Source: an optimization exercise on an open RTL-to-GDS flow (aim: small area and few clock cycles). Production flows keep margins and buffers that such runs may drop. In this exercise RTL edits were held to simulation tests only and were not proved equivalent to the original. Power is estimated from default activity; no workload was simulated.

===== config.mk =====
export PLATFORM = sky130hd
export DESIGN_NAME = DataCache
export DESIGN_NICKNAME = DataCache
export VERILOG_FILES = /design/flow/design.v
export SDC_FILE = /design/flow/constraint.sdc
export NUM_CORES = 4
export LEC_CHECK = 0
export CAP_MARGIN = 20
export CORE_MARGIN = 2
export CORE_UTILIZATION = 40
export SLEW_MARGIN = 20

===== constraint.sdc =====
create_clock -name core_clock -period 8.0 [get_ports {clock}]
set_input_delay 1.6000 -clock core_clock [delete_from_list [all_inputs] [get_ports {clock}]]
set_output_delay 1.6000 -clock core_clock [all_outputs]
set_load 0.01 [all_outputs]

===== design.v =====
module LUTRam(
  input         clock,
  input         reset,
  input         io_readAddr,
  output [27:0] io_readData,
  input         io_writeAddr,
  input  [27:0] io_writeData,
  input         io_writeEnable
);
  reg [27:0] _T_1_0;  
  reg [27:0] _T_1_1;  
  assign io_readData = io_readAddr ? _T_1_1 : _T_1_0;  
  always @(posedge clock) begin
    if (reset) begin
      _T_1_0 <= 28'h0;
    end else if (io_writeEnable) begin
      if (~io_writeAddr) begin
        _T_1_0 <= io_writeData;
      end
    end
    if (reset) begin
      _T_1_1 <= 28'h1;
    end else if (io_writeEnable) begin
      if (io_writeAddr) begin
        _T_1_1 <= io_writeData;
      end
    end
  end
endmodule
module LUTRam_1(
  input         clock,
  input         reset,
  input         io_readAddr,
  output [27:0] io_readData,
  input         io_writeAddr,
  input  [27:0] io_writeData,
  input         io_writeEnable
);
  reg [27:0] _T_1_0;  
  reg [27:0] _T_1_1;  
  assign io_readData = io_readAddr ? _T_1_1 : _T_1_0;  
  always @(posedge clock) begin
    if (reset) begin
      _T_1_0 <= 28'h2;
    end else if (io_writeEnable) begin
      if (~io_writeAddr) begin
        _T_1_0 <= io_writeData;
      end
    end
    if (reset) begin
      _T_1_1 <= 28'h3;
    end else if (io_writeEnable) begin
      if (io_writeAddr) begin
        _T_1_1 <= io_writeData;
      end
    end
  end
endmodule
module TagValidBanks(
  input         clock,
  input         reset,
  input         io_way_0_portA_addr,
  output [27:0] io_way_0_portA_data_tag,
  output        io_way_0_portA_data_valid,
  input         io_way_0_portB_addr,
  input         io_way_0_portB_writeEnable,
  input  [27:0] io_way_0_portB_writeData_tag,
  input         io_way_0_portB_writeData_valid,
  input         io_way_1_portA_addr,
  output [27:0] io_way_1_portA_data_tag,
  output        io_way_1_portA_data_valid,
  input         io_way_1_portB_addr,
  input         io_way_1_portB_writeEnable,
  input  [27:0] io_way_1_portB_writeData_tag,
  input         io_way_1_portB_writeData_valid
);
  wire  tag_bank_way_0_clock;  
  wire  tag_bank_way_0_reset;  
  wire  tag_bank_way_0_io_readAddr;  
  wire [27:0] tag_bank_way_0_io_readData;  
  wire  tag_bank_way_0_io_writeAddr;  
  wire [27:0] tag_bank_way_0_io_writeData;  
  wire  tag_bank_way_0_io_writeEnable;  
  wire  tag_bank_way_1_clock;  
  wire  tag_bank_way_1_reset;  
  wire  tag_bank_way_1_io_readAddr;  
  wire [27:0] tag_bank_way_1_io_readData;  
  wire  tag_bank_way_1_io_writeAddr;  
  wire [27:0] tag_bank_way_1_io_writeData;  
  wire  tag_bank_way_1_io_writeEnable;  
  reg  valid_bank_way_0_0;  
  reg  valid_bank_way_0_1;  
  wire  _GEN_2 = ~io_way_0_portB_addr ? io_way_0_portB_writeData_valid : valid_bank_way_0_0;  
  wire  _GEN_3 = io_way_0_portB_addr ? io_way_0_portB_writeData_valid : valid_bank_way_0_1;  
  wire  _GEN_4 = io_way_0_portB_writeEnable ? _GEN_2 : valid_bank_way_0_0;  
  wire  _GEN_5 = io_way_0_portB_writeEnable ? _GEN_3 : valid_bank_way_0_1;  
  reg  valid_bank_way_1_0;  
  reg  valid_bank_way_1_1;  
  wire  _GEN_8 = ~io_way_1_portB_addr ? io_way_1_portB_writeData_valid : valid_bank_way_1_0;  
  wire  _GEN_9 = io_way_1_portB_addr ? io_way_1_portB_writeData_valid : valid_bank_way_1_1;  
  wire  _GEN_10 = io_way_1_portB_writeEnable ? _GEN_8 : valid_bank_way_1_0;  
  wire  _GEN_11 = io_way_1_portB_writeEnable ? _GEN_9 : valid_bank_way_1_1;  
  LUTRam tag_bank_way_0 (  
    .clock(tag_bank_way_0_clock),
    .reset(tag_bank_way_0_reset),
    .io_readAddr(tag_bank_way_0_io_readAddr),
    .io_readData(tag_bank_way_0_io_readData),
    .io_writeAddr(tag_bank_way_0_io_writeAddr),
    .io_writeData(tag_bank_way_0_io_writeData),
    .io_writeEnable(tag_bank_way_0_io_writeEnable)
  );
  LUTRam_1 tag_bank_way_1 (  
    .clock(tag_bank_way_1_clock),
    .reset(tag_bank_way_1_reset),
    .io_readAddr(tag_bank_way_1_io_readAddr),
    .io_readData(tag_bank_way_1_io_readData),
    .io_writeAddr(tag_bank_way_1_io_writeAddr),
    .io_writeData(tag_bank_way_1_io_writeData),
    .io_writeEnable(tag_bank_way_1_io_writeEnable)
  );
  assign io_way_0_portA_data_tag = tag_bank_way_0_io_readData;  
  assign io_way_0_portA_data_valid = io_way_0_portA_addr ? valid_bank_way_0_1 : valid_bank_way_0_0;  
  assign io_way_1_portA_data_tag = tag_bank_way_1_io_readData;  
  assign io_way_1_portA_data_valid = io_way_1_portA_addr ? valid_bank_way_1_1 : valid_bank_way_1_0;  
  assign tag_bank_way_0_clock = clock;
  assign tag_bank_way_0_reset = reset;
  assign tag_bank_way_0_io_readAddr = io_way_0_portA_addr;  
  assign tag_bank_way_0_io_writeAddr = io_way_0_portB_addr;  
  assign tag_bank_way_0_io_writeData = io_way_0_portB_writeData_tag;  
  assign tag_bank_way_0_io_writeEnable = io_way_0_portB_writeEnable;  
  assign tag_bank_way_1_clock = clock;
  assign tag_bank_way_1_reset = reset;
  assign tag_bank_way_1_io_readAddr = io_way_1_portA_addr;  
  assign tag_bank_way_1_io_writeAddr = io_way_1_portB_addr;  
  assign tag_bank_way_1_io_writeData = io_way_1_portB_writeData_tag;  
  assign tag_bank_way_1_io_writeEnable = io_way_1_portB_writeEnable;  
  always @(posedge clock) begin
    valid_bank_way_0_0 <= ~reset & _GEN_4;
    valid_bank_way_0_1 <= ~reset & _GEN_5;
    valid_bank_way_1_0 <= ~reset & _GEN_10;
    valid_bank_way_1_1 <= ~reset & _GEN_11;
  end
endmodule
module TagValid(
  input         clock,
  input         reset,
  input         io_index,
  input         io_write_valid,
  input         io_write_bits_addr_index,
  input         io_write_bits_addr_waySel,
  input  [27:0] io_write_bits_tagValid_tag,
  output [27:0] io_tagValid_0_tag,
  output        io_tagValid_0_valid,
  output [27:0] io_tagValid_1_tag,
  output        io_tagValid_1_valid,
  input         io_invalidateAllWays
);
  wire  tagValidBanks_clock;  
  wire  tagValidBanks_reset;  
  wire  tagValidBanks_io_way_0_portA_addr;  
  wire [27:0] tagValidBanks_io_way_0_portA_data_tag;  
  wire  tagValidBanks_io_way_0_portA_data_valid;  
  wire  tagValidBanks_io_way_0_portB_addr;  
  wire  tagValidBanks_io_way_0_portB_writeEnable;  
  wire [27:0] tagValidBanks_io_way_0_portB_writeData_tag;  
  wire  tagValidBanks_io_way_0_portB_writeData_valid;  
  wire  tagValidBanks_io_way_1_portA_addr;  
  wire [27:0] tagValidBanks_io_way_1_portA_data_tag;  
  wire  tagValidBanks_io_way_1_portA_data_valid;  
  wire  tagValidBanks_io_way_1_portB_addr;  
  wire  tagValidBanks_io_way_1_portB_writeEnable;  
  wire [27:0] tagValidBanks_io_way_1_portB_writeData_tag;  
  wire  tagValidBanks_io_way_1_portB_writeData_valid;  
  wire  _T = ~io_write_bits_addr_waySel;  
  wire  _T_1 = io_write_valid & _T;  
  wire  _T_4 = io_write_valid & io_write_bits_addr_waySel;  
  TagValidBanks tagValidBanks (  
    .clock(tagValidBanks_clock),
    .reset(tagValidBanks_reset),
    .io_way_0_portA_addr(tagValidBanks_io_way_0_portA_addr),
    .io_way_0_portA_data_tag(tagValidBanks_io_way_0_portA_data_tag),
    .io_way_0_portA_data_valid(tagValidBanks_io_way_0_portA_data_valid),
    .io_way_0_portB_addr(tagValidBanks_io_way_0_portB_addr),
    .io_way_0_portB_writeEnable(tagValidBanks_io_way_0_portB_writeEnable),
    .io_way_0_portB_writeData_tag(tagValidBanks_io_way_0_portB_writeData_tag),
    .io_way_0_portB_writeData_valid(tagValidBanks_io_way_0_portB_writeData_valid),
    .io_way_1_portA_addr(tagValidBanks_io_way_1_portA_addr),
    .io_way_1_portA_data_tag(tagValidBanks_io_way_1_portA_data_tag),
    .io_way_1_portA_data_valid(tagValidBanks_io_way_1_portA_data_valid),
    .io_way_1_portB_addr(tagValidBanks_io_way_1_portB_addr),
    .io_way_1_portB_writeEnable(tagValidBanks_io_way_1_portB_writeEnable),
    .io_way_1_portB_writeData_tag(tagValidBanks_io_way_1_portB_writeData_tag),
    .io_way_1_portB_writeData_valid(tagValidBanks_io_way_1_portB_writeData_valid)
  );
  assign io_tagValid_0_tag = tagValidBanks_io_way_0_portA_data_tag;  
  assign io_tagValid_0_valid = tagValidBanks_io_way_0_portA_data_valid;  
  assign io_tagValid_1_tag = tagValidBanks_io_way_1_portA_data_tag;  
  assign io_tagValid_1_valid = tagValidBanks_io_way_1_portA_data_valid;  
  assign tagValidBanks_clock = clock;
  assign tagValidBanks_reset = reset;
  assign tagValidBanks_io_way_0_portA_addr = io_index;  
  assign tagValidBanks_io_way_0_portB_addr = io_write_bits_addr_index;  
  assign tagValidBanks_io_way_0_portB_writeEnable = _T_1 | io_invalidateAllWays;  
  assign tagValidBanks_io_way_0_portB_writeData_tag = io_write_bits_tagValid_tag;  
  assign tagValidBanks_io_way_0_portB_writeData_valid = io_invalidateAllWays ? 1'h0 : 1'h1;  
  assign tagValidBanks_io_way_1_portA_addr = io_index;  
  assign tagValidBanks_io_way_1_portB_addr = io_write_bits_addr_index;  
  assign tagValidBanks_io_way_1_portB_writeEnable = _T_4 | io_invalidateAllWays;  
  assign tagValidBanks_io_way_1_portB_writeData_tag = io_write_bits_tagValid_tag;  
  assign tagValidBanks_io_way_1_portB_writeData_valid = io_invalidateAllWays ? 1'h0 : 1'h1;  
endmodule
module FetchTop(
  input         clock,
  input         reset,
  input  [19:0] io_addr_translatedTag,
  input  [11:0] io_addr_physicalIndex,
  input         io_write_valid,
  input         io_write_bits_addr_index,
  input         io_write_bits_addr_waySel,
  input  [27:0] io_write_bits_tagValid_tag,
  input         io_invalidateAll,
  output [27:0] io_addrResult_phyTag,
  output        io_addrResult_index,
  output        io_addrResult_bankIndex,
  output [27:0] io_tagValid_0_tag,
  output        io_tagValid_0_valid,
  output [27:0] io_tagValid_1_tag,
  output        io_tagValid_1_valid
);
  wire  tagValid_clock;  
  wire  tagValid_reset;  
  wire  tagValid_io_index;  
  wire  tagValid_io_write_valid;  
  wire  tagValid_io_write_bits_addr_index;  
  wire  tagValid_io_write_bits_addr_waySel;  
  wire [27:0] tagValid_io_write_bits_tagValid_tag;  
  wire [27:0] tagValid_io_tagValid_0_tag;  
  wire  tagValid_io_tagValid_0_valid;  
  wire [27:0] tagValid_io_tagValid_1_tag;  
  wire  tagValid_io_tagValid_1_valid;  
  wire  tagValid_io_invalidateAllWays;  
  TagValid tagValid (  
    .clock(tagValid_clock),
    .reset(tagValid_reset),
    .io_index(tagValid_io_index),
    .io_write_valid(tagValid_io_write_valid),
    .io_write_bits_addr_index(tagValid_io_write_bits_addr_index),
    .io_write_bits_addr_waySel(tagValid_io_write_bits_addr_waySel),
    .io_write_bits_tagValid_tag(tagValid_io_write_bits_tagValid_tag),
    .io_tagValid_0_tag(tagValid_io_tagValid_0_tag),
    .io_tagValid_0_valid(tagValid_io_tagValid_0_valid),
    .io_tagValid_1_tag(tagValid_io_tagValid_1_tag),
    .io_tagValid_1_valid(tagValid_io_tagValid_1_valid),
    .io_invalidateAllWays(tagValid_io_invalidateAllWays)
  );
  assign io_addrResult_phyTag = {io_addr_translatedTag,io_addr_physicalIndex[11:4]};  
  assign io_addrResult_index = io_addr_physicalIndex[3];  
  assign io_addrResult_bankIndex = io_addr_physicalIndex[2];  
  assign io_tagValid_0_tag = tagValid_io_tagValid_0_tag;  
  assign io_tagValid_0_valid = tagValid_io_tagValid_0_valid;  
  assign io_tagValid_1_tag = tagValid_io_tagValid_1_tag;  
  assign io_tagValid_1_valid = tagValid_io_tagValid_1_valid;  
  assign tagValid_clock = clock;
  assign tagValid_reset = reset;
  assign tagValid_io_index = io_addr_physicalIndex[3];  
  assign tagValid_io_write_valid = io_write_valid;  
  assign tagValid_io_write_bits_addr_index = io_write_bits_addr_index;  
  assign tagValid_io_write_bits_addr_waySel = io_write_bits_addr_waySel;  
  assign tagValid_io_write_bits_tagValid_tag = io_write_bits_tagValid_tag;  
  assign tagValid_io_invalidateAllWays = io_invalidateAll;  
endmodule
module CachePipelineStage(
  input         clock,
  input         reset,
  input         io_stall,
  input  [27:0] io_in_tagValid_0_tag,
  input         io_in_tagValid_0_valid,
  input  [27:0] io_in_tagValid_1_tag,
  input         io_in_tagValid_1_valid,
  input  [27:0] io_in_phyTag,
  input         io_in_index,
  input         io_in_bankIndex,
  input         io_in_valid,
  input  [31:0] io_in_writeData,
  input  [3:0]  io_in_writeMask,
  input         io_in_invalidate,
  output [27:0] io_out_tagValid_0_tag,
  output        io_out_tagValid_0_valid,
  output [27:0] io_out_tagValid_1_tag,
  output        io_out_tagValid_1_valid,
  output [27:0] io_out_phyTag,
  output        io_out_index,
  output        io_out_bankIndex,
  output        io_out_valid,
  output [31:0] io_out_writeData,
  output [3:0]  io_out_writeMask,
  output        io_out_invalidate
);
  reg [27:0] pipelineReg_tagValid_0_tag;  
  reg  pipelineReg_tagValid_0_valid;  
  reg [27:0] pipelineReg_tagValid_1_tag;  
  reg  pipelineReg_tagValid_1_valid;  
  reg [27:0] pipelineReg_phyTag;  
  reg  pipelineReg_index;  
  reg  pipelineReg_bankIndex;  
  reg  pipelineReg_valid;  
  reg [31:0] pipelineReg_writeData;  
  reg [3:0] pipelineReg_writeMask;  
  reg  pipelineReg_invalidate;  
  wire  _T_1 = ~io_stall;  
  assign io_out_tagValid_0_tag = pipelineReg_tagValid_0_tag;  
  assign io_out_tagValid_0_valid = pipelineReg_tagValid_0_valid;  
  assign io_out_tagValid_1_tag = pipelineReg_tagValid_1_tag;  
  assign io_out_tagValid_1_valid = pipelineReg_tagValid_1_valid;  
  assign io_out_phyTag = pipelineReg_phyTag;  
  assign io_out_index = pipelineReg_index;  
  assign io_out_bankIndex = pipelineReg_bankIndex;  
  assign io_out_valid = pipelineReg_valid;  
  assign io_out_writeData = pipelineReg_writeData;  
  assign io_out_writeMask = pipelineReg_writeMask;  
  assign io_out_invalidate = pipelineReg_invalidate;  
  always @(posedge clock) begin
    if (reset) begin
      pipelineReg_tagValid_0_tag <= 28'h0;
    end else if (_T_1) begin
      pipelineReg_tagValid_0_tag <= io_in_tagValid_0_tag;
    end
    if (reset) begin
      pipelineReg_tagValid_0_valid <= 1'h0;
    end else if (_T_1) begin
      pipelineReg_tagValid_0_valid <= io_in_tagValid_0_valid;
    end
    if (reset) begin
      pipelineReg_tagValid_1_tag <= 28'h0;
    end else if (_T_1) begin
      pipelineReg_tagValid_1_tag <= io_in_tagValid_1_tag;
    end
    if (reset) begin
      pipelineReg_tagValid_1_valid <= 1'h0;
    end else if (_T_1) begin
      pipelineReg_tagValid_1_valid <= io_in_tagValid_1_valid;
    end
    if (reset) begin
      pipelineReg_phyTag <= 28'h0;
    end else if (_T_1) begin
      pipelineReg_phyTag <= io_in_phyTag;
    end
    if (reset) begin
      pipelineReg_index <= 1'h0;
    end else if (_T_1) begin
      pipelineReg_index <= io_in_index;
    end
    if (reset) begin
      pipelineReg_bankIndex <= 1'h0;
    end else if (_T_1) begin
      pipelineReg_bankIndex <= io_in_bankIndex;
    end
    if (reset) begin
      pipelineReg_valid <= 1'h0;
    end else if (_T_1) begin
      pipelineReg_valid <= io_in_valid;
    end
    if (reset) begin
      pipelineReg_writeData <= 32'h0;
    end else if (_T_1) begin
      pipelineReg_writeData <= io_in_writeData;
    end
    if (reset) begin
      pipelineReg_writeMask <= 4'h0;
    end else if (_T_1) begin
      pipelineReg_writeMask <= io_in_writeMask;
    end
    if (reset) begin
      pipelineReg_invalidate <= 1'h0;
    end else if (_T_1) begin
      pipelineReg_invalidate <= io_in_invalidate;
    end
  end
endmodule
module MissComparator(
  input  [27:0] io_tagValid_0_tag,
  input         io_tagValid_0_valid,
  input  [27:0] io_tagValid_1_tag,
  input         io_tagValid_1_valid,
  input  [27:0] io_phyTag,
  input         io_index,
  input  [27:0] io_mshr_tag,
  input         io_mshr_index,
  output        io_bankHitWay_valid,
  output        io_bankHitWay_bits,
  output        io_addrHitInRefillBuffer
);
  wire  _T = io_tagValid_0_tag == io_phyTag;  
  wire  bankHitVec_0 = io_tagValid_0_valid & _T;  
  wire  _T_2 = io_tagValid_1_tag == io_phyTag;  
  wire  bankHitVec_1 = io_tagValid_1_valid & _T_2;  
  wire  _T_17 = io_phyTag == io_mshr_tag;  
  wire  _T_18 = io_index == io_mshr_index;  
  assign io_bankHitWay_valid = bankHitVec_0 | bankHitVec_1;  
  assign io_bankHitWay_bits = bankHitVec_0 ? 1'h0 : 1'h1;  
  assign io_addrHitInRefillBuffer = _T_17 & _T_18;  
endmodule
module MSHR(
  input         clock,
  input         io_recordMiss_valid,
  input  [27:0] io_recordMiss_bits_addr_tag,
  input         io_recordMiss_bits_addr_index,
  input         io_recordMiss_bits_addr_bankIndex,
  input  [27:0] io_recordMiss_bits_tagValidAtIndex_0_tag,
  input         io_recordMiss_bits_tagValidAtIndex_0_valid,
  input  [27:0] io_recordMiss_bits_tagValidAtIndex_1_tag,
  input         io_recordMiss_bits_tagValidAtIndex_1_valid,
  output [27:0] io_extractMiss_addr_tag,
  output        io_extractMiss_addr_index,
  output        io_extractMiss_addr_bankIndex,
  output [27:0] io_extractMiss_tagValidAtIndex_0_tag,
  output        io_extractMiss_tagValidAtIndex_0_valid,
  output [27:0] io_extractMiss_tagValidAtIndex_1_tag,
  output        io_extractMiss_tagValidAtIndex_1_valid
);
  reg [27:0] missEntryReg_tag;  
  reg  missEntryReg_index;  
  reg  missEntryReg_bankIndex;  
  reg [27:0] tagValidAtIndexReg_0_tag;  
  reg  tagValidAtIndexReg_0_valid;  
  reg [27:0] tagValidAtIndexReg_1_tag;  
  reg  tagValidAtIndexReg_1_valid;  
  assign io_extractMiss_addr_tag = missEntryReg_tag;  
  assign io_extractMiss_addr_index = missEntryReg_index;  
  assign io_extractMiss_addr_bankIndex = missEntryReg_bankIndex;  
  assign io_extractMiss_tagValidAtIndex_0_tag = tagValidAtIndexReg_0_tag;  
  assign io_extractMiss_tagValidAtIndex_0_valid = tagValidAtIndexReg_0_valid;  
  assign io_extractMiss_tagValidAtIndex_1_tag = tagValidAtIndexReg_1_tag;  
  assign io_extractMiss_tagValidAtIndex_1_valid = tagValidAtIndexReg_1_valid;  
  always @(posedge clock) begin
    if (io_recordMiss_valid) begin
      missEntryReg_tag <= io_recordMiss_bits_addr_tag;
    end
    if (io_recordMiss_valid) begin
      missEntryReg_index <= io_recordMiss_bits_addr_index;
    end
    if (io_recordMiss_valid) begin
      missEntryReg_bankIndex <= io_recordMiss_bits_addr_bankIndex;
    end
    if (io_recordMiss_valid) begin
      tagValidAtIndexReg_0_tag <= io_recordMiss_bits_tagValidAtIndex_0_tag;
    end
    if (io_recordMiss_valid) begin
      tagValidAtIndexReg_0_valid <= io_recordMiss_bits_tagValidAtIndex_0_valid;
    end
    if (io_recordMiss_valid) begin
      tagValidAtIndexReg_1_tag <= io_recordMiss_bits_tagValidAtIndex_1_tag;
    end
    if (io_recordMiss_valid) begin
      tagValidAtIndexReg_1_valid <= io_recordMiss_bits_tagValidAtIndex_1_valid;
    end
  end
endmodule
module MaskedRefillBuffer(
  input         clock,
  input         reset,
  input         io_request_valid,
  input         io_request_bits_bankIndex,
  input  [3:0]  io_request_bits_writeMask,
  input  [31:0] io_request_bits_writeData,
  input         io_inputData_valid,
  input  [31:0] io_inputData_bits,
  input         io_finish,
  output        io_queryResult_valid,
  output [31:0] io_queryResult_bits,
  output [31:0] io_allData_0,
  output [31:0] io_allData_1,
  output        io_dataDirty
);
  reg  state;  
  reg [31:0] refillBuffer_0;  
  reg [31:0] refillBuffer_1;  
  reg  refillBufferValidArray_0;  
  reg  refillBufferValidArray_1;  
  reg  writePtr;  
  reg [31:0] writeHoldBuffer_0;  
  reg [31:0] writeHoldBuffer_1;  
  reg  writeHoldBufferMaskArray_0_0;  
  reg  writeHoldBufferMaskArray_0_1;  
  reg  writeHoldBufferMaskArray_0_2;  
  reg  writeHoldBufferMaskArray_0_3;  
  reg  writeHoldBufferMaskArray_1_0;  
  reg  writeHoldBufferMaskArray_1_1;  
  reg  writeHoldBufferMaskArray_1_2;  
  reg  writeHoldBufferMaskArray_1_3;  
  reg  bufferDirty;  
  wire [7:0] _T_6 = writeHoldBufferMaskArray_0_3 ? writeHoldBuffer_0[31:24] : refillBuffer_0[31:24];  
  wire [7:0] _T_9 = writeHoldBufferMaskArray_0_2 ? writeHoldBuffer_0[23:16] : refillBuffer_0[23:16];  
  wire [7:0] _T_12 = writeHoldBufferMaskArray_0_1 ? writeHoldBuffer_0[15:8] : refillBuffer_0[15:8];  
  wire [7:0] _T_15 = writeHoldBufferMaskArray_0_0 ? writeHoldBuffer_0[7:0] : refillBuffer_0[7:0];  
  wire [15:0] _T_16 = {_T_12,_T_15};  
  wire [15:0] _T_17 = {_T_6,_T_9};  
  wire [31:0] readData_0 = {_T_6,_T_9,_T_12,_T_15};  
  wire [7:0] _T_21 = writeHoldBufferMaskArray_1_3 ? writeHoldBuffer_1[31:24] : refillBuffer_1[31:24];  
  wire [7:0] _T_24 = writeHoldBufferMaskArray_1_2 ? writeHoldBuffer_1[23:16] : refillBuffer_1[23:16];  
  wire [7:0] _T_27 = writeHoldBufferMaskArray_1_1 ? writeHoldBuffer_1[15:8] : refillBuffer_1[15:8];  
  wire [7:0] _T_30 = writeHoldBufferMaskArray_1_0 ? writeHoldBuffer_1[7:0] : refillBuffer_1[7:0];  
  wire [15:0] _T_31 = {_T_27,_T_30};  
  wire [15:0] _T_32 = {_T_21,_T_24};  
  wire [31:0] readData_1 = {_T_21,_T_24,_T_27,_T_30};  
  wire  _GEN_1 = io_request_bits_bankIndex ? refillBufferValidArray_1 : refillBufferValidArray_0;  
  wire [3:0] _T_36 = {_GEN_1,_GEN_1,_GEN_1,_GEN_1};  
  wire  _GEN_6 = io_request_bits_bankIndex ? writeHoldBufferMaskArray_1_0 : writeHoldBufferMaskArray_0_0;  
  wire  _GEN_7 = io_request_bits_bankIndex ? writeHoldBufferMaskArray_1_1 : writeHoldBufferMaskArray_0_1;  
  wire  _GEN_8 = io_request_bits_bankIndex ? writeHoldBufferMaskArray_1_2 : writeHoldBufferMaskArray_0_2;  
  wire  _GEN_9 = io_request_bits_bankIndex ? writeHoldBufferMaskArray_1_3 : writeHoldBufferMaskArray_0_3;  
  wire [3:0] _T_39 = {_GEN_9,_GEN_8,_GEN_7,_GEN_6};  
  wire [3:0] tmpValidResult = _T_36 | _T_39;  
  wire  _T_40 = tmpValidResult == 4'hf;  
  wire  _T_41 = io_request_bits_writeMask == 4'h0;  
  wire  _T_42 = _T_40 & _T_41;  
  wire  _T_43 = io_request_bits_writeMask != 4'h0;  
  wire  _T_44 = _T_42 | _T_43;  
  wire  _T_47 = ~state;  
  wire  _GEN_16 = io_request_valid | state;  
  wire  _T_54 = _GEN_6 | io_request_bits_writeMask[0];  
  wire  _T_56 = _GEN_7 | io_request_bits_writeMask[1];  
  wire  _T_58 = _GEN_8 | io_request_bits_writeMask[2];  
  wire  _T_60 = _GEN_9 | io_request_bits_writeMask[3];  
  wire [31:0] _GEN_36 = io_request_bits_bankIndex ? writeHoldBuffer_1 : writeHoldBuffer_0;  
  wire [7:0] _T_64 = io_request_bits_writeMask[3] ? io_request_bits_writeData[31:24] : _GEN_36[31:24];  
  wire [7:0] _T_68 = io_request_bits_writeMask[2] ? io_request_bits_writeData[23:16] : _GEN_36[23:16];  
  wire [7:0] _T_72 = io_request_bits_writeMask[1] ? io_request_bits_writeData[15:8] : _GEN_36[15:8];  
  wire [7:0] _T_76 = io_request_bits_writeMask[0] ? io_request_bits_writeData[7:0] : _GEN_36[7:0];  
  wire [31:0] _T_79 = {_T_64,_T_68,_T_72,_T_76};  
  wire  _GEN_39 = _T_43 | bufferDirty;  
  wire  _T_81 = writePtr + 1'h1;  
  wire  _GEN_96 = ~writePtr;  
  wire  _GEN_52 = _GEN_96 | refillBufferValidArray_0;  
  wire  _GEN_53 = writePtr | refillBufferValidArray_1;  
  assign io_queryResult_valid = _T_44 & state;  
  assign io_queryResult_bits = io_request_bits_bankIndex ? readData_1 : readData_0;  
  assign io_allData_0 = {_T_17,_T_16};  
  assign io_allData_1 = {_T_32,_T_31};  
  assign io_dataDirty = bufferDirty;  
  always @(posedge clock) begin
    if (reset) begin
      state <= 1'h0;
    end else if (_T_47) begin
      state <= _GEN_16;
    end else if (state) begin
      if (io_finish) begin
        state <= 1'h0;
      end
    end
    if (_T_47) begin
      if (io_request_valid) begin
        refillBuffer_0 <= 32'h0;
      end
    end else if (state) begin
      if (io_inputData_valid) begin
        if (~writePtr) begin
          refillBuffer_0 <= io_inputData_bits;
        end
      end
    end
    if (_T_47) begin
      if (io_request_valid) begin
        refillBuffer_1 <= 32'h0;
      end
    end else if (state) begin
      if (io_inputData_valid) begin
        if (writePtr) begin
          refillBuffer_1 <= io_inputData_bits;
        end
      end
    end
    if (reset) begin
      refillBufferValidArray_0 <= 1'h0;
    end else if (_T_47) begin
      if (io_request_valid) begin
        refillBufferValidArray_0 <= 1'h0;
      end
    end else if (state) begin
      if (io_finish) begin
        refillBufferValidArray_0 <= 1'h0;
      end else if (io_inputData_valid) begin
        refillBufferValidArray_0 <= _GEN_52;
      end
    end
    if (reset) begin
      refillBufferValidArray_1 <= 1'h0;
    end else if (_T_47) begin
      if (io_request_valid) begin
        refillBufferValidArray_1 <= 1'h0;
      end
    end else if (state) begin
      if (io_finish) begin
        refillBufferValidArray_1 <= 1'h0;
      end else if (io_inputData_valid) begin
        refillBufferValidArray_1 <= _GEN_53;
      end
    end
    if (_T_47) begin
      if (io_request_valid) begin
        writePtr <= io_request_bits_bankIndex;
      end
    end else if (state) begin
      if (io_inputData_valid) begin
        writePtr <= _T_81;
      end
    end
    if (!(_T_47)) begin
      if (state) begin
        if (_T_43) begin
          if (~io_request_bits_bankIndex) begin
            writeHoldBuffer_0 <= _T_79;
          end
        end
      end
    end
    if (!(_T_47)) begin
      if (state) begin
        if (_T_43) begin
          if (io_request_bits_bankIndex) begin
            writeHoldBuffer_1 <= _T_79;
          end
        end
      end
    end
    if (reset) begin
      writeHoldBufferMaskArray_0_0 <= 1'h0;
    end else if (_T_47) begin
      if (io_request_valid) begin
        writeHoldBufferMaskArray_0_0 <= 1'h0;
      end
    end else if (state) begin
      if (_T_43) begin
        if (~io_request_bits_bankIndex) begin
          writeHoldBufferMaskArray_0_0 <= _T_54;
        end
      end
    end
    if (reset) begin
      writeHoldBufferMaskArray_0_1 <= 1'h0;
    end else if (_T_47) begin
      if (io_request_valid) begin
        writeHoldBufferMaskArray_0_1 <= 1'h0;
      end
    end else if (state) begin
      if (_T_43) begin
        if (~io_request_bits_bankIndex) begin
          writeHoldBufferMaskArray_0_1 <= _T_56;
        end
      end
    end
    if (reset) begin
      writeHoldBufferMaskArray_0_2 <= 1'h0;
    end else if (_T_47) begin
      if (io_request_valid) begin
        writeHoldBufferMaskArray_0_2 <= 1'h0;
      end
    end else if (state) begin
      if (_T_43) begin
        if (~io_request_bits_bankIndex) begin
          writeHoldBufferMaskArray_0_2 <= _T_58;
        end
      end
    end
    if (reset) begin
      writeHoldBufferMaskArray_0_3 <= 1'h0;
    end else if (_T_47) begin
      if (io_request_valid) begin
        writeHoldBufferMaskArray_0_3 <= 1'h0;
      end
    end else if (state) begin
      if (_T_43) begin
        if (~io_request_bits_bankIndex) begin
          writeHoldBufferMaskArray_0_3 <= _T_60;
        end
      end
    end
    if (reset) begin
      writeHoldBufferMaskArray_1_0 <= 1'h0;
    end else if (_T_47) begin
      if (io_request_valid) begin
        writeHoldBufferMaskArray_1_0 <= 1'h0;
      end
    end else if (state) begin
      if (_T_43) begin
        if (io_request_bits_bankIndex) begin
          writeHoldBufferMaskArray_1_0 <= _T_54;
        end
      end
    end
    if (reset) begin
      writeHoldBufferMaskArray_1_1 <= 1'h0;
    end else if (_T_47) begin
      if (io_request_valid) begin
        writeHoldBufferMaskArray_1_1 <= 1'h0;
      end
    end else if (state) begin
      if (_T_43) begin
        if (io_request_bits_bankIndex) begin
          writeHoldBufferMaskArray_1_1 <= _T_56;
        end
      end
    end
    if (reset) begin
      writeHoldBufferMaskArray_1_2 <= 1'h0;
    end else if (_T_47) begin
      if (io_request_valid) begin
        writeHoldBufferMaskArray_1_2 <= 1'h0;
      end
    end else if (state) begin
      if (_T_43) begin
        if (io_request_bits_bankIndex) begin
          writeHoldBufferMaskArray_1_2 <= _T_58;
        end
      end
    end
    if (reset) begin
      writeHoldBufferMaskArray_1_3 <= 1'h0;
    end else if (_T_47) begin
      if (io_request_valid) begin
        writeHoldBufferMaskArray_1_3 <= 1'h0;
      end
    end else if (state) begin
      if (_T_43) begin
        if (io_request_bits_bankIndex) begin
          writeHoldBufferMaskArray_1_3 <= _T_60;
        end
      end
    end
    if (reset) begin
      bufferDirty <= 1'h0;
    end else if (_T_47) begin
      if (io_request_valid) begin
        bufferDirty <= 1'h0;
      end
    end else if (state) begin
      bufferDirty <= _GEN_39;
    end
  end
endmodule
module AXIReadPort(
  input         clock,
  input         reset,
  input         io_axi_ar_ready,
  output        io_axi_ar_valid,
  output [31:0] io_axi_ar_bits_addr,
  output        io_axi_r_ready,
  input         io_axi_r_valid,
  input  [31:0] io_axi_r_bits_data,
  input         io_axi_r_bits_last,
  input         io_addrReq_valid,
  input  [31:0] io_addrReq_bits,
  output        io_transferData_valid,
  output [31:0] io_transferData_bits,
  output        io_finishTransfer
);
  reg [1:0] readState;  
  wire  _T_1 = readState == 2'h2;  
  wire  _T_3 = io_axi_r_ready & io_axi_r_valid;  
  wire  _T_4 = _T_1 & _T_3;  
  wire  _T_9 = 2'h0 == readState;  
  wire  _T_10 = io_axi_ar_ready & io_axi_ar_valid;  
  wire  _T_12 = 2'h1 == readState;  
  wire  _T_14 = 2'h2 == readState;  
  wire  _T_16 = _T_3 & io_axi_r_bits_last;  
  assign io_axi_ar_valid = readState == 2'h1;  
  assign io_axi_ar_bits_addr = io_addrReq_bits;  
  assign io_axi_r_ready = readState == 2'h2;  
  assign io_transferData_valid = _T_1 & _T_3;  
  assign io_transferData_bits = io_axi_r_bits_data;  
  assign io_finishTransfer = _T_4 & io_axi_r_bits_last;  
  always @(posedge clock) begin
    if (reset) begin
      readState <= 2'h0;
    end else if (_T_9) begin
      if (io_addrReq_valid) begin
        if (_T_10) begin
          readState <= 2'h2;
        end else begin
          readState <= 2'h1;
        end
      end
    end else if (_T_12) begin
      if (_T_10) begin
        readState <= 2'h2;
      end
    end else if (_T_14) begin
      if (_T_16) begin
        readState <= 2'h0;
      end
    end
  end
endmodule
module AXIWritePort(
  input         clock,
  input         reset,
  output        io_addrRequest_ready,
  input         io_addrRequest_valid,
  input  [27:0] io_addrRequest_bits_tag,
  input         io_addrRequest_bits_index,
  output        io_data_ready,
  input         io_data_valid,
  input  [31:0] io_data_bits,
  input         io_dataLast,
  input         io_axi_aw_ready,
  output        io_axi_aw_valid,
  output [31:0] io_axi_aw_bits_addr,
  input         io_axi_w_ready,
  output        io_axi_w_valid,
  output [31:0] io_axi_w_bits_data,
  output        io_axi_w_bits_last,
  output        io_axi_b_ready,
  input         io_axi_b_valid,
  output        io_writeCommit
);
  reg [1:0] writeState;  
  reg  awValidReg;  
  wire [28:0] _T = {io_addrRequest_bits_tag,io_addrRequest_bits_index};  
  wire  _T_5 = writeState == 2'h2;  
  wire  _T_6 = io_axi_b_ready & io_axi_b_valid;  
  wire  _T_9 = 2'h0 == writeState;  
  wire  _T_10 = io_addrRequest_ready & io_addrRequest_valid;  
  wire  _GEN_1 = _T_10 | awValidReg;  
  wire  _T_11 = 2'h1 == writeState;  
  wire  _T_12 = io_axi_aw_ready & io_axi_aw_valid;  
  wire  _T_13 = 2'h2 == writeState;  
  assign io_addrRequest_ready = writeState == 2'h0;  
  assign io_data_ready = io_axi_w_ready & io_axi_w_valid;  
  assign io_axi_aw_valid = awValidReg;  
  assign io_axi_aw_bits_addr = {_T,3'h0};  
  assign io_axi_w_valid = io_data_valid;  
  assign io_axi_w_bits_data = io_data_bits;  
  assign io_axi_w_bits_last = io_dataLast;  
  assign io_axi_b_ready = writeState == 2'h2;  
  assign io_writeCommit = _T_6 & _T_5;  
  always @(posedge clock) begin
    if (reset) begin
      writeState <= 2'h0;
    end else if (_T_9) begin
      if (_T_10) begin
        writeState <= 2'h1;
      end
    end else if (_T_11) begin
      if (io_dataLast) begin
        writeState <= 2'h2;
      end
    end else if (_T_13) begin
      if (_T_6) begin
        writeState <= 2'h0;
      end
    end
    if (reset) begin
      awValidReg <= 1'h0;
    end else if (_T_9) begin
      awValidReg <= _GEN_1;
    end else if (_T_11) begin
      if (_T_12) begin
        awValidReg <= 1'h0;
      end
    end
  end
endmodule
module WriteQueue(
  input         clock,
  input         reset,
  output        io_enqueue_ready,
  input         io_enqueue_valid,
  input  [27:0] io_enqueue_bits_addr_tag,
  input         io_enqueue_bits_addr_index,
  input  [31:0] io_enqueue_bits_data_0,
  input  [31:0] io_enqueue_bits_data_1,
  input  [27:0] io_query_addr_phyTag,
  input         io_query_addr_index,
  input         io_query_addr_bankIndex,
  input  [31:0] io_query_data,
  input  [3:0]  io_query_writeMask,
  output        io_resp_valid,
  output [31:0] io_resp_bits,
  input         io_dequeueAddr_ready,
  output        io_dequeueAddr_valid,
  output [27:0] io_dequeueAddr_bits_tag,
  output        io_dequeueAddr_bits_index,
  input         io_dequeueData_ready,
  output        io_dequeueData_valid,
  output [31:0] io_dequeueData_bits,
  output        io_dequeueLast,
  output        io_holdOffNewMiss,
  input         io_writeCommit,
  output [1:0]  io_size
);
  reg [1:0] size;  
  reg  headPTR;  
  reg  tailPTR;  
  reg  lineWritePTR;  
  reg [1:0] dispatchState;  
  reg [27:0] addrBank_0_tag;  
  reg  addrBank_0_index;  
  reg [27:0] addrBank_1_tag;  
  reg  addrBank_1_index;  
  reg  validBank_0;  
  reg  validBank_1;  
  reg [31:0] dataBanks_0_0;  
  reg [31:0] dataBanks_0_1;  
  reg [31:0] dataBanks_1_0;  
  reg [31:0] dataBanks_1_1;  
  wire  _GEN_72 = ~headPTR;
  wire [31:0] _GEN_1 = _GEN_72 & lineWritePTR ? dataBanks_0_1 : dataBanks_0_0;
  wire  _GEN_73 = ~lineWritePTR;
  wire [31:0] _GEN_2 = headPTR & _GEN_73 ? dataBanks_1_0 : _GEN_1;
  wire  _T_5 = addrBank_0_index == io_query_addr_index;  
  wire  _T_6 = addrBank_0_tag == io_query_addr_phyTag;  
  wire  _T_7 = _T_5 & _T_6;  
  wire  queryHitVec_0 = _T_7 & validBank_0;  
  wire  _T_9 = addrBank_1_index == io_query_addr_index;  
  wire  _T_10 = addrBank_1_tag == io_query_addr_phyTag;  
  wire  _T_11 = _T_9 & _T_10;  
  wire  queryHitVec_1 = _T_11 & validBank_1;  
  wire  queryHitPos = queryHitVec_0 ? 1'h0 : 1'h1;  
  wire [1:0] _T_14 = {queryHitVec_1,queryHitVec_0};  
  wire  _T_15 = _T_14 != 2'h0;  
  wire  _T_16 = queryHitPos != headPTR;  
  wire  isQueryHit = _T_15 & _T_16;  
  wire  _T_19 = queryHitPos == headPTR;  
  reg  hasAWHandshake;  
  wire  _GEN_74 = ~queryHitPos;  
  wire [31:0] _GEN_5 = _GEN_74 & io_query_addr_bankIndex ? dataBanks_0_1 : dataBanks_0_0;  
  wire  _GEN_75 = ~io_query_addr_bankIndex;  
  wire [31:0] _GEN_6 = queryHitPos & _GEN_75 ? dataBanks_1_0 : _GEN_5;  
  wire [31:0] _GEN_7 = queryHitPos & io_query_addr_bankIndex ? dataBanks_1_1 : _GEN_6;  
  wire  _T_22 = dispatchState == 2'h1;  
  wire  _T_23 = ~hasAWHandshake;  
  wire  _T_29 = io_enqueue_ready & io_enqueue_valid;  
  wire  _GEN_13 = tailPTR ? io_enqueue_bits_addr_index : addrBank_1_index;  
  wire  _GEN_76 = ~tailPTR;  
  wire  _GEN_16 = _GEN_76 | validBank_0;  
  wire  _GEN_17 = tailPTR | validBank_1;  
  wire  _T_31 = tailPTR - 1'h1;  
  wire  _GEN_23 = _T_29 ? _GEN_13 : addrBank_1_index;  
  wire  _GEN_26 = _T_29 ? _GEN_16 : validBank_0;  
  wire  _GEN_27 = _T_29 ? _GEN_17 : validBank_1;  
  wire  _T_32 = dispatchState == 2'h2;  
  wire  _T_33 = _T_32 & io_writeCommit;  
  wire [1:0] _GEN_77 = {{1'd0}, _T_33};  
  wire [1:0] _T_35 = size - _GEN_77;  
  wire [1:0] _GEN_78 = {{1'd0}, _T_29};  
  wire [1:0] _T_38 = _T_35 + _GEN_78;  
  wire  _T_39 = io_query_writeMask != 4'h0;  
  wire  _T_40 = _T_39 & isQueryHit;  
  wire [7:0] _T_44 = io_query_writeMask[3] ? io_query_data[31:24] : _GEN_7[31:24];  
  wire [7:0] _T_48 = io_query_writeMask[2] ? io_query_data[23:16] : _GEN_7[23:16];  
  wire [7:0] _T_52 = io_query_writeMask[1] ? io_query_data[15:8] : _GEN_7[15:8];  
  wire [7:0] _T_56 = io_query_writeMask[0] ? io_query_data[7:0] : _GEN_7[7:0];  
  wire [31:0] _T_59 = {_T_44,_T_48,_T_52,_T_56};  
  wire  _T_60 = 2'h0 == dispatchState;  
  wire  _T_61 = size != 2'h0;  
  wire  _T_62 = 2'h1 == dispatchState;  
  wire  _T_63 = io_dequeueAddr_ready & io_dequeueAddr_valid;  
  wire  _GEN_44 = _T_63 | hasAWHandshake;  
  wire  _T_64 = io_dequeueData_ready & io_dequeueData_valid;  
  wire  _T_66 = lineWritePTR + 1'h1;  
  wire  _T_68 = 2'h2 == dispatchState;  
  wire  _T_70 = headPTR - 1'h1;  
  wire  _GEN_48 = ~headPTR ? 1'h0 : _GEN_26;  
  wire  _GEN_49 = headPTR ? 1'h0 : _GEN_27;  
  wire  _GEN_51 = io_writeCommit ? _GEN_48 : _GEN_26;  
  wire  _GEN_52 = io_writeCommit ? _GEN_49 : _GEN_27;  
  wire  _GEN_55 = _T_68 ? _GEN_51 : _GEN_26;  
  wire  _GEN_56 = _T_68 ? _GEN_52 : _GEN_27;  
  wire  _GEN_62 = _T_62 ? _GEN_26 : _GEN_55;  
  wire  _GEN_63 = _T_62 ? _GEN_27 : _GEN_56;  
  wire  _GEN_68 = _T_60 ? _GEN_26 : _GEN_62;  
  wire  _GEN_69 = _T_60 ? _GEN_27 : _GEN_63;  
  wire  _T_71 = ~io_writeCommit;  
  wire  _T_73 = _T_71 | _T_32;  
  wire  _T_75 = _T_73 | reset;  
  wire  _T_76 = ~_T_75;  
  wire  _T_77 = size == 2'h0;  
  wire  _GEN_71 = headPTR ? validBank_1 : validBank_0;  
  wire  _T_79 = _T_61 & _GEN_71;  
  wire  _T_80 = _T_77 | _T_79;  
  wire  _T_82 = _T_80 | reset;  
  wire  _T_83 = ~_T_82;  
  wire  _T_84 = headPTR != tailPTR;  
  wire  _T_85 = headPTR == tailPTR;  
  wire  _T_87 = size == 2'h2;  
  wire  _T_88 = _T_77 | _T_87;  
  wire  _T_89 = _T_85 & _T_88;  
  wire  _T_90 = _T_84 | _T_89;  
  wire  _T_92 = _T_90 | reset;  
  wire  _T_93 = ~_T_92;  
  assign io_enqueue_ready = size != 2'h2;  
  assign io_resp_valid = _T_15 & _T_16;  
  assign io_resp_bits = queryHitPos & io_query_addr_bankIndex ? dataBanks_1_1 : _GEN_6;  
  assign io_dequeueAddr_valid = _T_22 & _T_23;  
  assign io_dequeueAddr_bits_tag = headPTR ? addrBank_1_tag : addrBank_0_tag;  
  assign io_dequeueAddr_bits_index = headPTR ? addrBank_1_index : addrBank_0_index;  
  assign io_dequeueData_valid = dispatchState == 2'h1;  
  assign io_dequeueData_bits = headPTR & lineWritePTR ? dataBanks_1_1 : _GEN_2;  
  assign io_dequeueLast = lineWritePTR & _T_22;  
  assign io_holdOffNewMiss = _T_15 & _T_19;  
  assign io_size = size;  
  always @(posedge clock) begin
    if (reset) begin
      size <= 2'h0;
    end else begin
      size <= _T_38;
    end
    if (reset) begin
      headPTR <= 1'h0;
    end else if (!(_T_60)) begin
      if (!(_T_62)) begin
        if (_T_68) begin
          if (io_writeCommit) begin
            headPTR <= _T_70;
          end
        end
      end
    end
    if (reset) begin
      tailPTR <= 1'h0;
    end else if (_T_29) begin
      tailPTR <= _T_31;
    end
    if (reset) begin
      lineWritePTR <= 1'h0;
    end else if (_T_60) begin
      if (_T_61) begin
        lineWritePTR <= 1'h0;
      end
    end else if (_T_62) begin
      if (_T_64) begin
        lineWritePTR <= _T_66;
      end
    end
    if (reset) begin
      dispatchState <= 2'h0;
    end else if (_T_60) begin
      if (_T_61) begin
        dispatchState <= 2'h1;
      end
    end else if (_T_62) begin
      if (_T_64) begin
        if (lineWritePTR) begin
          dispatchState <= 2'h2;
        end
      end
    end else if (_T_68) begin
      if (io_writeCommit) begin
        dispatchState <= 2'h0;
      end
    end
    if (reset) begin
      addrBank_0_tag <= 28'h7;
    end else if (_T_29) begin
      if (~tailPTR) begin
        addrBank_0_tag <= io_enqueue_bits_addr_tag;
      end
    end
    if (reset) begin
      addrBank_0_index <= 1'h0;
    end else if (_T_29) begin
      if (~tailPTR) begin
        addrBank_0_index <= io_enqueue_bits_addr_index;
      end
    end
    if (reset) begin
      addrBank_1_tag <= 28'h7;
    end else if (_T_29) begin
      if (tailPTR) begin
        addrBank_1_tag <= io_enqueue_bits_addr_tag;
      end
    end
    addrBank_1_index <= reset | _GEN_23;
    validBank_0 <= ~reset & _GEN_68;
    validBank_1 <= ~reset & _GEN_69;
    if (reset) begin
      dataBanks_0_0 <= 32'h1c;
    end else if (_T_40) begin
      if (_GEN_74 & _GEN_75) begin
        dataBanks_0_0 <= _T_59;
      end else if (_T_29) begin
        if (~tailPTR) begin
          dataBanks_0_0 <= io_enqueue_bits_data_0;
        end
      end
    end else if (_T_29) begin
      if (~tailPTR) begin
        dataBanks_0_0 <= io_enqueue_bits_data_0;
      end
    end
    if (reset) begin
      dataBanks_0_1 <= 32'h1d;
    end else if (_T_40) begin
      if (_GEN_74 & io_query_addr_bankIndex) begin
        dataBanks_0_1 <= _T_59;
      end else if (_T_29) begin
        if (~tailPTR) begin
          dataBanks_0_1 <= io_enqueue_bits_data_1;
        end
      end
    end else if (_T_29) begin
      if (~tailPTR) begin
        dataBanks_0_1 <= io_enqueue_bits_data_1;
      end
    end
    if (reset) begin
      dataBanks_1_0 <= 32'h1e;
    end else if (_T_40) begin
      if (queryHitPos & _GEN_75) begin
        dataBanks_1_0 <= _T_59;
      end else if (_T_29) begin
        if (tailPTR) begin
          dataBanks_1_0 <= io_enqueue_bits_data_0;
        end
      end
    end else if (_T_29) begin
      if (tailPTR) begin
        dataBanks_1_0 <= io_enqueue_bits_data_0;
      end
    end
    if (reset) begin
      dataBanks_1_1 <= 32'h1f;
    end else if (_T_40) begin
      if (queryHitPos & io_query_addr_bankIndex) begin
        dataBanks_1_1 <= _T_59;
      end else if (_T_29) begin
        if (tailPTR) begin
          dataBanks_1_1 <= io_enqueue_bits_data_1;
        end
      end
    end else if (_T_29) begin
      if (tailPTR) begin
        dataBanks_1_1 <= io_enqueue_bits_data_1;
      end
    end
    if (reset) begin
      hasAWHandshake <= 1'h0;
    end else if (_T_60) begin
      if (_T_61) begin
        hasAWHandshake <= 1'h0;
      end
    end else if (_T_62) begin
      hasAWHandshake <= _GEN_44;
    end
  end
endmodule
module QueryTop(
  input         clock,
  input         reset,
  input  [27:0] io_fetchQuery_tagValid_0_tag,
  input         io_fetchQuery_tagValid_0_valid,
  input  [27:0] io_fetchQuery_tagValid_1_tag,
  input         io_fetchQuery_tagValid_1_valid,
  input  [27:0] io_fetchQuery_phyTag,
  input         io_fetchQuery_index,
  input         io_fetchQuery_bankIndex,
  input         io_fetchQuery_valid,
  input  [31:0] io_fetchQuery_writeData,
  input  [3:0]  io_fetchQuery_writeMask,
  input         io_fetchQuery_invalidate,
  output        io_writeBack_valid,
  output        io_writeBack_bits_addr_index,
  output        io_writeBack_bits_addr_waySel,
  output [27:0] io_writeBack_bits_tagValid_tag,
  output [31:0] io_writeBack_bits_data_0,
  output [31:0] io_writeBack_bits_data_1,
  input         io_axi_ar_ready,
  output        io_axi_ar_valid,
  output [31:0] io_axi_ar_bits_addr,
  output        io_axi_r_ready,
  input         io_axi_r_valid,
  input  [31:0] io_axi_r_bits_data,
  input         io_axi_r_bits_last,
  input         io_axi_aw_ready,
  output        io_axi_aw_valid,
  output [31:0] io_axi_aw_bits_addr,
  input         io_axi_w_ready,
  output        io_axi_w_valid,
  output [31:0] io_axi_w_bits_data,
  output        io_axi_w_bits_last,
  output        io_axi_b_ready,
  input         io_axi_b_valid,
  input  [31:0] io_dirtyData_0,
  input  [31:0] io_dirtyData_1,
  output        io_queryCommit_indexSel,
  output        io_queryCommit_waySel,
  output        io_queryCommit_bankIndexSel,
  output [31:0] io_queryCommit_writeData,
  output        io_queryCommit_writeEnable,
  output [3:0]  io_queryCommit_writeMask,
  output [31:0] io_queryCommit_readData,
  output        io_queryCommit_readDataValid,
  output        io_hit,
  output        io_ready,
  output        io_readyForInvalidate,
  output        io_invalidateAllValid,
  output        io_dirtyWay
);
  wire [27:0] comparator_io_tagValid_0_tag;  
  wire  comparator_io_tagValid_0_valid;  
  wire [27:0] comparator_io_tagValid_1_tag;  
  wire  comparator_io_tagValid_1_valid;  
  wire [27:0] comparator_io_phyTag;  
  wire  comparator_io_index;  
  wire [27:0] comparator_io_mshr_tag;  
  wire  comparator_io_mshr_index;  
  wire  comparator_io_bankHitWay_valid;  
  wire  comparator_io_bankHitWay_bits;  
  wire  comparator_io_addrHitInRefillBuffer;  
  wire  mshr_clock;  
  wire  mshr_io_recordMiss_valid;  
  wire [27:0] mshr_io_recordMiss_bits_addr_tag;  
  wire  mshr_io_recordMiss_bits_addr_index;  
  wire  mshr_io_recordMiss_bits_addr_bankIndex;  
  wire [27:0] mshr_io_recordMiss_bits_tagValidAtIndex_0_tag;  
  wire  mshr_io_recordMiss_bits_tagValidAtIndex_0_valid;  
  wire [27:0] mshr_io_recordMiss_bits_tagValidAtIndex_1_tag;  
  wire  mshr_io_recordMiss_bits_tagValidAtIndex_1_valid;  
  wire [27:0] mshr_io_extractMiss_addr_tag;  
  wire  mshr_io_extractMiss_addr_index;  
  wire  mshr_io_extractMiss_addr_bankIndex;  
  wire [27:0] mshr_io_extractMiss_tagValidAtIndex_0_tag;  
  wire  mshr_io_extractMiss_tagValidAtIndex_0_valid;  
  wire [27:0] mshr_io_extractMiss_tagValidAtIndex_1_tag;  
  wire  mshr_io_extractMiss_tagValidAtIndex_1_valid;  
  wire  refillBuffer_clock;  
  wire  refillBuffer_reset;  
  wire  refillBuffer_io_request_valid;  
  wire  refillBuffer_io_request_bits_bankIndex;  
  wire [3:0] refillBuffer_io_request_bits_writeMask;  
  wire [31:0] refillBuffer_io_request_bits_writeData;  
  wire  refillBuffer_io_inputData_valid;  
  wire [31:0] refillBuffer_io_inputData_bits;  
  wire  refillBuffer_io_finish;  
  wire  refillBuffer_io_queryResult_valid;  
  wire [31:0] refillBuffer_io_queryResult_bits;  
  wire [31:0] refillBuffer_io_allData_0;  
  wire [31:0] refillBuffer_io_allData_1;  
  wire  refillBuffer_io_dataDirty;  
  wire  axiRead_clock;  
  wire  axiRead_reset;  
  wire  axiRead_io_axi_ar_ready;  
  wire  axiRead_io_axi_ar_valid;  
  wire [31:0] axiRead_io_axi_ar_bits_addr;  
  wire  axiRead_io_axi_r_ready;  
  wire  axiRead_io_axi_r_valid;  
  wire [31:0] axiRead_io_axi_r_bits_data;  
  wire  axiRead_io_axi_r_bits_last;  
  wire  axiRead_io_addrReq_valid;  
  wire [31:0] axiRead_io_addrReq_bits;  
  wire  axiRead_io_transferData_valid;  
  wire [31:0] axiRead_io_transferData_bits;  
  wire  axiRead_io_finishTransfer;  
  wire  axiWrite_clock;  
  wire  axiWrite_reset;  
  wire  axiWrite_io_addrRequest_ready;  
  wire  axiWrite_io_addrRequest_valid;  
  wire [27:0] axiWrite_io_addrRequest_bits_tag;  
  wire  axiWrite_io_addrRequest_bits_index;  
  wire  axiWrite_io_data_ready;  
  wire  axiWrite_io_data_valid;  
  wire [31:0] axiWrite_io_data_bits;  
  wire  axiWrite_io_dataLast;  
  wire  axiWrite_io_axi_aw_ready;  
  wire  axiWrite_io_axi_aw_valid;  
  wire [31:0] axiWrite_io_axi_aw_bits_addr;  
  wire  axiWrite_io_axi_w_ready;  
  wire  axiWrite_io_axi_w_valid;  
  wire [31:0] axiWrite_io_axi_w_bits_data;  
  wire  axiWrite_io_axi_w_bits_last;  
  wire  axiWrite_io_axi_b_ready;  
  wire  axiWrite_io_axi_b_valid;  
  wire  axiWrite_io_writeCommit;  
  wire  writeQueue_clock;  
  wire  writeQueue_reset;  
  wire  writeQueue_io_enqueue_ready;  
  wire  writeQueue_io_enqueue_valid;  
  wire [27:0] writeQueue_io_enqueue_bits_addr_tag;  
  wire  writeQueue_io_enqueue_bits_addr_index;  
  wire [31:0] writeQueue_io_enqueue_bits_data_0;  
  wire [31:0] writeQueue_io_enqueue_bits_data_1;  
  wire [27:0] writeQueue_io_query_addr_phyTag;  
  wire  writeQueue_io_query_addr_index;  
  wire  writeQueue_io_query_addr_bankIndex;  
  wire [31:0] writeQueue_io_query_data;  
  wire [3:0] writeQueue_io_query_writeMask;  
  wire  writeQueue_io_resp_valid;  
  wire [31:0] writeQueue_io_resp_bits;  
  wire  writeQueue_io_dequeueAddr_ready;  
  wire  writeQueue_io_dequeueAddr_valid;  
  wire [27:0] writeQueue_io_dequeueAddr_bits_tag;  
  wire  writeQueue_io_dequeueAddr_bits_index;  
  wire  writeQueue_io_dequeueData_ready;  
  wire  writeQueue_io_dequeueData_valid;  
  wire [31:0] writeQueue_io_dequeueData_bits;  
  wire  writeQueue_io_dequeueLast;  
  wire  writeQueue_io_holdOffNewMiss;  
  wire  writeQueue_io_writeCommit;  
  wire [1:0] writeQueue_io_size;  
  reg  lruLine_0;  
  reg  lruLine_1;  
  reg  dirtyBanks_0_0;  
  reg  dirtyBanks_0_1;  
  reg  dirtyBanks_1_0;  
  reg  dirtyBanks_1_1;  
  reg [1:0] invalidateCounter;  
  wire  passThrough = ~io_fetchQuery_valid;  
  wire  dispatchToWriteQSucessful = writeQueue_io_enqueue_ready & writeQueue_io_enqueue_valid;  
  reg [2:0] qState;  
  wire  _T_30 = qState != 3'h3;  
  wire  hitInBank = comparator_io_bankHitWay_valid & _T_30;  
  wire  _T_27 = comparator_io_addrHitInRefillBuffer & refillBuffer_io_queryResult_valid;  
  wire  _T_28 = qState == 3'h1;  
  wire  hitInRefillBuffer = _T_27 & _T_28;  
  wire  _T_5 = hitInBank | hitInRefillBuffer;  
  wire  queryHit = _T_5 | writeQueue_io_resp_valid;  
  reg  lruWayReg;  
  wire  _GEN_82 = ~lruWayReg;  
  wire  _GEN_1 = _GEN_82 & mshr_io_extractMiss_addr_index ? dirtyBanks_0_1 : dirtyBanks_0_0;  
  wire  _GEN_83 = ~mshr_io_extractMiss_addr_index;  
  wire  _GEN_2 = lruWayReg & _GEN_83 ? dirtyBanks_1_0 : _GEN_1;  
  wire  _GEN_3 = lruWayReg & mshr_io_extractMiss_addr_index ? dirtyBanks_1_1 : _GEN_2;  
  wire [27:0] _GEN_4 = mshr_io_extractMiss_tagValidAtIndex_0_tag;  
  wire  _GEN_5 = mshr_io_extractMiss_tagValidAtIndex_0_valid;  
  wire [27:0] _GEN_6 = lruWayReg ? mshr_io_extractMiss_tagValidAtIndex_1_tag : _GEN_4;  
  wire  _GEN_7 = lruWayReg ? mshr_io_extractMiss_tagValidAtIndex_1_valid : _GEN_5;  
  wire  evictWayDirty = _GEN_3 & _GEN_7;  
  reg [2:0] qStateNext;  
  wire  _T_6 = 3'h0 == qState;  
  wire  _T_7 = io_readyForInvalidate & io_fetchQuery_invalidate;  
  wire  _T_21 = ~queryHit;  
  wire  _T_22 = ~passThrough;  
  wire  _T_23 = _T_21 & _T_22;  
  wire  isIdle = qState == 3'h0;  
  wire  _T_24 = _T_23 & isIdle;  
  wire  _T_25 = ~writeQueue_io_holdOffNewMiss;  
  wire  newMiss = _T_24 & _T_25;  
  wire  _T_8 = 3'h1 == qState;  
  wire  _T_10 = 3'h2 == qState;  
  wire  _T_11 = 3'h3 == qState;  
  wire  _T_12 = 3'h4 == qState;  
  wire  _T_13 = invalidateCounter == 2'h0;  
  wire  _T_14 = 3'h5 == qState;  
  wire  _T_15 = writeQueue_io_size == 2'h0;  
  wire  isEvict = qState == 3'h2;  
  wire  isWriteBack = qState == 3'h3;  
  wire  _T_16 = ~axiRead_io_finishTransfer;  
  wire  _T_17 = _T_28 & _T_16;  
  wire  resourceFree = isIdle | _T_17;  
  wire  _T_18 = qState == 3'h4;  
  wire [1:0] _T_20 = invalidateCounter - 2'h1;  
  wire  _T_32 = _T_28 & axiRead_io_finishTransfer;  
  wire  _T_33 = _T_32 | isEvict;  
  wire  _T_35 = io_fetchQuery_writeMask != 4'h0;  
  wire  _T_36 = hitInBank & _T_35;  
  wire  _T_37 = _T_36 & resourceFree;  
  wire  _T_42 = hitInBank & resourceFree;  
  wire  _T_43 = _T_42 | hitInRefillBuffer;  
  wire  _T_44 = _T_43 | writeQueue_io_resp_valid;  
  wire  _T_48 = passThrough | _T_42;  
  wire  _T_49 = _T_48 | hitInRefillBuffer;  
  wire  _T_50 = _T_49 | writeQueue_io_resp_valid;  
  wire  _T_51 = qState != 3'h4;  
  wire  _T_52 = _T_50 & _T_51;  
  wire  _T_53 = qState != 3'h5;  
  wire  _T_55 = qStateNext == 3'h4;  
  reg [1:0] _T_56;  
  wire [1:0] _T_57 = _T_55 ? _T_56 : {{1'd0}, lruWayReg};  
  wire  _T_60 = _T_15 & isIdle;  
  reg  _T_63;  
  wire  _T_68 = comparator_io_addrHitInRefillBuffer & _T_28;  
  wire  _T_69 = _T_68 & io_fetchQuery_valid;  
  wire [31:0] _T_73 = {io_fetchQuery_phyTag,io_fetchQuery_index,io_fetchQuery_bankIndex,2'h0};  
  wire [31:0] _T_76 = {mshr_io_extractMiss_addr_tag,mshr_io_extractMiss_addr_index,mshr_io_extractMiss_addr_bankIndex,2'h0};  
  wire  _T_79 = isEvict & _GEN_3;  
  wire  _T_80 = _T_79 & _GEN_7;  
  wire  _GEN_84 = ~invalidateCounter[0];  
  wire  _GEN_30 = _GEN_84 & io_fetchQuery_index ? dirtyBanks_0_1 : dirtyBanks_0_0;  
  wire  _GEN_85 = ~io_fetchQuery_index;  
  wire  _GEN_31 = invalidateCounter[0] & _GEN_85 ? dirtyBanks_1_0 : _GEN_30;  
  wire  _GEN_32 = invalidateCounter[0] & io_fetchQuery_index ? dirtyBanks_1_1 : _GEN_31;  
  wire  _GEN_36 = invalidateCounter[0] ? io_fetchQuery_tagValid_1_valid : io_fetchQuery_tagValid_0_valid;  
  wire  _T_84 = _GEN_32 & _GEN_36;  
  reg  _T_85;  
  reg [27:0] _T_87;  
  wire [29:0] _T_89 = {io_fetchQuery_phyTag,io_fetchQuery_index,io_fetchQuery_bankIndex};  
  wire  _T_99 = dispatchToWriteQSucessful & isEvict;  
  wire  _GEN_46 = _GEN_82 & _GEN_83 ? 1'h0 : dirtyBanks_0_0;  
  wire  _GEN_47 = _GEN_82 & mshr_io_extractMiss_addr_index ? 1'h0 : dirtyBanks_0_1;  
  wire  _GEN_48 = lruWayReg & _GEN_83 ? 1'h0 : dirtyBanks_1_0;  
  wire  _GEN_49 = lruWayReg & mshr_io_extractMiss_addr_index ? 1'h0 : dirtyBanks_1_1;  
  wire  _GEN_50 = _T_99 ? _GEN_46 : dirtyBanks_0_0;  
  wire  _GEN_51 = _T_99 ? _GEN_47 : dirtyBanks_0_1;  
  wire  _GEN_52 = _T_99 ? _GEN_48 : dirtyBanks_1_0;  
  wire  _GEN_53 = _T_99 ? _GEN_49 : dirtyBanks_1_1;  
  wire  _dirtyBanks_lruWayReg_mshr_io_extractMiss_addr_index_2 = refillBuffer_io_dataDirty;  
  wire  _GEN_54 = _GEN_82 & _GEN_83 ? _dirtyBanks_lruWayReg_mshr_io_extractMiss_addr_index_2 : _GEN_50;  
  wire  _GEN_55 = _GEN_82 & mshr_io_extractMiss_addr_index ? _dirtyBanks_lruWayReg_mshr_io_extractMiss_addr_index_2 : _GEN_51;  
  wire  _GEN_56 = lruWayReg & _GEN_83 ? _dirtyBanks_lruWayReg_mshr_io_extractMiss_addr_index_2 : _GEN_52;  
  wire  _GEN_57 = lruWayReg & mshr_io_extractMiss_addr_index ? _dirtyBanks_lruWayReg_mshr_io_extractMiss_addr_index_2 : _GEN_53;  
  wire  _GEN_58 = isWriteBack ? _GEN_54 : _GEN_50;  
  wire  _GEN_59 = isWriteBack ? _GEN_55 : _GEN_51;  
  wire  _GEN_60 = isWriteBack ? _GEN_56 : _GEN_52;  
  wire  _GEN_61 = isWriteBack ? _GEN_57 : _GEN_53;  
  wire  _T_103 = dispatchToWriteQSucessful & _T_55;  
  reg [1:0] _T_104;  
  wire  _GEN_94 = ~_T_104[0];  
  wire  _GEN_62 = _GEN_94 & _GEN_85 ? 1'h0 : _GEN_58;  
  wire  _GEN_63 = _GEN_94 & io_fetchQuery_index ? 1'h0 : _GEN_59;  
  wire  _GEN_64 = _T_104[0] & _GEN_85 ? 1'h0 : _GEN_60;  
  wire  _GEN_65 = _T_104[0] & io_fetchQuery_index ? 1'h0 : _GEN_61;  
  wire  _GEN_66 = _T_103 ? _GEN_62 : _GEN_58;  
  wire  _GEN_67 = _T_103 ? _GEN_63 : _GEN_59;  
  wire  _GEN_68 = _T_103 ? _GEN_64 : _GEN_60;  
  wire  _GEN_69 = _T_103 ? _GEN_65 : _GEN_61;  
  wire  _GEN_98 = ~io_queryCommit_waySel;  
  wire  _GEN_99 = ~io_queryCommit_indexSel;  
  wire  _GEN_100 = _GEN_98 & _GEN_99;  
  wire  _GEN_70 = _GEN_100 | _GEN_66;  
  wire  _GEN_102 = _GEN_98 & io_queryCommit_indexSel;  
  wire  _GEN_71 = _GEN_102 | _GEN_67;  
  wire  _GEN_104 = io_queryCommit_waySel & _GEN_99;  
  wire  _GEN_72 = _GEN_104 | _GEN_68;  
  wire  _GEN_105 = io_queryCommit_waySel & io_queryCommit_indexSel;  
  wire  _GEN_73 = _GEN_105 | _GEN_69;  
  wire  _GEN_74 = io_queryCommit_writeEnable ? _GEN_70 : _GEN_66;  
  wire  _GEN_75 = io_queryCommit_writeEnable ? _GEN_71 : _GEN_67;  
  wire  _GEN_76 = io_queryCommit_writeEnable ? _GEN_72 : _GEN_68;  
  wire  _GEN_77 = io_queryCommit_writeEnable ? _GEN_73 : _GEN_69;  
  wire  _T_107 = hitInBank & io_fetchQuery_valid;  
  wire  _lruLine_io_fetchQuery_index = comparator_io_bankHitWay_bits;  
  wire  _T_108 = io_fetchQuery_valid & io_fetchQuery_invalidate;  
  wire  _T_109 = ~_T_108;  
  wire  _T_111 = _T_109 | reset;  
  wire  _T_112 = ~_T_111;  
  MissComparator comparator (  
    .io_tagValid_0_tag(comparator_io_tagValid_0_tag),
    .io_tagValid_0_valid(comparator_io_tagValid_0_valid),
    .io_tagValid_1_tag(comparator_io_tagValid_1_tag),
    .io_tagValid_1_valid(comparator_io_tagValid_1_valid),
    .io_phyTag(comparator_io_phyTag),
    .io_index(comparator_io_index),
    .io_mshr_tag(comparator_io_mshr_tag),
    .io_mshr_index(comparator_io_mshr_index),
    .io_bankHitWay_valid(comparator_io_bankHitWay_valid),
    .io_bankHitWay_bits(comparator_io_bankHitWay_bits),
    .io_addrHitInRefillBuffer(comparator_io_addrHitInRefillBuffer)
  );
  MSHR mshr (  
    .clock(mshr_clock),
    .io_recordMiss_valid(mshr_io_recordMiss_valid),
    .io_recordMiss_bits_addr_tag(mshr_io_recordMiss_bits_addr_tag),
    .io_recordMiss_bits_addr_index(mshr_io_recordMiss_bits_addr_index),
    .io_recordMiss_bits_addr_bankIndex(mshr_io_recordMiss_bits_addr_bankIndex),
    .io_recordMiss_bits_tagValidAtIndex_0_tag(mshr_io_recordMiss_bits_tagValidAtIndex_0_tag),
    .io_recordMiss_bits_tagValidAtIndex_0_valid(mshr_io_recordMiss_bits_tagValidAtIndex_0_valid),
    .io_recordMiss_bits_tagValidAtIndex_1_tag(mshr_io_recordMiss_bits_tagValidAtIndex_1_tag),
    .io_recordMiss_bits_tagValidAtIndex_1_valid(mshr_io_recordMiss_bits_tagValidAtIndex_1_valid),
    .io_extractMiss_addr_tag(mshr_io_extractMiss_addr_tag),
    .io_extractMiss_addr_index(mshr_io_extractMiss_addr_index),
    .io_extractMiss_addr_bankIndex(mshr_io_extractMiss_addr_bankIndex),
    .io_extractMiss_tagValidAtIndex_0_tag(mshr_io_extractMiss_tagValidAtIndex_0_tag),
    .io_extractMiss_tagValidAtIndex_0_valid(mshr_io_extractMiss_tagValidAtIndex_0_valid),
    .io_extractMiss_tagValidAtIndex_1_tag(mshr_io_extractMiss_tagValidAtIndex_1_tag),
    .io_extractMiss_tagValidAtIndex_1_valid(mshr_io_extractMiss_tagValidAtIndex_1_valid)
  );
  MaskedRefillBuffer refillBuffer (  
    .clock(refillBuffer_clock),
    .reset(refillBuffer_reset),
    .io_request_valid(refillBuffer_io_request_valid),
    .io_request_bits_bankIndex(refillBuffer_io_request_bits_bankIndex),
    .io_request_bits_writeMask(refillBuffer_io_request_bits_writeMask),
    .io_request_bits_writeData(refillBuffer_io_request_bits_writeData),
    .io_inputData_valid(refillBuffer_io_inputData_valid),
    .io_inputData_bits(refillBuffer_io_inputData_bits),
    .io_finish(refillBuffer_io_finish),
    .io_queryResult_valid(refillBuffer_io_queryResult_valid),
    .io_queryResult_bits(refillBuffer_io_queryResult_bits),
    .io_allData_0(refillBuffer_io_allData_0),
    .io_allData_1(refillBuffer_io_allData_1),
    .io_dataDirty(refillBuffer_io_dataDirty)
  );
  AXIReadPort axiRead (  
    .clock(axiRead_clock),
    .reset(axiRead_reset),
    .io_axi_ar_ready(axiRead_io_axi_ar_ready),
    .io_axi_ar_valid(axiRead_io_axi_ar_valid),
    .io_axi_ar_bits_addr(axiRead_io_axi_ar_bits_addr),
    .io_axi_r_ready(axiRead_io_axi_r_ready),
    .io_axi_r_valid(axiRead_io_axi_r_valid),
    .io_axi_r_bits_data(axiRead_io_axi_r_bits_data),
    .io_axi_r_bits_last(axiRead_io_axi_r_bits_last),
    .io_addrReq_valid(axiRead_io_addrReq_valid),
    .io_addrReq_bits(axiRead_io_addrReq_bits),
    .io_transferData_valid(axiRead_io_transferData_valid),
    .io_transferData_bits(axiRead_io_transferData_bits),
    .io_finishTransfer(axiRead_io_finishTransfer)
  );
  AXIWritePort axiWrite (  
    .clock(axiWrite_clock),
    .reset(axiWrite_reset),
    .io_addrRequest_ready(axiWrite_io_addrRequest_ready),
    .io_addrRequest_valid(axiWrite_io_addrRequest_valid),
    .io_addrRequest_bits_tag(axiWrite_io_addrRequest_bits_tag),
    .io_addrRequest_bits_index(axiWrite_io_addrRequest_bits_index),
    .io_data_ready(axiWrite_io_data_ready),
    .io_data_valid(axiWrite_io_data_valid),
    .io_data_bits(axiWrite_io_data_bits),
    .io_dataLast(axiWrite_io_dataLast),
    .io_axi_aw_ready(axiWrite_io_axi_aw_ready),
    .io_axi_aw_valid(axiWrite_io_axi_aw_valid),
    .io_axi_aw_bits_addr(axiWrite_io_axi_aw_bits_addr),
    .io_axi_w_ready(axiWrite_io_axi_w_ready),
    .io_axi_w_valid(axiWrite_io_axi_w_valid),
    .io_axi_w_bits_data(axiWrite_io_axi_w_bits_data),
    .io_axi_w_bits_last(axiWrite_io_axi_w_bits_last),
    .io_axi_b_ready(axiWrite_io_axi_b_ready),
    .io_axi_b_valid(axiWrite_io_axi_b_valid),
    .io_writeCommit(axiWrite_io_writeCommit)
  );
  WriteQueue writeQueue (  
    .clock(writeQueue_clock),
    .reset(writeQueue_reset),
    .io_enqueue_ready(writeQueue_io_enqueue_ready),
    .io_enqueue_valid(writeQueue_io_enqueue_valid),
    .io_enqueue_bits_addr_tag(writeQueue_io_enqueue_bits_addr_tag),
    .io_enqueue_bits_addr_index(writeQueue_io_enqueue_bits_addr_index),
    .io_enqueue_bits_data_0(writeQueue_io_enqueue_bits_data_0),
    .io_enqueue_bits_data_1(writeQueue_io_enqueue_bits_data_1),
    .io_query_addr_phyTag(writeQueue_io_query_addr_phyTag),
    .io_query_addr_index(writeQueue_io_query_addr_index),
    .io_query_addr_bankIndex(writeQueue_io_query_addr_bankIndex),
    .io_query_data(writeQueue_io_query_data),
    .io_query_writeMask(writeQueue_io_query_writeMask),
    .io_resp_valid(writeQueue_io_resp_valid),
    .io_resp_bits(writeQueue_io_resp_bits),
    .io_dequeueAddr_ready(writeQueue_io_dequeueAddr_ready),
    .io_dequeueAddr_valid(writeQueue_io_dequeueAddr_valid),
    .io_dequeueAddr_bits_tag(writeQueue_io_dequeueAddr_bits_tag),
    .io_dequeueAddr_bits_index(writeQueue_io_dequeueAddr_bits_index),
    .io_dequeueData_ready(writeQueue_io_dequeueData_ready),
    .io_dequeueData_valid(writeQueue_io_dequeueData_valid),
    .io_dequeueData_bits(writeQueue_io_dequeueData_bits),
    .io_dequeueLast(writeQueue_io_dequeueLast),
    .io_holdOffNewMiss(writeQueue_io_holdOffNewMiss),
    .io_writeCommit(writeQueue_io_writeCommit),
    .io_size(writeQueue_io_size)
  );
  assign io_writeBack_valid = qState == 3'h3;  
  assign io_writeBack_bits_addr_index = mshr_io_extractMiss_addr_index;  
  assign io_writeBack_bits_addr_waySel = lruWayReg;  
  assign io_writeBack_bits_tagValid_tag = mshr_io_extractMiss_addr_tag;  
  assign io_writeBack_bits_data_0 = refillBuffer_io_allData_0;  
  assign io_writeBack_bits_data_1 = refillBuffer_io_allData_1;  
  assign io_axi_ar_valid = axiRead_io_axi_ar_valid;  
  assign io_axi_ar_bits_addr = axiRead_io_axi_ar_bits_addr;  
  assign io_axi_r_ready = axiRead_io_axi_r_ready;  
  assign io_axi_aw_valid = axiWrite_io_axi_aw_valid;  
  assign io_axi_aw_bits_addr = axiWrite_io_axi_aw_bits_addr;  
  assign io_axi_w_valid = axiWrite_io_axi_w_valid;  
  assign io_axi_w_bits_data = axiWrite_io_axi_w_bits_data;  
  assign io_axi_w_bits_last = axiWrite_io_axi_w_bits_last;  
  assign io_axi_b_ready = axiWrite_io_axi_b_ready;  
  assign io_queryCommit_indexSel = _T_33 ? mshr_io_extractMiss_addr_index : io_fetchQuery_index;  
  assign io_queryCommit_waySel = comparator_io_bankHitWay_bits;  
  assign io_queryCommit_bankIndexSel = io_fetchQuery_bankIndex;  
  assign io_queryCommit_writeData = io_fetchQuery_writeData;  
  assign io_queryCommit_writeEnable = _T_37 & _T_22;  
  assign io_queryCommit_writeMask = io_fetchQuery_writeMask;  
  assign io_queryCommit_readData = writeQueue_io_resp_valid ? writeQueue_io_resp_bits : refillBuffer_io_queryResult_bits;  
  assign io_queryCommit_readDataValid = hitInRefillBuffer | writeQueue_io_resp_valid;  
  assign io_hit = _T_44 & _T_22;  
  assign io_ready = _T_52 & _T_53;  
  assign io_readyForInvalidate = _T_63;  
  assign io_invalidateAllValid = _T_18 & _T_13;  
  assign io_dirtyWay = _T_57[0];  
  assign comparator_io_tagValid_0_tag = io_fetchQuery_tagValid_0_tag;  
  assign comparator_io_tagValid_0_valid = io_fetchQuery_tagValid_0_valid;  
  assign comparator_io_tagValid_1_tag = io_fetchQuery_tagValid_1_tag;  
  assign comparator_io_tagValid_1_valid = io_fetchQuery_tagValid_1_valid;  
  assign comparator_io_phyTag = io_fetchQuery_phyTag;  
  assign comparator_io_index = io_fetchQuery_index;  
  assign comparator_io_mshr_tag = mshr_io_extractMiss_addr_tag;  
  assign comparator_io_mshr_index = mshr_io_extractMiss_addr_index;  
  assign mshr_clock = clock;
  assign mshr_io_recordMiss_valid = _T_24 & _T_25;  
  assign mshr_io_recordMiss_bits_addr_tag = io_fetchQuery_phyTag;  
  assign mshr_io_recordMiss_bits_addr_index = io_fetchQuery_index;  
  assign mshr_io_recordMiss_bits_addr_bankIndex = io_fetchQuery_bankIndex;  
  assign mshr_io_recordMiss_bits_tagValidAtIndex_0_tag = io_fetchQuery_tagValid_0_tag;  
  assign mshr_io_recordMiss_bits_tagValidAtIndex_0_valid = io_fetchQuery_tagValid_0_valid;  
  assign mshr_io_recordMiss_bits_tagValidAtIndex_1_tag = io_fetchQuery_tagValid_1_tag;  
  assign mshr_io_recordMiss_bits_tagValidAtIndex_1_valid = io_fetchQuery_tagValid_1_valid;  
  assign refillBuffer_clock = clock;
  assign refillBuffer_reset = reset;
  assign refillBuffer_io_request_valid = _T_24 & _T_25;  
  assign refillBuffer_io_request_bits_bankIndex = io_fetchQuery_bankIndex;  
  assign refillBuffer_io_request_bits_writeMask = _T_69 ? io_fetchQuery_writeMask : 4'h0;  
  assign refillBuffer_io_request_bits_writeData = io_fetchQuery_writeData;  
  assign refillBuffer_io_inputData_valid = axiRead_io_transferData_valid;  
  assign refillBuffer_io_inputData_bits = axiRead_io_transferData_bits;  
  assign refillBuffer_io_finish = axiRead_io_finishTransfer;  
  assign axiRead_clock = clock;
  assign axiRead_reset = reset;
  assign axiRead_io_axi_ar_ready = io_axi_ar_ready;  
  assign axiRead_io_axi_r_valid = io_axi_r_valid;  
  assign axiRead_io_axi_r_bits_data = io_axi_r_bits_data;  
  assign axiRead_io_axi_r_bits_last = io_axi_r_bits_last;  
  assign axiRead_io_addrReq_valid = _T_24 & _T_25;  
  assign axiRead_io_addrReq_bits = newMiss ? _T_73 : _T_76;  
  assign axiWrite_clock = clock;
  assign axiWrite_reset = reset;
  assign axiWrite_io_addrRequest_valid = writeQueue_io_dequeueAddr_valid;  
  assign axiWrite_io_addrRequest_bits_tag = writeQueue_io_dequeueAddr_bits_tag;  
  assign axiWrite_io_addrRequest_bits_index = writeQueue_io_dequeueAddr_bits_index;  
  assign axiWrite_io_data_valid = writeQueue_io_dequeueData_valid;  
  assign axiWrite_io_data_bits = writeQueue_io_dequeueData_bits;  
  assign axiWrite_io_dataLast = writeQueue_io_dequeueLast;  
  assign axiWrite_io_axi_aw_ready = io_axi_aw_ready;  
  assign axiWrite_io_axi_w_ready = io_axi_w_ready;  
  assign axiWrite_io_axi_b_valid = io_axi_b_valid;  
  assign writeQueue_clock = clock;
  assign writeQueue_reset = reset;
  assign writeQueue_io_enqueue_valid = _T_55 ? _T_85 : _T_80;  
  assign writeQueue_io_enqueue_bits_addr_tag = _T_55 ? _T_87 : _GEN_6;  
  assign writeQueue_io_enqueue_bits_addr_index = _T_55 ? io_fetchQuery_index : mshr_io_extractMiss_addr_index;  
  assign writeQueue_io_enqueue_bits_data_0 = io_dirtyData_0;  
  assign writeQueue_io_enqueue_bits_data_1 = io_dirtyData_1;  
  assign writeQueue_io_query_addr_phyTag = _T_89[29:2];  
  assign writeQueue_io_query_addr_index = _T_89[1];  
  assign writeQueue_io_query_addr_bankIndex = _T_89[0];  
  assign writeQueue_io_query_data = io_fetchQuery_writeData;  
  assign writeQueue_io_query_writeMask = passThrough ? 4'h0 : io_fetchQuery_writeMask;  
  assign writeQueue_io_dequeueAddr_ready = axiWrite_io_addrRequest_ready;  
  assign writeQueue_io_dequeueData_ready = axiWrite_io_data_ready;  
  assign writeQueue_io_writeCommit = axiWrite_io_writeCommit;  
  always @(posedge clock) begin
    if (reset) begin
      lruLine_0 <= 1'h0;
    end else if (_T_107) begin
      if (~io_fetchQuery_index) begin
        lruLine_0 <= _lruLine_io_fetchQuery_index;
      end
    end
    if (reset) begin
      lruLine_1 <= 1'h0;
    end else if (_T_107) begin
      if (io_fetchQuery_index) begin
        lruLine_1 <= _lruLine_io_fetchQuery_index;
      end
    end
    dirtyBanks_0_0 <= ~reset & _GEN_74;
    dirtyBanks_0_1 <= ~reset & _GEN_75;
    dirtyBanks_1_0 <= ~reset & _GEN_76;
    dirtyBanks_1_1 <= ~reset & _GEN_77;
    if (reset) begin
      invalidateCounter <= 2'h0;
    end else if (_T_18) begin
      invalidateCounter <= _T_20;
    end else if (_T_6) begin
      if (!(newMiss)) begin
        if (_T_7) begin
          invalidateCounter <= 2'h1;
        end
      end
    end
    if (reset) begin
      qState <= 3'h0;
    end else if (_T_6) begin
      if (newMiss) begin
        qState <= 3'h1;
      end else if (_T_7) begin
        qState <= 3'h4;
      end
    end else if (_T_8) begin
      if (axiRead_io_finishTransfer) begin
        if (evictWayDirty) begin
          qState <= 3'h2;
        end else begin
          qState <= 3'h3;
        end
      end
    end else if (_T_10) begin
      if (dispatchToWriteQSucessful) begin
        qState <= 3'h3;
      end
    end else if (_T_11) begin
      qState <= 3'h0;
    end else if (_T_12) begin
      if (_T_13) begin
        qState <= 3'h5;
      end
    end else if (_T_14) begin
      if (_T_15) begin
        qState <= 3'h0;
      end
    end
    if (!(_T_6)) begin
      if (_T_8) begin
        if (!(axiRead_io_finishTransfer)) begin
          if (mshr_io_extractMiss_addr_index) begin
            lruWayReg <= ~lruLine_1;
          end else begin
            lruWayReg <= ~lruLine_0;
          end
        end
      end
    end
    if (reset) begin
      qStateNext <= 3'h0;
    end else begin
      qStateNext <= qState;
    end
    _T_56 <= invalidateCounter;
    _T_63 <= _T_60 & passThrough;
    if (reset) begin
      _T_85 <= 1'h0;
    end else begin
      _T_85 <= _T_84;
    end
    if (invalidateCounter[0]) begin
      _T_87 <= io_fetchQuery_tagValid_1_tag;
    end else begin
      _T_87 <= io_fetchQuery_tagValid_0_tag;
    end
    _T_104 <= invalidateCounter;
  end
endmodule
module VerificationBRam(
  input         clock,
  input         reset,
  input         io_addr,
  input  [31:0] io_writeVector,
  input  [31:0] io_inData,
  output [31:0] io_outData
);
  reg [31:0] bank_0;  
  reg [31:0] bank_1;  
  reg [31:0] readHoldRegister;  
  wire [31:0] _GEN_1 = io_addr ? bank_1 : bank_0;  
  wire  _T_1 = io_writeVector != 32'h0;  
  wire [7:0] _T_5 = io_writeVector[3] ? io_inData[31:24] : _GEN_1[31:24];  
  wire [7:0] _T_9 = io_writeVector[2] ? io_inData[23:16] : _GEN_1[23:16];  
  wire [7:0] _T_13 = io_writeVector[1] ? io_inData[15:8] : _GEN_1[15:8];  
  wire [7:0] _T_17 = io_writeVector[0] ? io_inData[7:0] : _GEN_1[7:0];  
  wire [31:0] _T_20 = {_T_5,_T_9,_T_13,_T_17};  
  assign io_outData = readHoldRegister;  
  always @(posedge clock) begin
    if (reset) begin
      bank_0 <= 32'h0;
    end else if (_T_1) begin
      if (~io_addr) begin
        bank_0 <= _T_20;
      end
    end
    if (reset) begin
      bank_1 <= 32'h6;
    end else if (_T_1) begin
      if (io_addr) begin
        bank_1 <= _T_20;
      end
    end
    if (io_addr) begin
      readHoldRegister <= bank_1;
    end else begin
      readHoldRegister <= bank_0;
    end
  end
endmodule
module VerificationBRam_1(
  input         clock,
  input         reset,
  input         io_addr,
  input  [31:0] io_writeVector,
  input  [31:0] io_inData,
  output [31:0] io_outData
);
  reg [31:0] bank_0;  
  reg [31:0] bank_1;  
  reg [31:0] readHoldRegister;  
  wire [31:0] _GEN_1 = io_addr ? bank_1 : bank_0;  
  wire  _T_1 = io_writeVector != 32'h0;  
  wire [7:0] _T_5 = io_writeVector[3] ? io_inData[31:24] : _GEN_1[31:24];  
  wire [7:0] _T_9 = io_writeVector[2] ? io_inData[23:16] : _GEN_1[23:16];  
  wire [7:0] _T_13 = io_writeVector[1] ? io_inData[15:8] : _GEN_1[15:8];  
  wire [7:0] _T_17 = io_writeVector[0] ? io_inData[7:0] : _GEN_1[7:0];  
  wire [31:0] _T_20 = {_T_5,_T_9,_T_13,_T_17};  
  assign io_outData = readHoldRegister;  
  always @(posedge clock) begin
    if (reset) begin
      bank_0 <= 32'h1;
    end else if (_T_1) begin
      if (~io_addr) begin
        bank_0 <= _T_20;
      end
    end
    if (reset) begin
      bank_1 <= 32'h7;
    end else if (_T_1) begin
      if (io_addr) begin
        bank_1 <= _T_20;
      end
    end
    if (io_addr) begin
      readHoldRegister <= bank_1;
    end else begin
      readHoldRegister <= bank_0;
    end
  end
endmodule
module VerificationBRam_2(
  input         clock,
  input         reset,
  input         io_addr,
  input  [31:0] io_writeVector,
  input  [31:0] io_inData,
  output [31:0] io_outData
);
  reg [31:0] bank_0;  
  reg [31:0] bank_1;  
  reg [31:0] readHoldRegister;  
  wire [31:0] _GEN_1 = io_addr ? bank_1 : bank_0;  
  wire  _T_1 = io_writeVector != 32'h0;  
  wire [7:0] _T_5 = io_writeVector[3] ? io_inData[31:24] : _GEN_1[31:24];  
  wire [7:0] _T_9 = io_writeVector[2] ? io_inData[23:16] : _GEN_1[23:16];  
  wire [7:0] _T_13 = io_writeVector[1] ? io_inData[15:8] : _GEN_1[15:8];  
  wire [7:0] _T_17 = io_writeVector[0] ? io_inData[7:0] : _GEN_1[7:0];  
  wire [31:0] _T_20 = {_T_5,_T_9,_T_13,_T_17};  
  assign io_outData = readHoldRegister;  
  always @(posedge clock) begin
    if (reset) begin
      bank_0 <= 32'h8;
    end else if (_T_1) begin
      if (~io_addr) begin
        bank_0 <= _T_20;
      end
    end
    if (reset) begin
      bank_1 <= 32'he;
    end else if (_T_1) begin
      if (io_addr) begin
        bank_1 <= _T_20;
      end
    end
    if (io_addr) begin
      readHoldRegister <= bank_1;
    end else begin
      readHoldRegister <= bank_0;
    end
  end
endmodule
module VerificationBRam_3(
  input         clock,
  input         reset,
  input         io_addr,
  input  [31:0] io_writeVector,
  input  [31:0] io_inData,
  output [31:0] io_outData
);
  reg [31:0] bank_0;  
  reg [31:0] bank_1;  
  reg [31:0] readHoldRegister;  
  wire [31:0] _GEN_1 = io_addr ? bank_1 : bank_0;  
  wire  _T_1 = io_writeVector != 32'h0;  
  wire [7:0] _T_5 = io_writeVector[3] ? io_inData[31:24] : _GEN_1[31:24];  
  wire [7:0] _T_9 = io_writeVector[2] ? io_inData[23:16] : _GEN_1[23:16];  
  wire [7:0] _T_13 = io_writeVector[1] ? io_inData[15:8] : _GEN_1[15:8];  
  wire [7:0] _T_17 = io_writeVector[0] ? io_inData[7:0] : _GEN_1[7:0];  
  wire [31:0] _T_20 = {_T_5,_T_9,_T_13,_T_17};  
  assign io_outData = readHoldRegister;  
  always @(posedge clock) begin
    if (reset) begin
      bank_0 <= 32'h9;
    end else if (_T_1) begin
      if (~io_addr) begin
        bank_0 <= _T_20;
      end
    end
    if (reset) begin
      bank_1 <= 32'hf;
    end else if (_T_1) begin
      if (io_addr) begin
        bank_1 <= _T_20;
      end
    end
    if (io_addr) begin
      readHoldRegister <= bank_1;
    end else begin
      readHoldRegister <= bank_0;
    end
  end
endmodule
module DataBanks(
  input         clock,
  input         reset,
  input         io_way_bank_0_0_addr,
  input  [3:0]  io_way_bank_0_0_writeMask,
  input  [31:0] io_way_bank_0_0_writeData,
  output [31:0] io_way_bank_0_0_readData,
  input         io_way_bank_0_1_addr,
  input  [3:0]  io_way_bank_0_1_writeMask,
  input  [31:0] io_way_bank_0_1_writeData,
  output [31:0] io_way_bank_0_1_readData,
  input         io_way_bank_1_0_addr,
  input  [3:0]  io_way_bank_1_0_writeMask,
  input  [31:0] io_way_bank_1_0_writeData,
  output [31:0] io_way_bank_1_0_readData,
  input         io_way_bank_1_1_addr,
  input  [3:0]  io_way_bank_1_1_writeMask,
  input  [31:0] io_way_bank_1_1_writeData,
  output [31:0] io_way_bank_1_1_readData
);
  wire  data_cache_bank_way_0_bankOffset_0_clock;  
  wire  data_cache_bank_way_0_bankOffset_0_reset;  
  wire  data_cache_bank_way_0_bankOffset_0_io_addr;  
  wire [31:0] data_cache_bank_way_0_bankOffset_0_io_writeVector;  
  wire [31:0] data_cache_bank_way_0_bankOffset_0_io_inData;  
  wire [31:0] data_cache_bank_way_0_bankOffset_0_io_outData;  
  wire  data_cache_bank_way_0_bankOffset_1_clock;  
  wire  data_cache_bank_way_0_bankOffset_1_reset;  
  wire  data_cache_bank_way_0_bankOffset_1_io_addr;  
  wire [31:0] data_cache_bank_way_0_bankOffset_1_io_writeVector;  
  wire [31:0] data_cache_bank_way_0_bankOffset_1_io_inData;  
  wire [31:0] data_cache_bank_way_0_bankOffset_1_io_outData;  
  wire  data_cache_bank_way_1_bankOffset_0_clock;  
  wire  data_cache_bank_way_1_bankOffset_0_reset;  
  wire  data_cache_bank_way_1_bankOffset_0_io_addr;  
  wire [31:0] data_cache_bank_way_1_bankOffset_0_io_writeVector;  
  wire [31:0] data_cache_bank_way_1_bankOffset_0_io_inData;  
  wire [31:0] data_cache_bank_way_1_bankOffset_0_io_outData;  
  wire  data_cache_bank_way_1_bankOffset_1_clock;  
  wire  data_cache_bank_way_1_bankOffset_1_reset;  
  wire  data_cache_bank_way_1_bankOffset_1_io_addr;  
  wire [31:0] data_cache_bank_way_1_bankOffset_1_io_writeVector;  
  wire [31:0] data_cache_bank_way_1_bankOffset_1_io_inData;  
  wire [31:0] data_cache_bank_way_1_bankOffset_1_io_outData;  
  VerificationBRam data_cache_bank_way_0_bankOffset_0 (  
    .clock(data_cache_bank_way_0_bankOffset_0_clock),
    .reset(data_cache_bank_way_0_bankOffset_0_reset),
    .io_addr(data_cache_bank_way_0_bankOffset_0_io_addr),
    .io_writeVector(data_cache_bank_way_0_bankOffset_0_io_writeVector),
    .io_inData(data_cache_bank_way_0_bankOffset_0_io_inData),
    .io_outData(data_cache_bank_way_0_bankOffset_0_io_outData)
  );
  VerificationBRam_1 data_cache_bank_way_0_bankOffset_1 (  
    .clock(data_cache_bank_way_0_bankOffset_1_clock),
    .reset(data_cache_bank_way_0_bankOffset_1_reset),
    .io_addr(data_cache_bank_way_0_bankOffset_1_io_addr),
    .io_writeVector(data_cache_bank_way_0_bankOffset_1_io_writeVector),
    .io_inData(data_cache_bank_way_0_bankOffset_1_io_inData),
    .io_outData(data_cache_bank_way_0_bankOffset_1_io_outData)
  );
  VerificationBRam_2 data_cache_bank_way_1_bankOffset_0 (  
    .clock(data_cache_bank_way_1_bankOffset_0_clock),
    .reset(data_cache_bank_way_1_bankOffset_0_reset),
    .io_addr(data_cache_bank_way_1_bankOffset_0_io_addr),
    .io_writeVector(data_cache_bank_way_1_bankOffset_0_io_writeVector),
    .io_inData(data_cache_bank_way_1_bankOffset_0_io_inData),
    .io_outData(data_cache_bank_way_1_bankOffset_0_io_outData)
  );
  VerificationBRam_3 data_cache_bank_way_1_bankOffset_1 (  
    .clock(data_cache_bank_way_1_bankOffset_1_clock),
    .reset(data_cache_bank_way_1_bankOffset_1_reset),
    .io_addr(data_cache_bank_way_1_bankOffset_1_io_addr),
    .io_writeVector(data_cache_bank_way_1_bankOffset_1_io_writeVector),
    .io_inData(data_cache_bank_way_1_bankOffset_1_io_inData),
    .io_outData(data_cache_bank_way_1_bankOffset_1_io_outData)
  );
  assign io_way_bank_0_0_readData = data_cache_bank_way_0_bankOffset_0_io_outData;  
  assign io_way_bank_0_1_readData = data_cache_bank_way_0_bankOffset_1_io_outData;  
  assign io_way_bank_1_0_readData = data_cache_bank_way_1_bankOffset_0_io_outData;  
  assign io_way_bank_1_1_readData = data_cache_bank_way_1_bankOffset_1_io_outData;  
  assign data_cache_bank_way_0_bankOffset_0_clock = clock;
  assign data_cache_bank_way_0_bankOffset_0_reset = reset;
  assign data_cache_bank_way_0_bankOffset_0_io_addr = io_way_bank_0_0_addr;  
  assign data_cache_bank_way_0_bankOffset_0_io_writeVector = {{28'd0}, io_way_bank_0_0_writeMask};  
  assign data_cache_bank_way_0_bankOffset_0_io_inData = io_way_bank_0_0_writeData;  
  assign data_cache_bank_way_0_bankOffset_1_clock = clock;
  assign data_cache_bank_way_0_bankOffset_1_reset = reset;
  assign data_cache_bank_way_0_bankOffset_1_io_addr = io_way_bank_0_1_addr;  
  assign data_cache_bank_way_0_bankOffset_1_io_writeVector = {{28'd0}, io_way_bank_0_1_writeMask};  
  assign data_cache_bank_way_0_bankOffset_1_io_inData = io_way_bank_0_1_writeData;  
  assign data_cache_bank_way_1_bankOffset_0_clock = clock;
  assign data_cache_bank_way_1_bankOffset_0_reset = reset;
  assign data_cache_bank_way_1_bankOffset_0_io_addr = io_way_bank_1_0_addr;  
  assign data_cache_bank_way_1_bankOffset_0_io_writeVector = {{28'd0}, io_way_bank_1_0_writeMask};  
  assign data_cache_bank_way_1_bankOffset_0_io_inData = io_way_bank_1_0_writeData;  
  assign data_cache_bank_way_1_bankOffset_1_clock = clock;
  assign data_cache_bank_way_1_bankOffset_1_reset = reset;
  assign data_cache_bank_way_1_bankOffset_1_io_addr = io_way_bank_1_1_addr;  
  assign data_cache_bank_way_1_bankOffset_1_io_writeVector = {{28'd0}, io_way_bank_1_1_writeMask};  
  assign data_cache_bank_way_1_bankOffset_1_io_inData = io_way_bank_1_1_writeData;  
endmodule
module CachePipelineStage_1(
  input         clock,
  input         reset,
  input         io_in_waySel,
  input         io_in_bankIndexSel,
  input  [31:0] io_in_readData,
  input         io_in_readDataValid,
  output        io_out_waySel,
  output        io_out_bankIndexSel,
  output [31:0] io_out_readData,
  output        io_out_readDataValid
);
  reg  pipelineReg_waySel;  
  reg  pipelineReg_bankIndexSel;  
  reg [31:0] pipelineReg_readData;  
  reg  pipelineReg_readDataValid;  
  assign io_out_waySel = pipelineReg_waySel;  
  assign io_out_bankIndexSel = pipelineReg_bankIndexSel;  
  assign io_out_readData = pipelineReg_readData;  
  assign io_out_readDataValid = pipelineReg_readDataValid;  
  always @(posedge clock) begin
    if (reset) begin
      pipelineReg_waySel <= 1'h0;
    end else begin
      pipelineReg_waySel <= io_in_waySel;
    end
    if (reset) begin
      pipelineReg_bankIndexSel <= 1'h0;
    end else begin
      pipelineReg_bankIndexSel <= io_in_bankIndexSel;
    end
    if (reset) begin
      pipelineReg_readData <= 32'h0;
    end else begin
      pipelineReg_readData <= io_in_readData;
    end
    if (reset) begin
      pipelineReg_readDataValid <= 1'h0;
    end else begin
      pipelineReg_readDataValid <= io_in_readDataValid;
    end
  end
endmodule
module DCacheController(
  input   io_stage2Ready,
  output  io_inputReady
);
  assign io_inputReady = io_stage2Ready;  
endmodule
module DataCache(
  input         clock,
  input         reset,
  output        io_request_ready,
  input         io_request_valid,
  input  [19:0] io_request_bits_tag,
  input  [11:0] io_request_bits_physicalIndex,
  input  [3:0]  io_request_bits_writeMask,
  input  [31:0] io_request_bits_writeData,
  output        io_commit,
  output [31:0] io_readData,
  input         io_axi_ar_ready,
  output        io_axi_ar_valid,
  output [31:0] io_axi_ar_bits_addr,
  output        io_axi_r_ready,
  input         io_axi_r_valid,
  input  [31:0] io_axi_r_bits_data,
  input         io_axi_r_bits_last,
  input         io_axi_aw_ready,
  output        io_axi_aw_valid,
  output [31:0] io_axi_aw_bits_addr,
  input         io_axi_w_ready,
  output        io_axi_w_valid,
  output [31:0] io_axi_w_bits_data,
  output        io_axi_w_bits_last,
  output        io_axi_b_ready,
  input         io_axi_b_valid
);
  wire  io_cacheInstruction_valid = 1'h0;
  wire  io_cacheInstruction_ready;
  wire  fetch_clock;  
  wire  fetch_reset;  
  wire [19:0] fetch_io_addr_translatedTag;  
  wire [11:0] fetch_io_addr_physicalIndex;  
  wire  fetch_io_write_valid;  
  wire  fetch_io_write_bits_addr_index;  
  wire  fetch_io_write_bits_addr_waySel;  
  wire [27:0] fetch_io_write_bits_tagValid_tag;  
  wire  fetch_io_invalidateAll;  
  wire [27:0] fetch_io_addrResult_phyTag;  
  wire  fetch_io_addrResult_index;  
  wire  fetch_io_addrResult_bankIndex;  
  wire [27:0] fetch_io_tagValid_0_tag;  
  wire  fetch_io_tagValid_0_valid;  
  wire [27:0] fetch_io_tagValid_1_tag;  
  wire  fetch_io_tagValid_1_valid;  
  wire  fetch_query_clock;  
  wire  fetch_query_reset;  
  wire  fetch_query_io_stall;  
  wire [27:0] fetch_query_io_in_tagValid_0_tag;  
  wire  fetch_query_io_in_tagValid_0_valid;  
  wire [27:0] fetch_query_io_in_tagValid_1_tag;  
  wire  fetch_query_io_in_tagValid_1_valid;  
  wire [27:0] fetch_query_io_in_phyTag;  
  wire  fetch_query_io_in_index;  
  wire  fetch_query_io_in_bankIndex;  
  wire  fetch_query_io_in_valid;  
  wire [31:0] fetch_query_io_in_writeData;  
  wire [3:0] fetch_query_io_in_writeMask;  
  wire  fetch_query_io_in_invalidate;  
  wire [27:0] fetch_query_io_out_tagValid_0_tag;  
  wire  fetch_query_io_out_tagValid_0_valid;  
  wire [27:0] fetch_query_io_out_tagValid_1_tag;  
  wire  fetch_query_io_out_tagValid_1_valid;  
  wire [27:0] fetch_query_io_out_phyTag;  
  wire  fetch_query_io_out_index;  
  wire  fetch_query_io_out_bankIndex;  
  wire  fetch_query_io_out_valid;  
  wire [31:0] fetch_query_io_out_writeData;  
  wire [3:0] fetch_query_io_out_writeMask;  
  wire  fetch_query_io_out_invalidate;  
  wire  query_clock;  
  wire  query_reset;  
  wire [27:0] query_io_fetchQuery_tagValid_0_tag;  
  wire  query_io_fetchQuery_tagValid_0_valid;  
  wire [27:0] query_io_fetchQuery_tagValid_1_tag;  
  wire  query_io_fetchQuery_tagValid_1_valid;  
  wire [27:0] query_io_fetchQuery_phyTag;  
  wire  query_io_fetchQuery_index;  
  wire  query_io_fetchQuery_bankIndex;  
  wire  query_io_fetchQuery_valid;  
  wire [31:0] query_io_fetchQuery_writeData;  
  wire [3:0] query_io_fetchQuery_writeMask;  
  wire  query_io_fetchQuery_invalidate;  
  wire  query_io_writeBack_valid;  
  wire  query_io_writeBack_bits_addr_index;  
  wire  query_io_writeBack_bits_addr_waySel;  
  wire [27:0] query_io_writeBack_bits_tagValid_tag;  
  wire [31:0] query_io_writeBack_bits_data_0;  
  wire [31:0] query_io_writeBack_bits_data_1;  
  wire  query_io_axi_ar_ready;  
  wire  query_io_axi_ar_valid;  
  wire [31:0] query_io_axi_ar_bits_addr;  
  wire  query_io_axi_r_ready;  
  wire  query_io_axi_r_valid;  
  wire [31:0] query_io_axi_r_bits_data;  
  wire  query_io_axi_r_bits_last;  
  wire  query_io_axi_aw_ready;  
  wire  query_io_axi_aw_valid;  
  wire [31:0] query_io_axi_aw_bits_addr;  
  wire  query_io_axi_w_ready;  
  wire  query_io_axi_w_valid;  
  wire [31:0] query_io_axi_w_bits_data;  
  wire  query_io_axi_w_bits_last;  
  wire  query_io_axi_b_ready;  
  wire  query_io_axi_b_valid;  
  wire [31:0] query_io_dirtyData_0;  
  wire [31:0] query_io_dirtyData_1;  
  wire  query_io_queryCommit_indexSel;  
  wire  query_io_queryCommit_waySel;  
  wire  query_io_queryCommit_bankIndexSel;  
  wire [31:0] query_io_queryCommit_writeData;  
  wire  query_io_queryCommit_writeEnable;  
  wire [3:0] query_io_queryCommit_writeMask;  
  wire [31:0] query_io_queryCommit_readData;  
  wire  query_io_queryCommit_readDataValid;  
  wire  query_io_hit;  
  wire  query_io_ready;  
  wire  query_io_readyForInvalidate;  
  wire  query_io_invalidateAllValid;  
  wire  query_io_dirtyWay;  
  wire  dataBanks_clock;  
  wire  dataBanks_reset;  
  wire  dataBanks_io_way_bank_0_0_addr;  
  wire [3:0] dataBanks_io_way_bank_0_0_writeMask;  
  wire [31:0] dataBanks_io_way_bank_0_0_writeData;  
  wire [31:0] dataBanks_io_way_bank_0_0_readData;  
  wire  dataBanks_io_way_bank_0_1_addr;  
  wire [3:0] dataBanks_io_way_bank_0_1_writeMask;  
  wire [31:0] dataBanks_io_way_bank_0_1_writeData;  
  wire [31:0] dataBanks_io_way_bank_0_1_readData;  
  wire  dataBanks_io_way_bank_1_0_addr;  
  wire [3:0] dataBanks_io_way_bank_1_0_writeMask;  
  wire [31:0] dataBanks_io_way_bank_1_0_writeData;  
  wire [31:0] dataBanks_io_way_bank_1_0_readData;  
  wire  dataBanks_io_way_bank_1_1_addr;  
  wire [3:0] dataBanks_io_way_bank_1_1_writeMask;  
  wire [31:0] dataBanks_io_way_bank_1_1_writeData;  
  wire [31:0] dataBanks_io_way_bank_1_1_readData;  
  wire  query_commit_clock;  
  wire  query_commit_reset;  
  wire  query_commit_io_in_waySel;  
  wire  query_commit_io_in_bankIndexSel;  
  wire [31:0] query_commit_io_in_readData;  
  wire  query_commit_io_in_readDataValid;  
  wire  query_commit_io_out_waySel;  
  wire  query_commit_io_out_bankIndexSel;  
  wire [31:0] query_commit_io_out_readData;  
  wire  query_commit_io_out_readDataValid;  
  wire  controller_io_stage2Ready;  
  wire  controller_io_inputReady;  
  wire  _T = io_cacheInstruction_ready & io_cacheInstruction_valid;  
  wire  _T_1 = ~_T;  
  wire  _T_2 = controller_io_inputReady & _T_1;  
  wire  _T_3 = ~fetch_query_io_out_invalidate;  
  wire [31:0] _GEN_36 = dataBanks_io_way_bank_0_0_readData;  
  wire [31:0] readDataWire_0 = query_commit_io_out_bankIndexSel ? dataBanks_io_way_bank_0_1_readData : _GEN_36;  
  wire [31:0] _GEN_44 = dataBanks_io_way_bank_1_0_readData;  
  wire [31:0] readDataWire_1 = query_commit_io_out_bankIndexSel ? dataBanks_io_way_bank_1_1_readData : _GEN_44;  
  wire [31:0] _GEN_1 = query_commit_io_out_waySel ? readDataWire_1 : readDataWire_0;  
  wire  _T_6 = ~controller_io_inputReady;  
  wire  _T_7 = io_request_ready & io_request_valid;  
  wire  _T_9 = query_io_writeBack_bits_addr_index == fetch_query_io_out_index;  
  wire  _T_10 = query_io_writeBack_valid & _T_9;  
  wire  _T_11 = _T_10 & fetch_query_io_out_valid;  
  wire  _GEN_49 = ~query_io_writeBack_bits_addr_waySel;  
  wire  _GEN_2 = _GEN_49 | fetch_query_io_out_tagValid_0_valid;  
  wire  _GEN_3 = query_io_writeBack_bits_addr_waySel | fetch_query_io_out_tagValid_1_valid;  
  wire [27:0] _fetch_query_io_in_tagValid_query_io_writeBack_bits_addr_waySel_tag = query_io_writeBack_bits_tagValid_tag;  
  wire [27:0] _GEN_4 = ~query_io_writeBack_bits_addr_waySel ? _fetch_query_io_in_tagValid_query_io_writeBack_bits_addr_waySel_tag : fetch_query_io_out_tagValid_0_tag;  
  wire [27:0] _GEN_5 = query_io_writeBack_bits_addr_waySel ? _fetch_query_io_in_tagValid_query_io_writeBack_bits_addr_waySel_tag : fetch_query_io_out_tagValid_1_tag;  
  wire  _T_12 = ~query_io_writeBack_valid;  
  wire  _T_16 = query_io_writeBack_valid & _GEN_49;  
  wire  _T_17 = ~query_io_queryCommit_waySel;  
  wire  _T_18 = query_io_queryCommit_writeEnable & _T_17;  
  wire  _T_19 = ~query_io_queryCommit_bankIndexSel;  
  wire  _T_20 = _T_18 & _T_19;  
  wire [3:0] _T_21 = _T_20 ? query_io_queryCommit_writeMask : 4'h0;  
  wire [31:0] _GEN_24 = dataBanks_io_way_bank_0_1_readData;  
  wire  _T_29 = query_io_queryCommit_bankIndexSel;  
  wire  _T_30 = _T_18 & _T_29;  
  wire [3:0] _T_31 = _T_30 ? query_io_queryCommit_writeMask : 4'h0;  
  wire  _T_35 = query_io_writeBack_bits_addr_waySel;  
  wire  _T_36 = query_io_writeBack_valid & _T_35;  
  wire  _T_37 = query_io_queryCommit_waySel;  
  wire  _T_38 = query_io_queryCommit_writeEnable & _T_37;  
  wire  _T_40 = _T_38 & _T_19;  
  wire [3:0] _T_41 = _T_40 ? query_io_queryCommit_writeMask : 4'h0;  
  wire  _T_50 = _T_38 & _T_29;  
  wire [3:0] _T_51 = _T_50 ? query_io_queryCommit_writeMask : 4'h0;  
  FetchTop fetch (  
    .clock(fetch_clock),
    .reset(fetch_reset),
    .io_addr_translatedTag(fetch_io_addr_translatedTag),
    .io_addr_physicalIndex(fetch_io_addr_physicalIndex),
    .io_write_valid(fetch_io_write_valid),
    .io_write_bits_addr_index(fetch_io_write_bits_addr_index),
    .io_write_bits_addr_waySel(fetch_io_write_bits_addr_waySel),
    .io_write_bits_tagValid_tag(fetch_io_write_bits_tagValid_tag),
    .io_invalidateAll(fetch_io_invalidateAll),
    .io_addrResult_phyTag(fetch_io_addrResult_phyTag),
    .io_addrResult_index(fetch_io_addrResult_index),
    .io_addrResult_bankIndex(fetch_io_addrResult_bankIndex),
    .io_tagValid_0_tag(fetch_io_tagValid_0_tag),
    .io_tagValid_0_valid(fetch_io_tagValid_0_valid),
    .io_tagValid_1_tag(fetch_io_tagValid_1_tag),
    .io_tagValid_1_valid(fetch_io_tagValid_1_valid)
  );
  CachePipelineStage fetch_query (  
    .clock(fetch_query_clock),
    .reset(fetch_query_reset),
    .io_stall(fetch_query_io_stall),
    .io_in_tagValid_0_tag(fetch_query_io_in_tagValid_0_tag),
    .io_in_tagValid_0_valid(fetch_query_io_in_tagValid_0_valid),
    .io_in_tagValid_1_tag(fetch_query_io_in_tagValid_1_tag),
    .io_in_tagValid_1_valid(fetch_query_io_in_tagValid_1_valid),
    .io_in_phyTag(fetch_query_io_in_phyTag),
    .io_in_index(fetch_query_io_in_index),
    .io_in_bankIndex(fetch_query_io_in_bankIndex),
    .io_in_valid(fetch_query_io_in_valid),
    .io_in_writeData(fetch_query_io_in_writeData),
    .io_in_writeMask(fetch_query_io_in_writeMask),
    .io_in_invalidate(fetch_query_io_in_invalidate),
    .io_out_tagValid_0_tag(fetch_query_io_out_tagValid_0_tag),
    .io_out_tagValid_0_valid(fetch_query_io_out_tagValid_0_valid),
    .io_out_tagValid_1_tag(fetch_query_io_out_tagValid_1_tag),
    .io_out_tagValid_1_valid(fetch_query_io_out_tagValid_1_valid),
    .io_out_phyTag(fetch_query_io_out_phyTag),
    .io_out_index(fetch_query_io_out_index),
    .io_out_bankIndex(fetch_query_io_out_bankIndex),
    .io_out_valid(fetch_query_io_out_valid),
    .io_out_writeData(fetch_query_io_out_writeData),
    .io_out_writeMask(fetch_query_io_out_writeMask),
    .io_out_invalidate(fetch_query_io_out_invalidate)
  );
  QueryTop query (  
    .clock(query_clock),
    .reset(query_reset),
    .io_fetchQuery_tagValid_0_tag(query_io_fetchQuery_tagValid_0_tag),
    .io_fetchQuery_tagValid_0_valid(query_io_fetchQuery_tagValid_0_valid),
    .io_fetchQuery_tagValid_1_tag(query_io_fetchQuery_tagValid_1_tag),
    .io_fetchQuery_tagValid_1_valid(query_io_fetchQuery_tagValid_1_valid),
    .io_fetchQuery_phyTag(query_io_fetchQuery_phyTag),
    .io_fetchQuery_index(query_io_fetchQuery_index),
    .io_fetchQuery_bankIndex(query_io_fetchQuery_bankIndex),
    .io_fetchQuery_valid(query_io_fetchQuery_valid),
    .io_fetchQuery_writeData(query_io_fetchQuery_writeData),
    .io_fetchQuery_writeMask(query_io_fetchQuery_writeMask),
    .io_fetchQuery_invalidate(query_io_fetchQuery_invalidate),
    .io_writeBack_valid(query_io_writeBack_valid),
    .io_writeBack_bits_addr_index(query_io_writeBack_bits_addr_index),
    .io_writeBack_bits_addr_waySel(query_io_writeBack_bits_addr_waySel),
    .io_writeBack_bits_tagValid_tag(query_io_writeBack_bits_tagValid_tag),
    .io_writeBack_bits_data_0(query_io_writeBack_bits_data_0),
    .io_writeBack_bits_data_1(query_io_writeBack_bits_data_1),
    .io_axi_ar_ready(query_io_axi_ar_ready),
    .io_axi_ar_valid(query_io_axi_ar_valid),
    .io_axi_ar_bits_addr(query_io_axi_ar_bits_addr),
    .io_axi_r_ready(query_io_axi_r_ready),
    .io_axi_r_valid(query_io_axi_r_valid),
    .io_axi_r_bits_data(query_io_axi_r_bits_data),
    .io_axi_r_bits_last(query_io_axi_r_bits_last),
    .io_axi_aw_ready(query_io_axi_aw_ready),
    .io_axi_aw_valid(query_io_axi_aw_valid),
    .io_axi_aw_bits_addr(query_io_axi_aw_bits_addr),
    .io_axi_w_ready(query_io_axi_w_ready),
    .io_axi_w_valid(query_io_axi_w_valid),
    .io_axi_w_bits_data(query_io_axi_w_bits_data),
    .io_axi_w_bits_last(query_io_axi_w_bits_last),
    .io_axi_b_ready(query_io_axi_b_ready),
    .io_axi_b_valid(query_io_axi_b_valid),
    .io_dirtyData_0(query_io_dirtyData_0),
    .io_dirtyData_1(query_io_dirtyData_1),
    .io_queryCommit_indexSel(query_io_queryCommit_indexSel),
    .io_queryCommit_waySel(query_io_queryCommit_waySel),
    .io_queryCommit_bankIndexSel(query_io_queryCommit_bankIndexSel),
    .io_queryCommit_writeData(query_io_queryCommit_writeData),
    .io_queryCommit_writeEnable(query_io_queryCommit_writeEnable),
    .io_queryCommit_writeMask(query_io_queryCommit_writeMask),
    .io_queryCommit_readData(query_io_queryCommit_readData),
    .io_queryCommit_readDataValid(query_io_queryCommit_readDataValid),
    .io_hit(query_io_hit),
    .io_ready(query_io_ready),
    .io_readyForInvalidate(query_io_readyForInvalidate),
    .io_invalidateAllValid(query_io_invalidateAllValid),
    .io_dirtyWay(query_io_dirtyWay)
  );
  DataBanks dataBanks (  
    .clock(dataBanks_clock),
    .reset(dataBanks_reset),
    .io_way_bank_0_0_addr(dataBanks_io_way_bank_0_0_addr),
    .io_way_bank_0_0_writeMask(dataBanks_io_way_bank_0_0_writeMask),
    .io_way_bank_0_0_writeData(dataBanks_io_way_bank_0_0_writeData),
    .io_way_bank_0_0_readData(dataBanks_io_way_bank_0_0_readData),
    .io_way_bank_0_1_addr(dataBanks_io_way_bank_0_1_addr),
    .io_way_bank_0_1_writeMask(dataBanks_io_way_bank_0_1_writeMask),
    .io_way_bank_0_1_writeData(dataBanks_io_way_bank_0_1_writeData),
    .io_way_bank_0_1_readData(dataBanks_io_way_bank_0_1_readData),
    .io_way_bank_1_0_addr(dataBanks_io_way_bank_1_0_addr),
    .io_way_bank_1_0_writeMask(dataBanks_io_way_bank_1_0_writeMask),
    .io_way_bank_1_0_writeData(dataBanks_io_way_bank_1_0_writeData),
    .io_way_bank_1_0_readData(dataBanks_io_way_bank_1_0_readData),
    .io_way_bank_1_1_addr(dataBanks_io_way_bank_1_1_addr),
    .io_way_bank_1_1_writeMask(dataBanks_io_way_bank_1_1_writeMask),
    .io_way_bank_1_1_writeData(dataBanks_io_way_bank_1_1_writeData),
    .io_way_bank_1_1_readData(dataBanks_io_way_bank_1_1_readData)
  );
  CachePipelineStage_1 query_commit (  
    .clock(query_commit_clock),
    .reset(query_commit_reset),
    .io_in_waySel(query_commit_io_in_waySel),
    .io_in_bankIndexSel(query_commit_io_in_bankIndexSel),
    .io_in_readData(query_commit_io_in_readData),
    .io_in_readDataValid(query_commit_io_in_readDataValid),
    .io_out_waySel(query_commit_io_out_waySel),
    .io_out_bankIndexSel(query_commit_io_out_bankIndexSel),
    .io_out_readData(query_commit_io_out_readData),
    .io_out_readDataValid(query_commit_io_out_readDataValid)
  );
  DCacheController controller (  
    .io_stage2Ready(controller_io_stage2Ready),
    .io_inputReady(controller_io_inputReady)
  );
  assign io_cacheInstruction_ready = query_io_readyForInvalidate;  
  assign io_request_ready = _T_2 & _T_3;  
  assign io_commit = query_io_hit & _T_12;  
  assign io_readData = query_commit_io_out_readDataValid ? query_commit_io_out_readData : _GEN_1;  
  assign io_axi_ar_valid = query_io_axi_ar_valid;  
  assign io_axi_ar_bits_addr = query_io_axi_ar_bits_addr;  
  assign io_axi_r_ready = query_io_axi_r_ready;  
  assign io_axi_aw_valid = query_io_axi_aw_valid;  
  assign io_axi_aw_bits_addr = query_io_axi_aw_bits_addr;  
  assign io_axi_w_valid = query_io_axi_w_valid;  
  assign io_axi_w_bits_data = query_io_axi_w_bits_data;  
  assign io_axi_w_bits_last = query_io_axi_w_bits_last;  
  assign io_axi_b_ready = query_io_axi_b_ready;  
  assign fetch_clock = clock;
  assign fetch_reset = reset;
  assign fetch_io_addr_translatedTag = io_request_bits_tag;  
  assign fetch_io_addr_physicalIndex = io_request_bits_physicalIndex;  
  assign fetch_io_write_valid = query_io_writeBack_valid;  
  assign fetch_io_write_bits_addr_index = query_io_writeBack_bits_addr_index;  
  assign fetch_io_write_bits_addr_waySel = query_io_writeBack_bits_addr_waySel;  
  assign fetch_io_write_bits_tagValid_tag = query_io_writeBack_bits_tagValid_tag;  
  assign fetch_io_invalidateAll = query_io_invalidateAllValid;  
  assign fetch_query_clock = clock;
  assign fetch_query_reset = reset;
  assign fetch_query_io_stall = _T_11 ? 1'h0 : _T_6;  
  assign fetch_query_io_in_tagValid_0_tag = _T_11 ? _GEN_4 : fetch_io_tagValid_0_tag;  
  assign fetch_query_io_in_tagValid_0_valid = _T_11 ? _GEN_2 : fetch_io_tagValid_0_valid;  
  assign fetch_query_io_in_tagValid_1_tag = _T_11 ? _GEN_5 : fetch_io_tagValid_1_tag;  
  assign fetch_query_io_in_tagValid_1_valid = _T_11 ? _GEN_3 : fetch_io_tagValid_1_valid;  
  assign fetch_query_io_in_phyTag = _T_11 ? fetch_query_io_out_phyTag : fetch_io_addrResult_phyTag;  
  assign fetch_query_io_in_index = _T_11 ? fetch_query_io_out_index : fetch_io_addrResult_index;  
  assign fetch_query_io_in_bankIndex = _T_11 ? fetch_query_io_out_bankIndex : fetch_io_addrResult_bankIndex;  
  assign fetch_query_io_in_valid = _T_11 ? fetch_query_io_out_valid : _T_7;  
  assign fetch_query_io_in_writeData = _T_11 ? fetch_query_io_out_writeData : io_request_bits_writeData;  
  assign fetch_query_io_in_writeMask = _T_11 ? fetch_query_io_out_writeMask : io_request_bits_writeMask;  
  assign fetch_query_io_in_invalidate = io_cacheInstruction_ready & io_cacheInstruction_valid;  
  assign query_clock = clock;
  assign query_reset = reset;
  assign query_io_fetchQuery_tagValid_0_tag = fetch_query_io_out_tagValid_0_tag;  
  assign query_io_fetchQuery_tagValid_0_valid = fetch_query_io_out_tagValid_0_valid;  
  assign query_io_fetchQuery_tagValid_1_tag = fetch_query_io_out_tagValid_1_tag;  
  assign query_io_fetchQuery_tagValid_1_valid = fetch_query_io_out_tagValid_1_valid;  
  assign query_io_fetchQuery_phyTag = fetch_query_io_out_phyTag;  
  assign query_io_fetchQuery_index = fetch_query_io_out_index;  
  assign query_io_fetchQuery_bankIndex = fetch_query_io_out_bankIndex;  
  assign query_io_fetchQuery_valid = fetch_query_io_out_valid;  
  assign query_io_fetchQuery_writeData = fetch_query_io_out_writeData;  
  assign query_io_fetchQuery_writeMask = fetch_query_io_out_writeMask;  
  assign query_io_fetchQuery_invalidate = fetch_query_io_out_invalidate;  
  assign query_io_axi_ar_ready = io_axi_ar_ready;  
  assign query_io_axi_r_valid = io_axi_r_valid;  
  assign query_io_axi_r_bits_data = io_axi_r_bits_data;  
  assign query_io_axi_r_bits_last = io_axi_r_bits_last;  
  assign query_io_axi_aw_ready = io_axi_aw_ready;  
  assign query_io_axi_w_ready = io_axi_w_ready;  
  assign query_io_axi_b_valid = io_axi_b_valid;  
  assign query_io_dirtyData_0 = query_io_dirtyWay ? dataBanks_io_way_bank_1_0_readData : _GEN_36;  
  assign query_io_dirtyData_1 = query_io_dirtyWay ? dataBanks_io_way_bank_1_1_readData : _GEN_24;  
  assign dataBanks_clock = clock;
  assign dataBanks_reset = reset;
  assign dataBanks_io_way_bank_0_0_addr = query_io_writeBack_valid ? query_io_writeBack_bits_addr_index : query_io_queryCommit_indexSel;  
  assign dataBanks_io_way_bank_0_0_writeMask = _T_16 ? 4'hf : _T_21;  
  assign dataBanks_io_way_bank_0_0_writeData = query_io_writeBack_valid ? query_io_writeBack_bits_data_0 : query_io_queryCommit_writeData;  
  assign dataBanks_io_way_bank_0_1_addr = query_io_writeBack_valid ? query_io_writeBack_bits_addr_index : query_io_queryCommit_indexSel;  
  assign dataBanks_io_way_bank_0_1_writeMask = _T_16 ? 4'hf : _T_31;  
  assign dataBanks_io_way_bank_0_1_writeData = query_io_writeBack_valid ? query_io_writeBack_bits_data_1 : query_io_queryCommit_writeData;  
  assign dataBanks_io_way_bank_1_0_addr = query_io_writeBack_valid ? query_io_writeBack_bits_addr_index : query_io_queryCommit_indexSel;  
  assign dataBanks_io_way_bank_1_0_writeMask = _T_36 ? 4'hf : _T_41;  
  assign dataBanks_io_way_bank_1_0_writeData = query_io_writeBack_valid ? query_io_writeBack_bits_data_0 : query_io_queryCommit_writeData;  
  assign dataBanks_io_way_bank_1_1_addr = query_io_writeBack_valid ? query_io_writeBack_bits_addr_index : query_io_queryCommit_indexSel;  
  assign dataBanks_io_way_bank_1_1_writeMask = _T_36 ? 4'hf : _T_51;  
  assign dataBanks_io_way_bank_1_1_writeData = query_io_writeBack_valid ? query_io_writeBack_bits_data_1 : query_io_queryCommit_writeData;  
  assign query_commit_clock = clock;
  assign query_commit_reset = reset;
  assign query_commit_io_in_waySel = query_io_queryCommit_waySel;  
  assign query_commit_io_in_bankIndexSel = query_io_queryCommit_bankIndexSel;  
  assign query_commit_io_in_readData = query_io_queryCommit_readData;  
  assign query_commit_io_in_readDataValid = query_io_queryCommit_readDataValid;  
  assign controller_io_stage2Ready = query_io_ready & _T_12;  
endmodule

===== run.sh =====
#!/bin/bash
# synth_recipe.tcl (not shown) runs the flow's synth.tcl, then flattens the netlist and writes it again
# the make line also repeats each setting of config.mk as NAME=value (left out here)
make -C /OpenROAD-flow-scripts/flow DESIGN_CONFIG=/design/flow/config.mk WORK_HOME=/design/flow/orfs CLKGATE_MAP_FILE= SYNTH_SCRIPT=/design/flow/synth_recipe.tcl finish

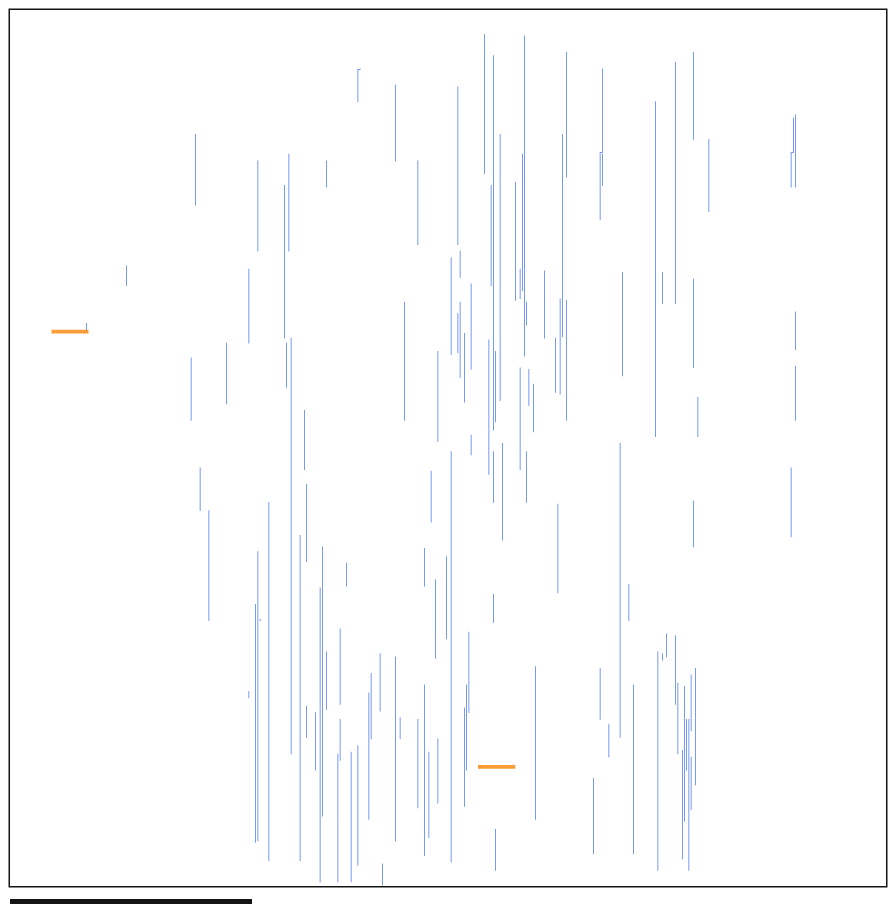
Fig. 1. Signal wires by layer.
Bar = 100 µm. Two of the layers only.
| colour | layer | wire length |
|---|---|---|
| blue | metal 4 | 5370 µm |
| orange | metal 5 | 27.6 µm |

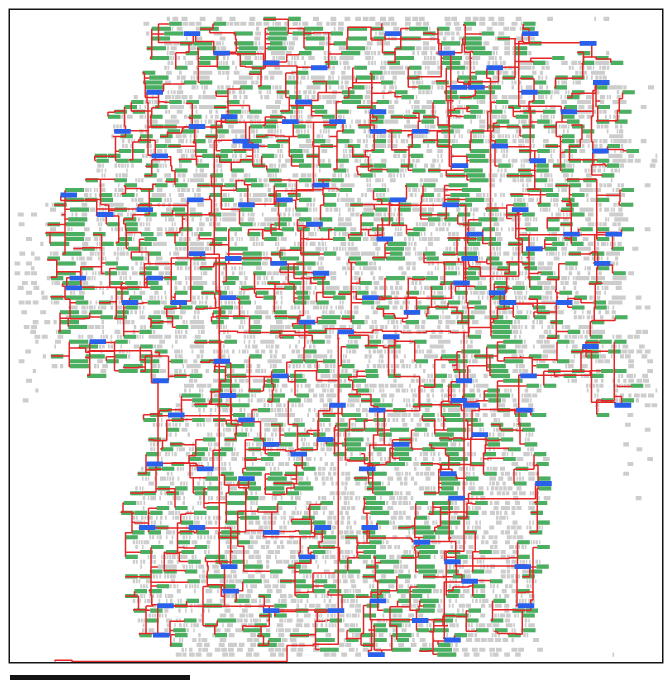
Fig. 2. Routed clock nets over the placement.
Bar = 100 µm.
[green] flip-flops | count: 1135
[blue] clock drivers | count: 117
[red] clock wires | length: 13900 µm
routed clock nets: 118

==> run summary <==
status=timing/DRC/antenna clean; grt ovf=0; commonest cells after routing, fill and taps aside=nand2_1 (1023), dfxtp_1 (909), mux2i_1 (547); placed cell area=around 55000 µm²; Detailed Routing Iterations Pass 1=6; Met1 Wirelength=roughly 80000 µm; vias per inst=5.68; Final nets=5612; Worst Path Required=approximately 6.4 ns; Clock Latency Late Sink=0.74 ns; M1 GR Usage=38.1%; Final Wtd Congestion=0.932; Sink Count=around 1.1k; Hold Crit Depth=2; Comb pwr share=6.7%; slowest cell delay on critical path=0.90 ns; area occupied by registers=24900 µm²; Switching Fraction=24.3%; sequential power=about 0.0061 W; DR iter-0 viols=4673; number of synthesized register bits=1135; top cell type's share of synthesized area=35.7%; dpl ws=between 2 and 2.5 ns; Final Max Slew Viols=0; YS warnings=15; Post-synth EDFFs=218; synthesized area=51400 µm²; reg2reg path depth=10; FILL cells=11.9k; DR WL/cell=24.1 µm; Clock Power=0.00557 W; most common cell after layout, fill and taps aside=nand2_1; Sum Neg Setup Slack=0 ns; startpoint types=flop; CTS Root Cell=clkbuf_16; number of buffers created by CTS=117; Syn-to-layout area delta=14.7%; Initial Util=40.3%; CTS tree=built; Fmax=between 100 and 150 MHz; Port-buffer cells=approximately 240; met2 Track Usage GR=38.6%; Finished Cell Area=59000 µm²; crit path DAT=between 5 and 6 ns; Sw Pwr=0.00303 W; crit path capture type=primary output; setup violators final=0; leakage=about 21 nW; GR Util All Layers=26.0%; CP endpoint=io_axi_ar_bits_addr[29]; fin util=between 40 and 50%; crit-path cells=xor2_1 > nor4_1 > nand4_1 > or4_4 > nand3_1 > nor2_4 > buf_12 > mux2_2 > clkdlybuf4s50_1; worst r2r dst=fetch_query.pipelineReg_phyTag[11]; met3 Usage GRT=4.26%; post-synthesis sequential area ratio=about half; met3 WL post-DR=15000 µm; most instantiated cells after synthesis=nand2_1 (1023), dfxtp_1 (917), mux2i_1 (549), a21oi_1 (523), nor2_1 (436); layout cells sized above 1=10.2%; number of remaining DRC errors=0; crit path time final=6.86 ns; I/O Pins=245; Hold Fails Final Rpt=0; post-CTS setup buffers=0; Clk pwr share=between 40% and 50%; Top FF cell, synth=dfxtp_1; multi-input logic area=24700 µm²; Pwr Total=about 0.012 W; Worst R2R Setup Slack=2.86 ns; initial antenna violation count=9; GR peak layer=met2; Clock transition at path regs=roughly 0.060 ns; Crit. Startpoint=fetch_query.pipelineReg_phyTag[8]; RSZ-0062 raised after global routing=false; slowest stage cell, crit path=dfxtp_1; Top Consumer=registers; Slew HR=approximately 24%; final worst path period share=85.8%; Syn Inst Count=5510; CTS resizes=0; H-tree Lvls=3; Vias=between 40k and 50k; core footprint=128000 µm²; library cells used by synthesis=75; Routed Antenna Nets=0; RR Startpoint=fetch_query.pipelineReg_phyTag[8]; crit path max fanout=122; most frequent cell after synthesis=nand2_1; Synth area leaders=dfxtp_1 (36%), edfxtp_1 (13%), mux2i_1 (11%); met2 WL=~75000 µm; Mapped Avg Cell Area=9.34 µm²; Hold-fix buffers, CTS=0; clock buffer depth=3; DP HPWL=between 100000 and 150000 µm; vias in the first global route=38.6k; cell-internal power=0.00942 W; worst slew pin tran=1.13 ns
Testbench counts, summed over its fixed seeds: cycles 104,782.
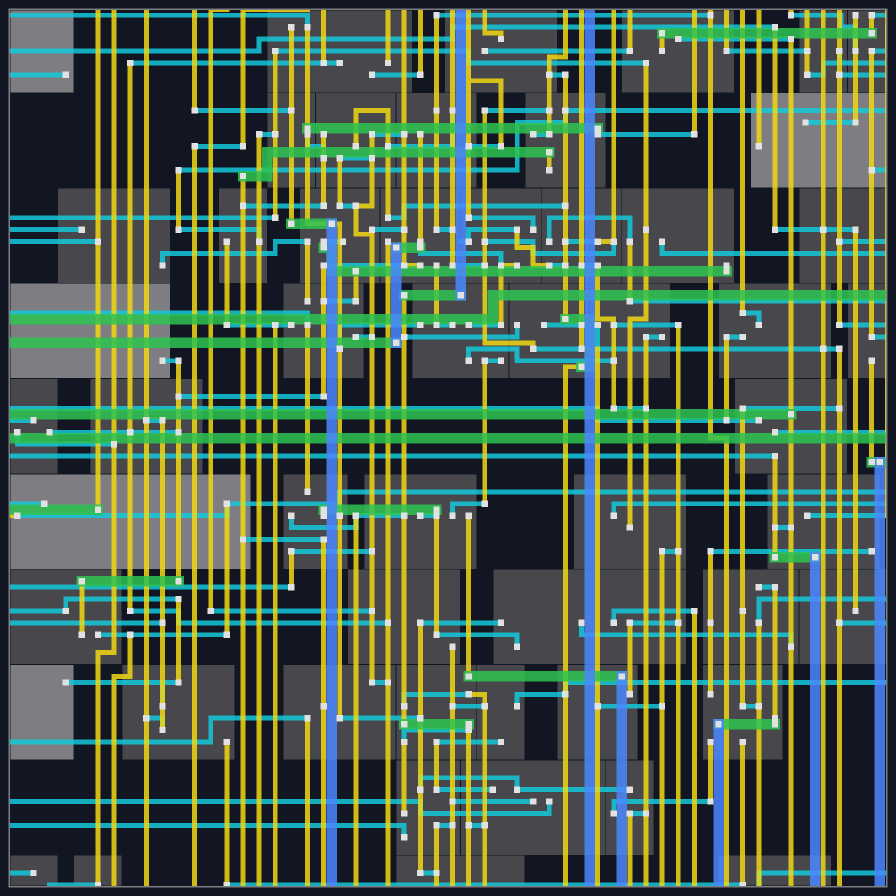
Fig. 3. Layout detail.
Window x 259 to 284, y 78 to 103 µm. Cells in grey, sequential cells in the stronger grey; small squares are vias.
| colour | layer |
|---|---|
| green | metal 3 |
| yellow | metal 2 |
| blue | metal 4 |
| cyan | metal 1 |
sequential cells in the window: 3
most frequent: xnor2_1 (9), nand4_1 (8), nand2_1 (6)
netlist names of flops here include: query.writeQueue.addrBank_1_tag (2), query.writeQueue.addrBank_0_tag (1)
cells with their middle in the window: 46

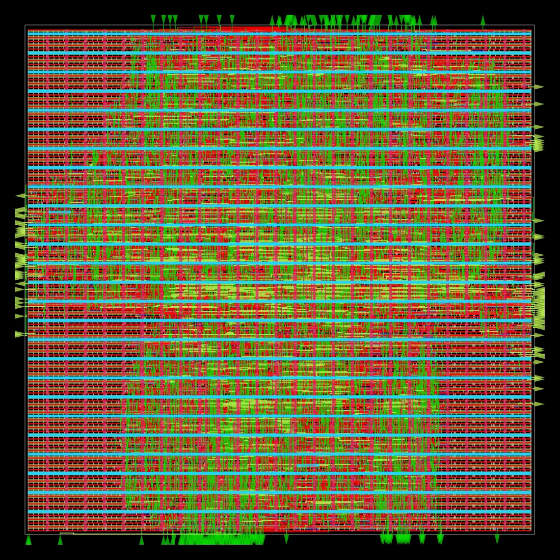
Fig. 4. Full-chip view from the flow's report step.
WL final: 176000 µm
die width: 363 µm

-- cells by family after synthesis --
group,Yosys count,share of synthesized area (%)
and+or+nand+nor,1841,15.2
DFF,1135,48.4
AOI/OAI and AO/OA,1127,12.8
muxes,739,16.9
buffers and inverters,521,4.13
xor gates and xnor gates,143,2.43
adders and majority gates,3,0.0730
other,1,0.00729
-- worst max-delay path: cells and delay by family, from the launching register on --
| family | cells | cell delay (ns) |
|---|---|---|
| buf+inv | 2 | 1.00 |
| mux | 1 | 0.45 |
| simple gates | 5 | 1.72 |
| flops | 1 | 0.90 |
| xor+xnor | 1 | 0.26 |
-- through the flow --
step / instances / hold WS [ns]
floorplan: 5514 / 0.373
global placement: 7041 / 0.430
detailed placement: 7041 / 0.429
CTS: 7262 / 0.438
global route: 7266 / 0.457
finish: 7270 / 0.438
-- layout make-up --
type / count / share of cell area, %
Inverter: 57 / 0.371
Clock buffer: 180 / 5.88
Tap cell: 1662 / 3.52
Sequential cell: 1135 / 42.2
Multi-Input combinational cell: 3858 / 41.8
Clock inverter: 41 / 0.776
Antenna cell: 6 / 0.0254
Timing Repair Buffer: 331 / 5.37

==> afterwards: timing with drivers on the ports <==
The results above use ideal ports. As a check the final layout listed here was re-extracted and re-timed, cells and wires unchanged. Step 1 sets driving cells, clkbuf_16 on the clock port and buf_2 on the other inputs (assumed; they add their load-dependent delay and slew). Step 2 also shifts input and output timing later by t, the mid clock arrival at the registers, as if the neighbouring blocks saw the same clock. a / b / c = no drivers / after step 1 / after step 2; a / b = the first two.
shift t [ns]: 0.804
setup slack, ns: 1.137 / 1.062 / 1.867
hold slack, ns: 0.438 / 0.438 / 0.438
clock arrival spread, ns: 0.025 / 0.025
After both steps this run still meets setup and hold. The setup slack of this run moves by -0.075 ns with the drivers and by +0.730 ns with both steps.
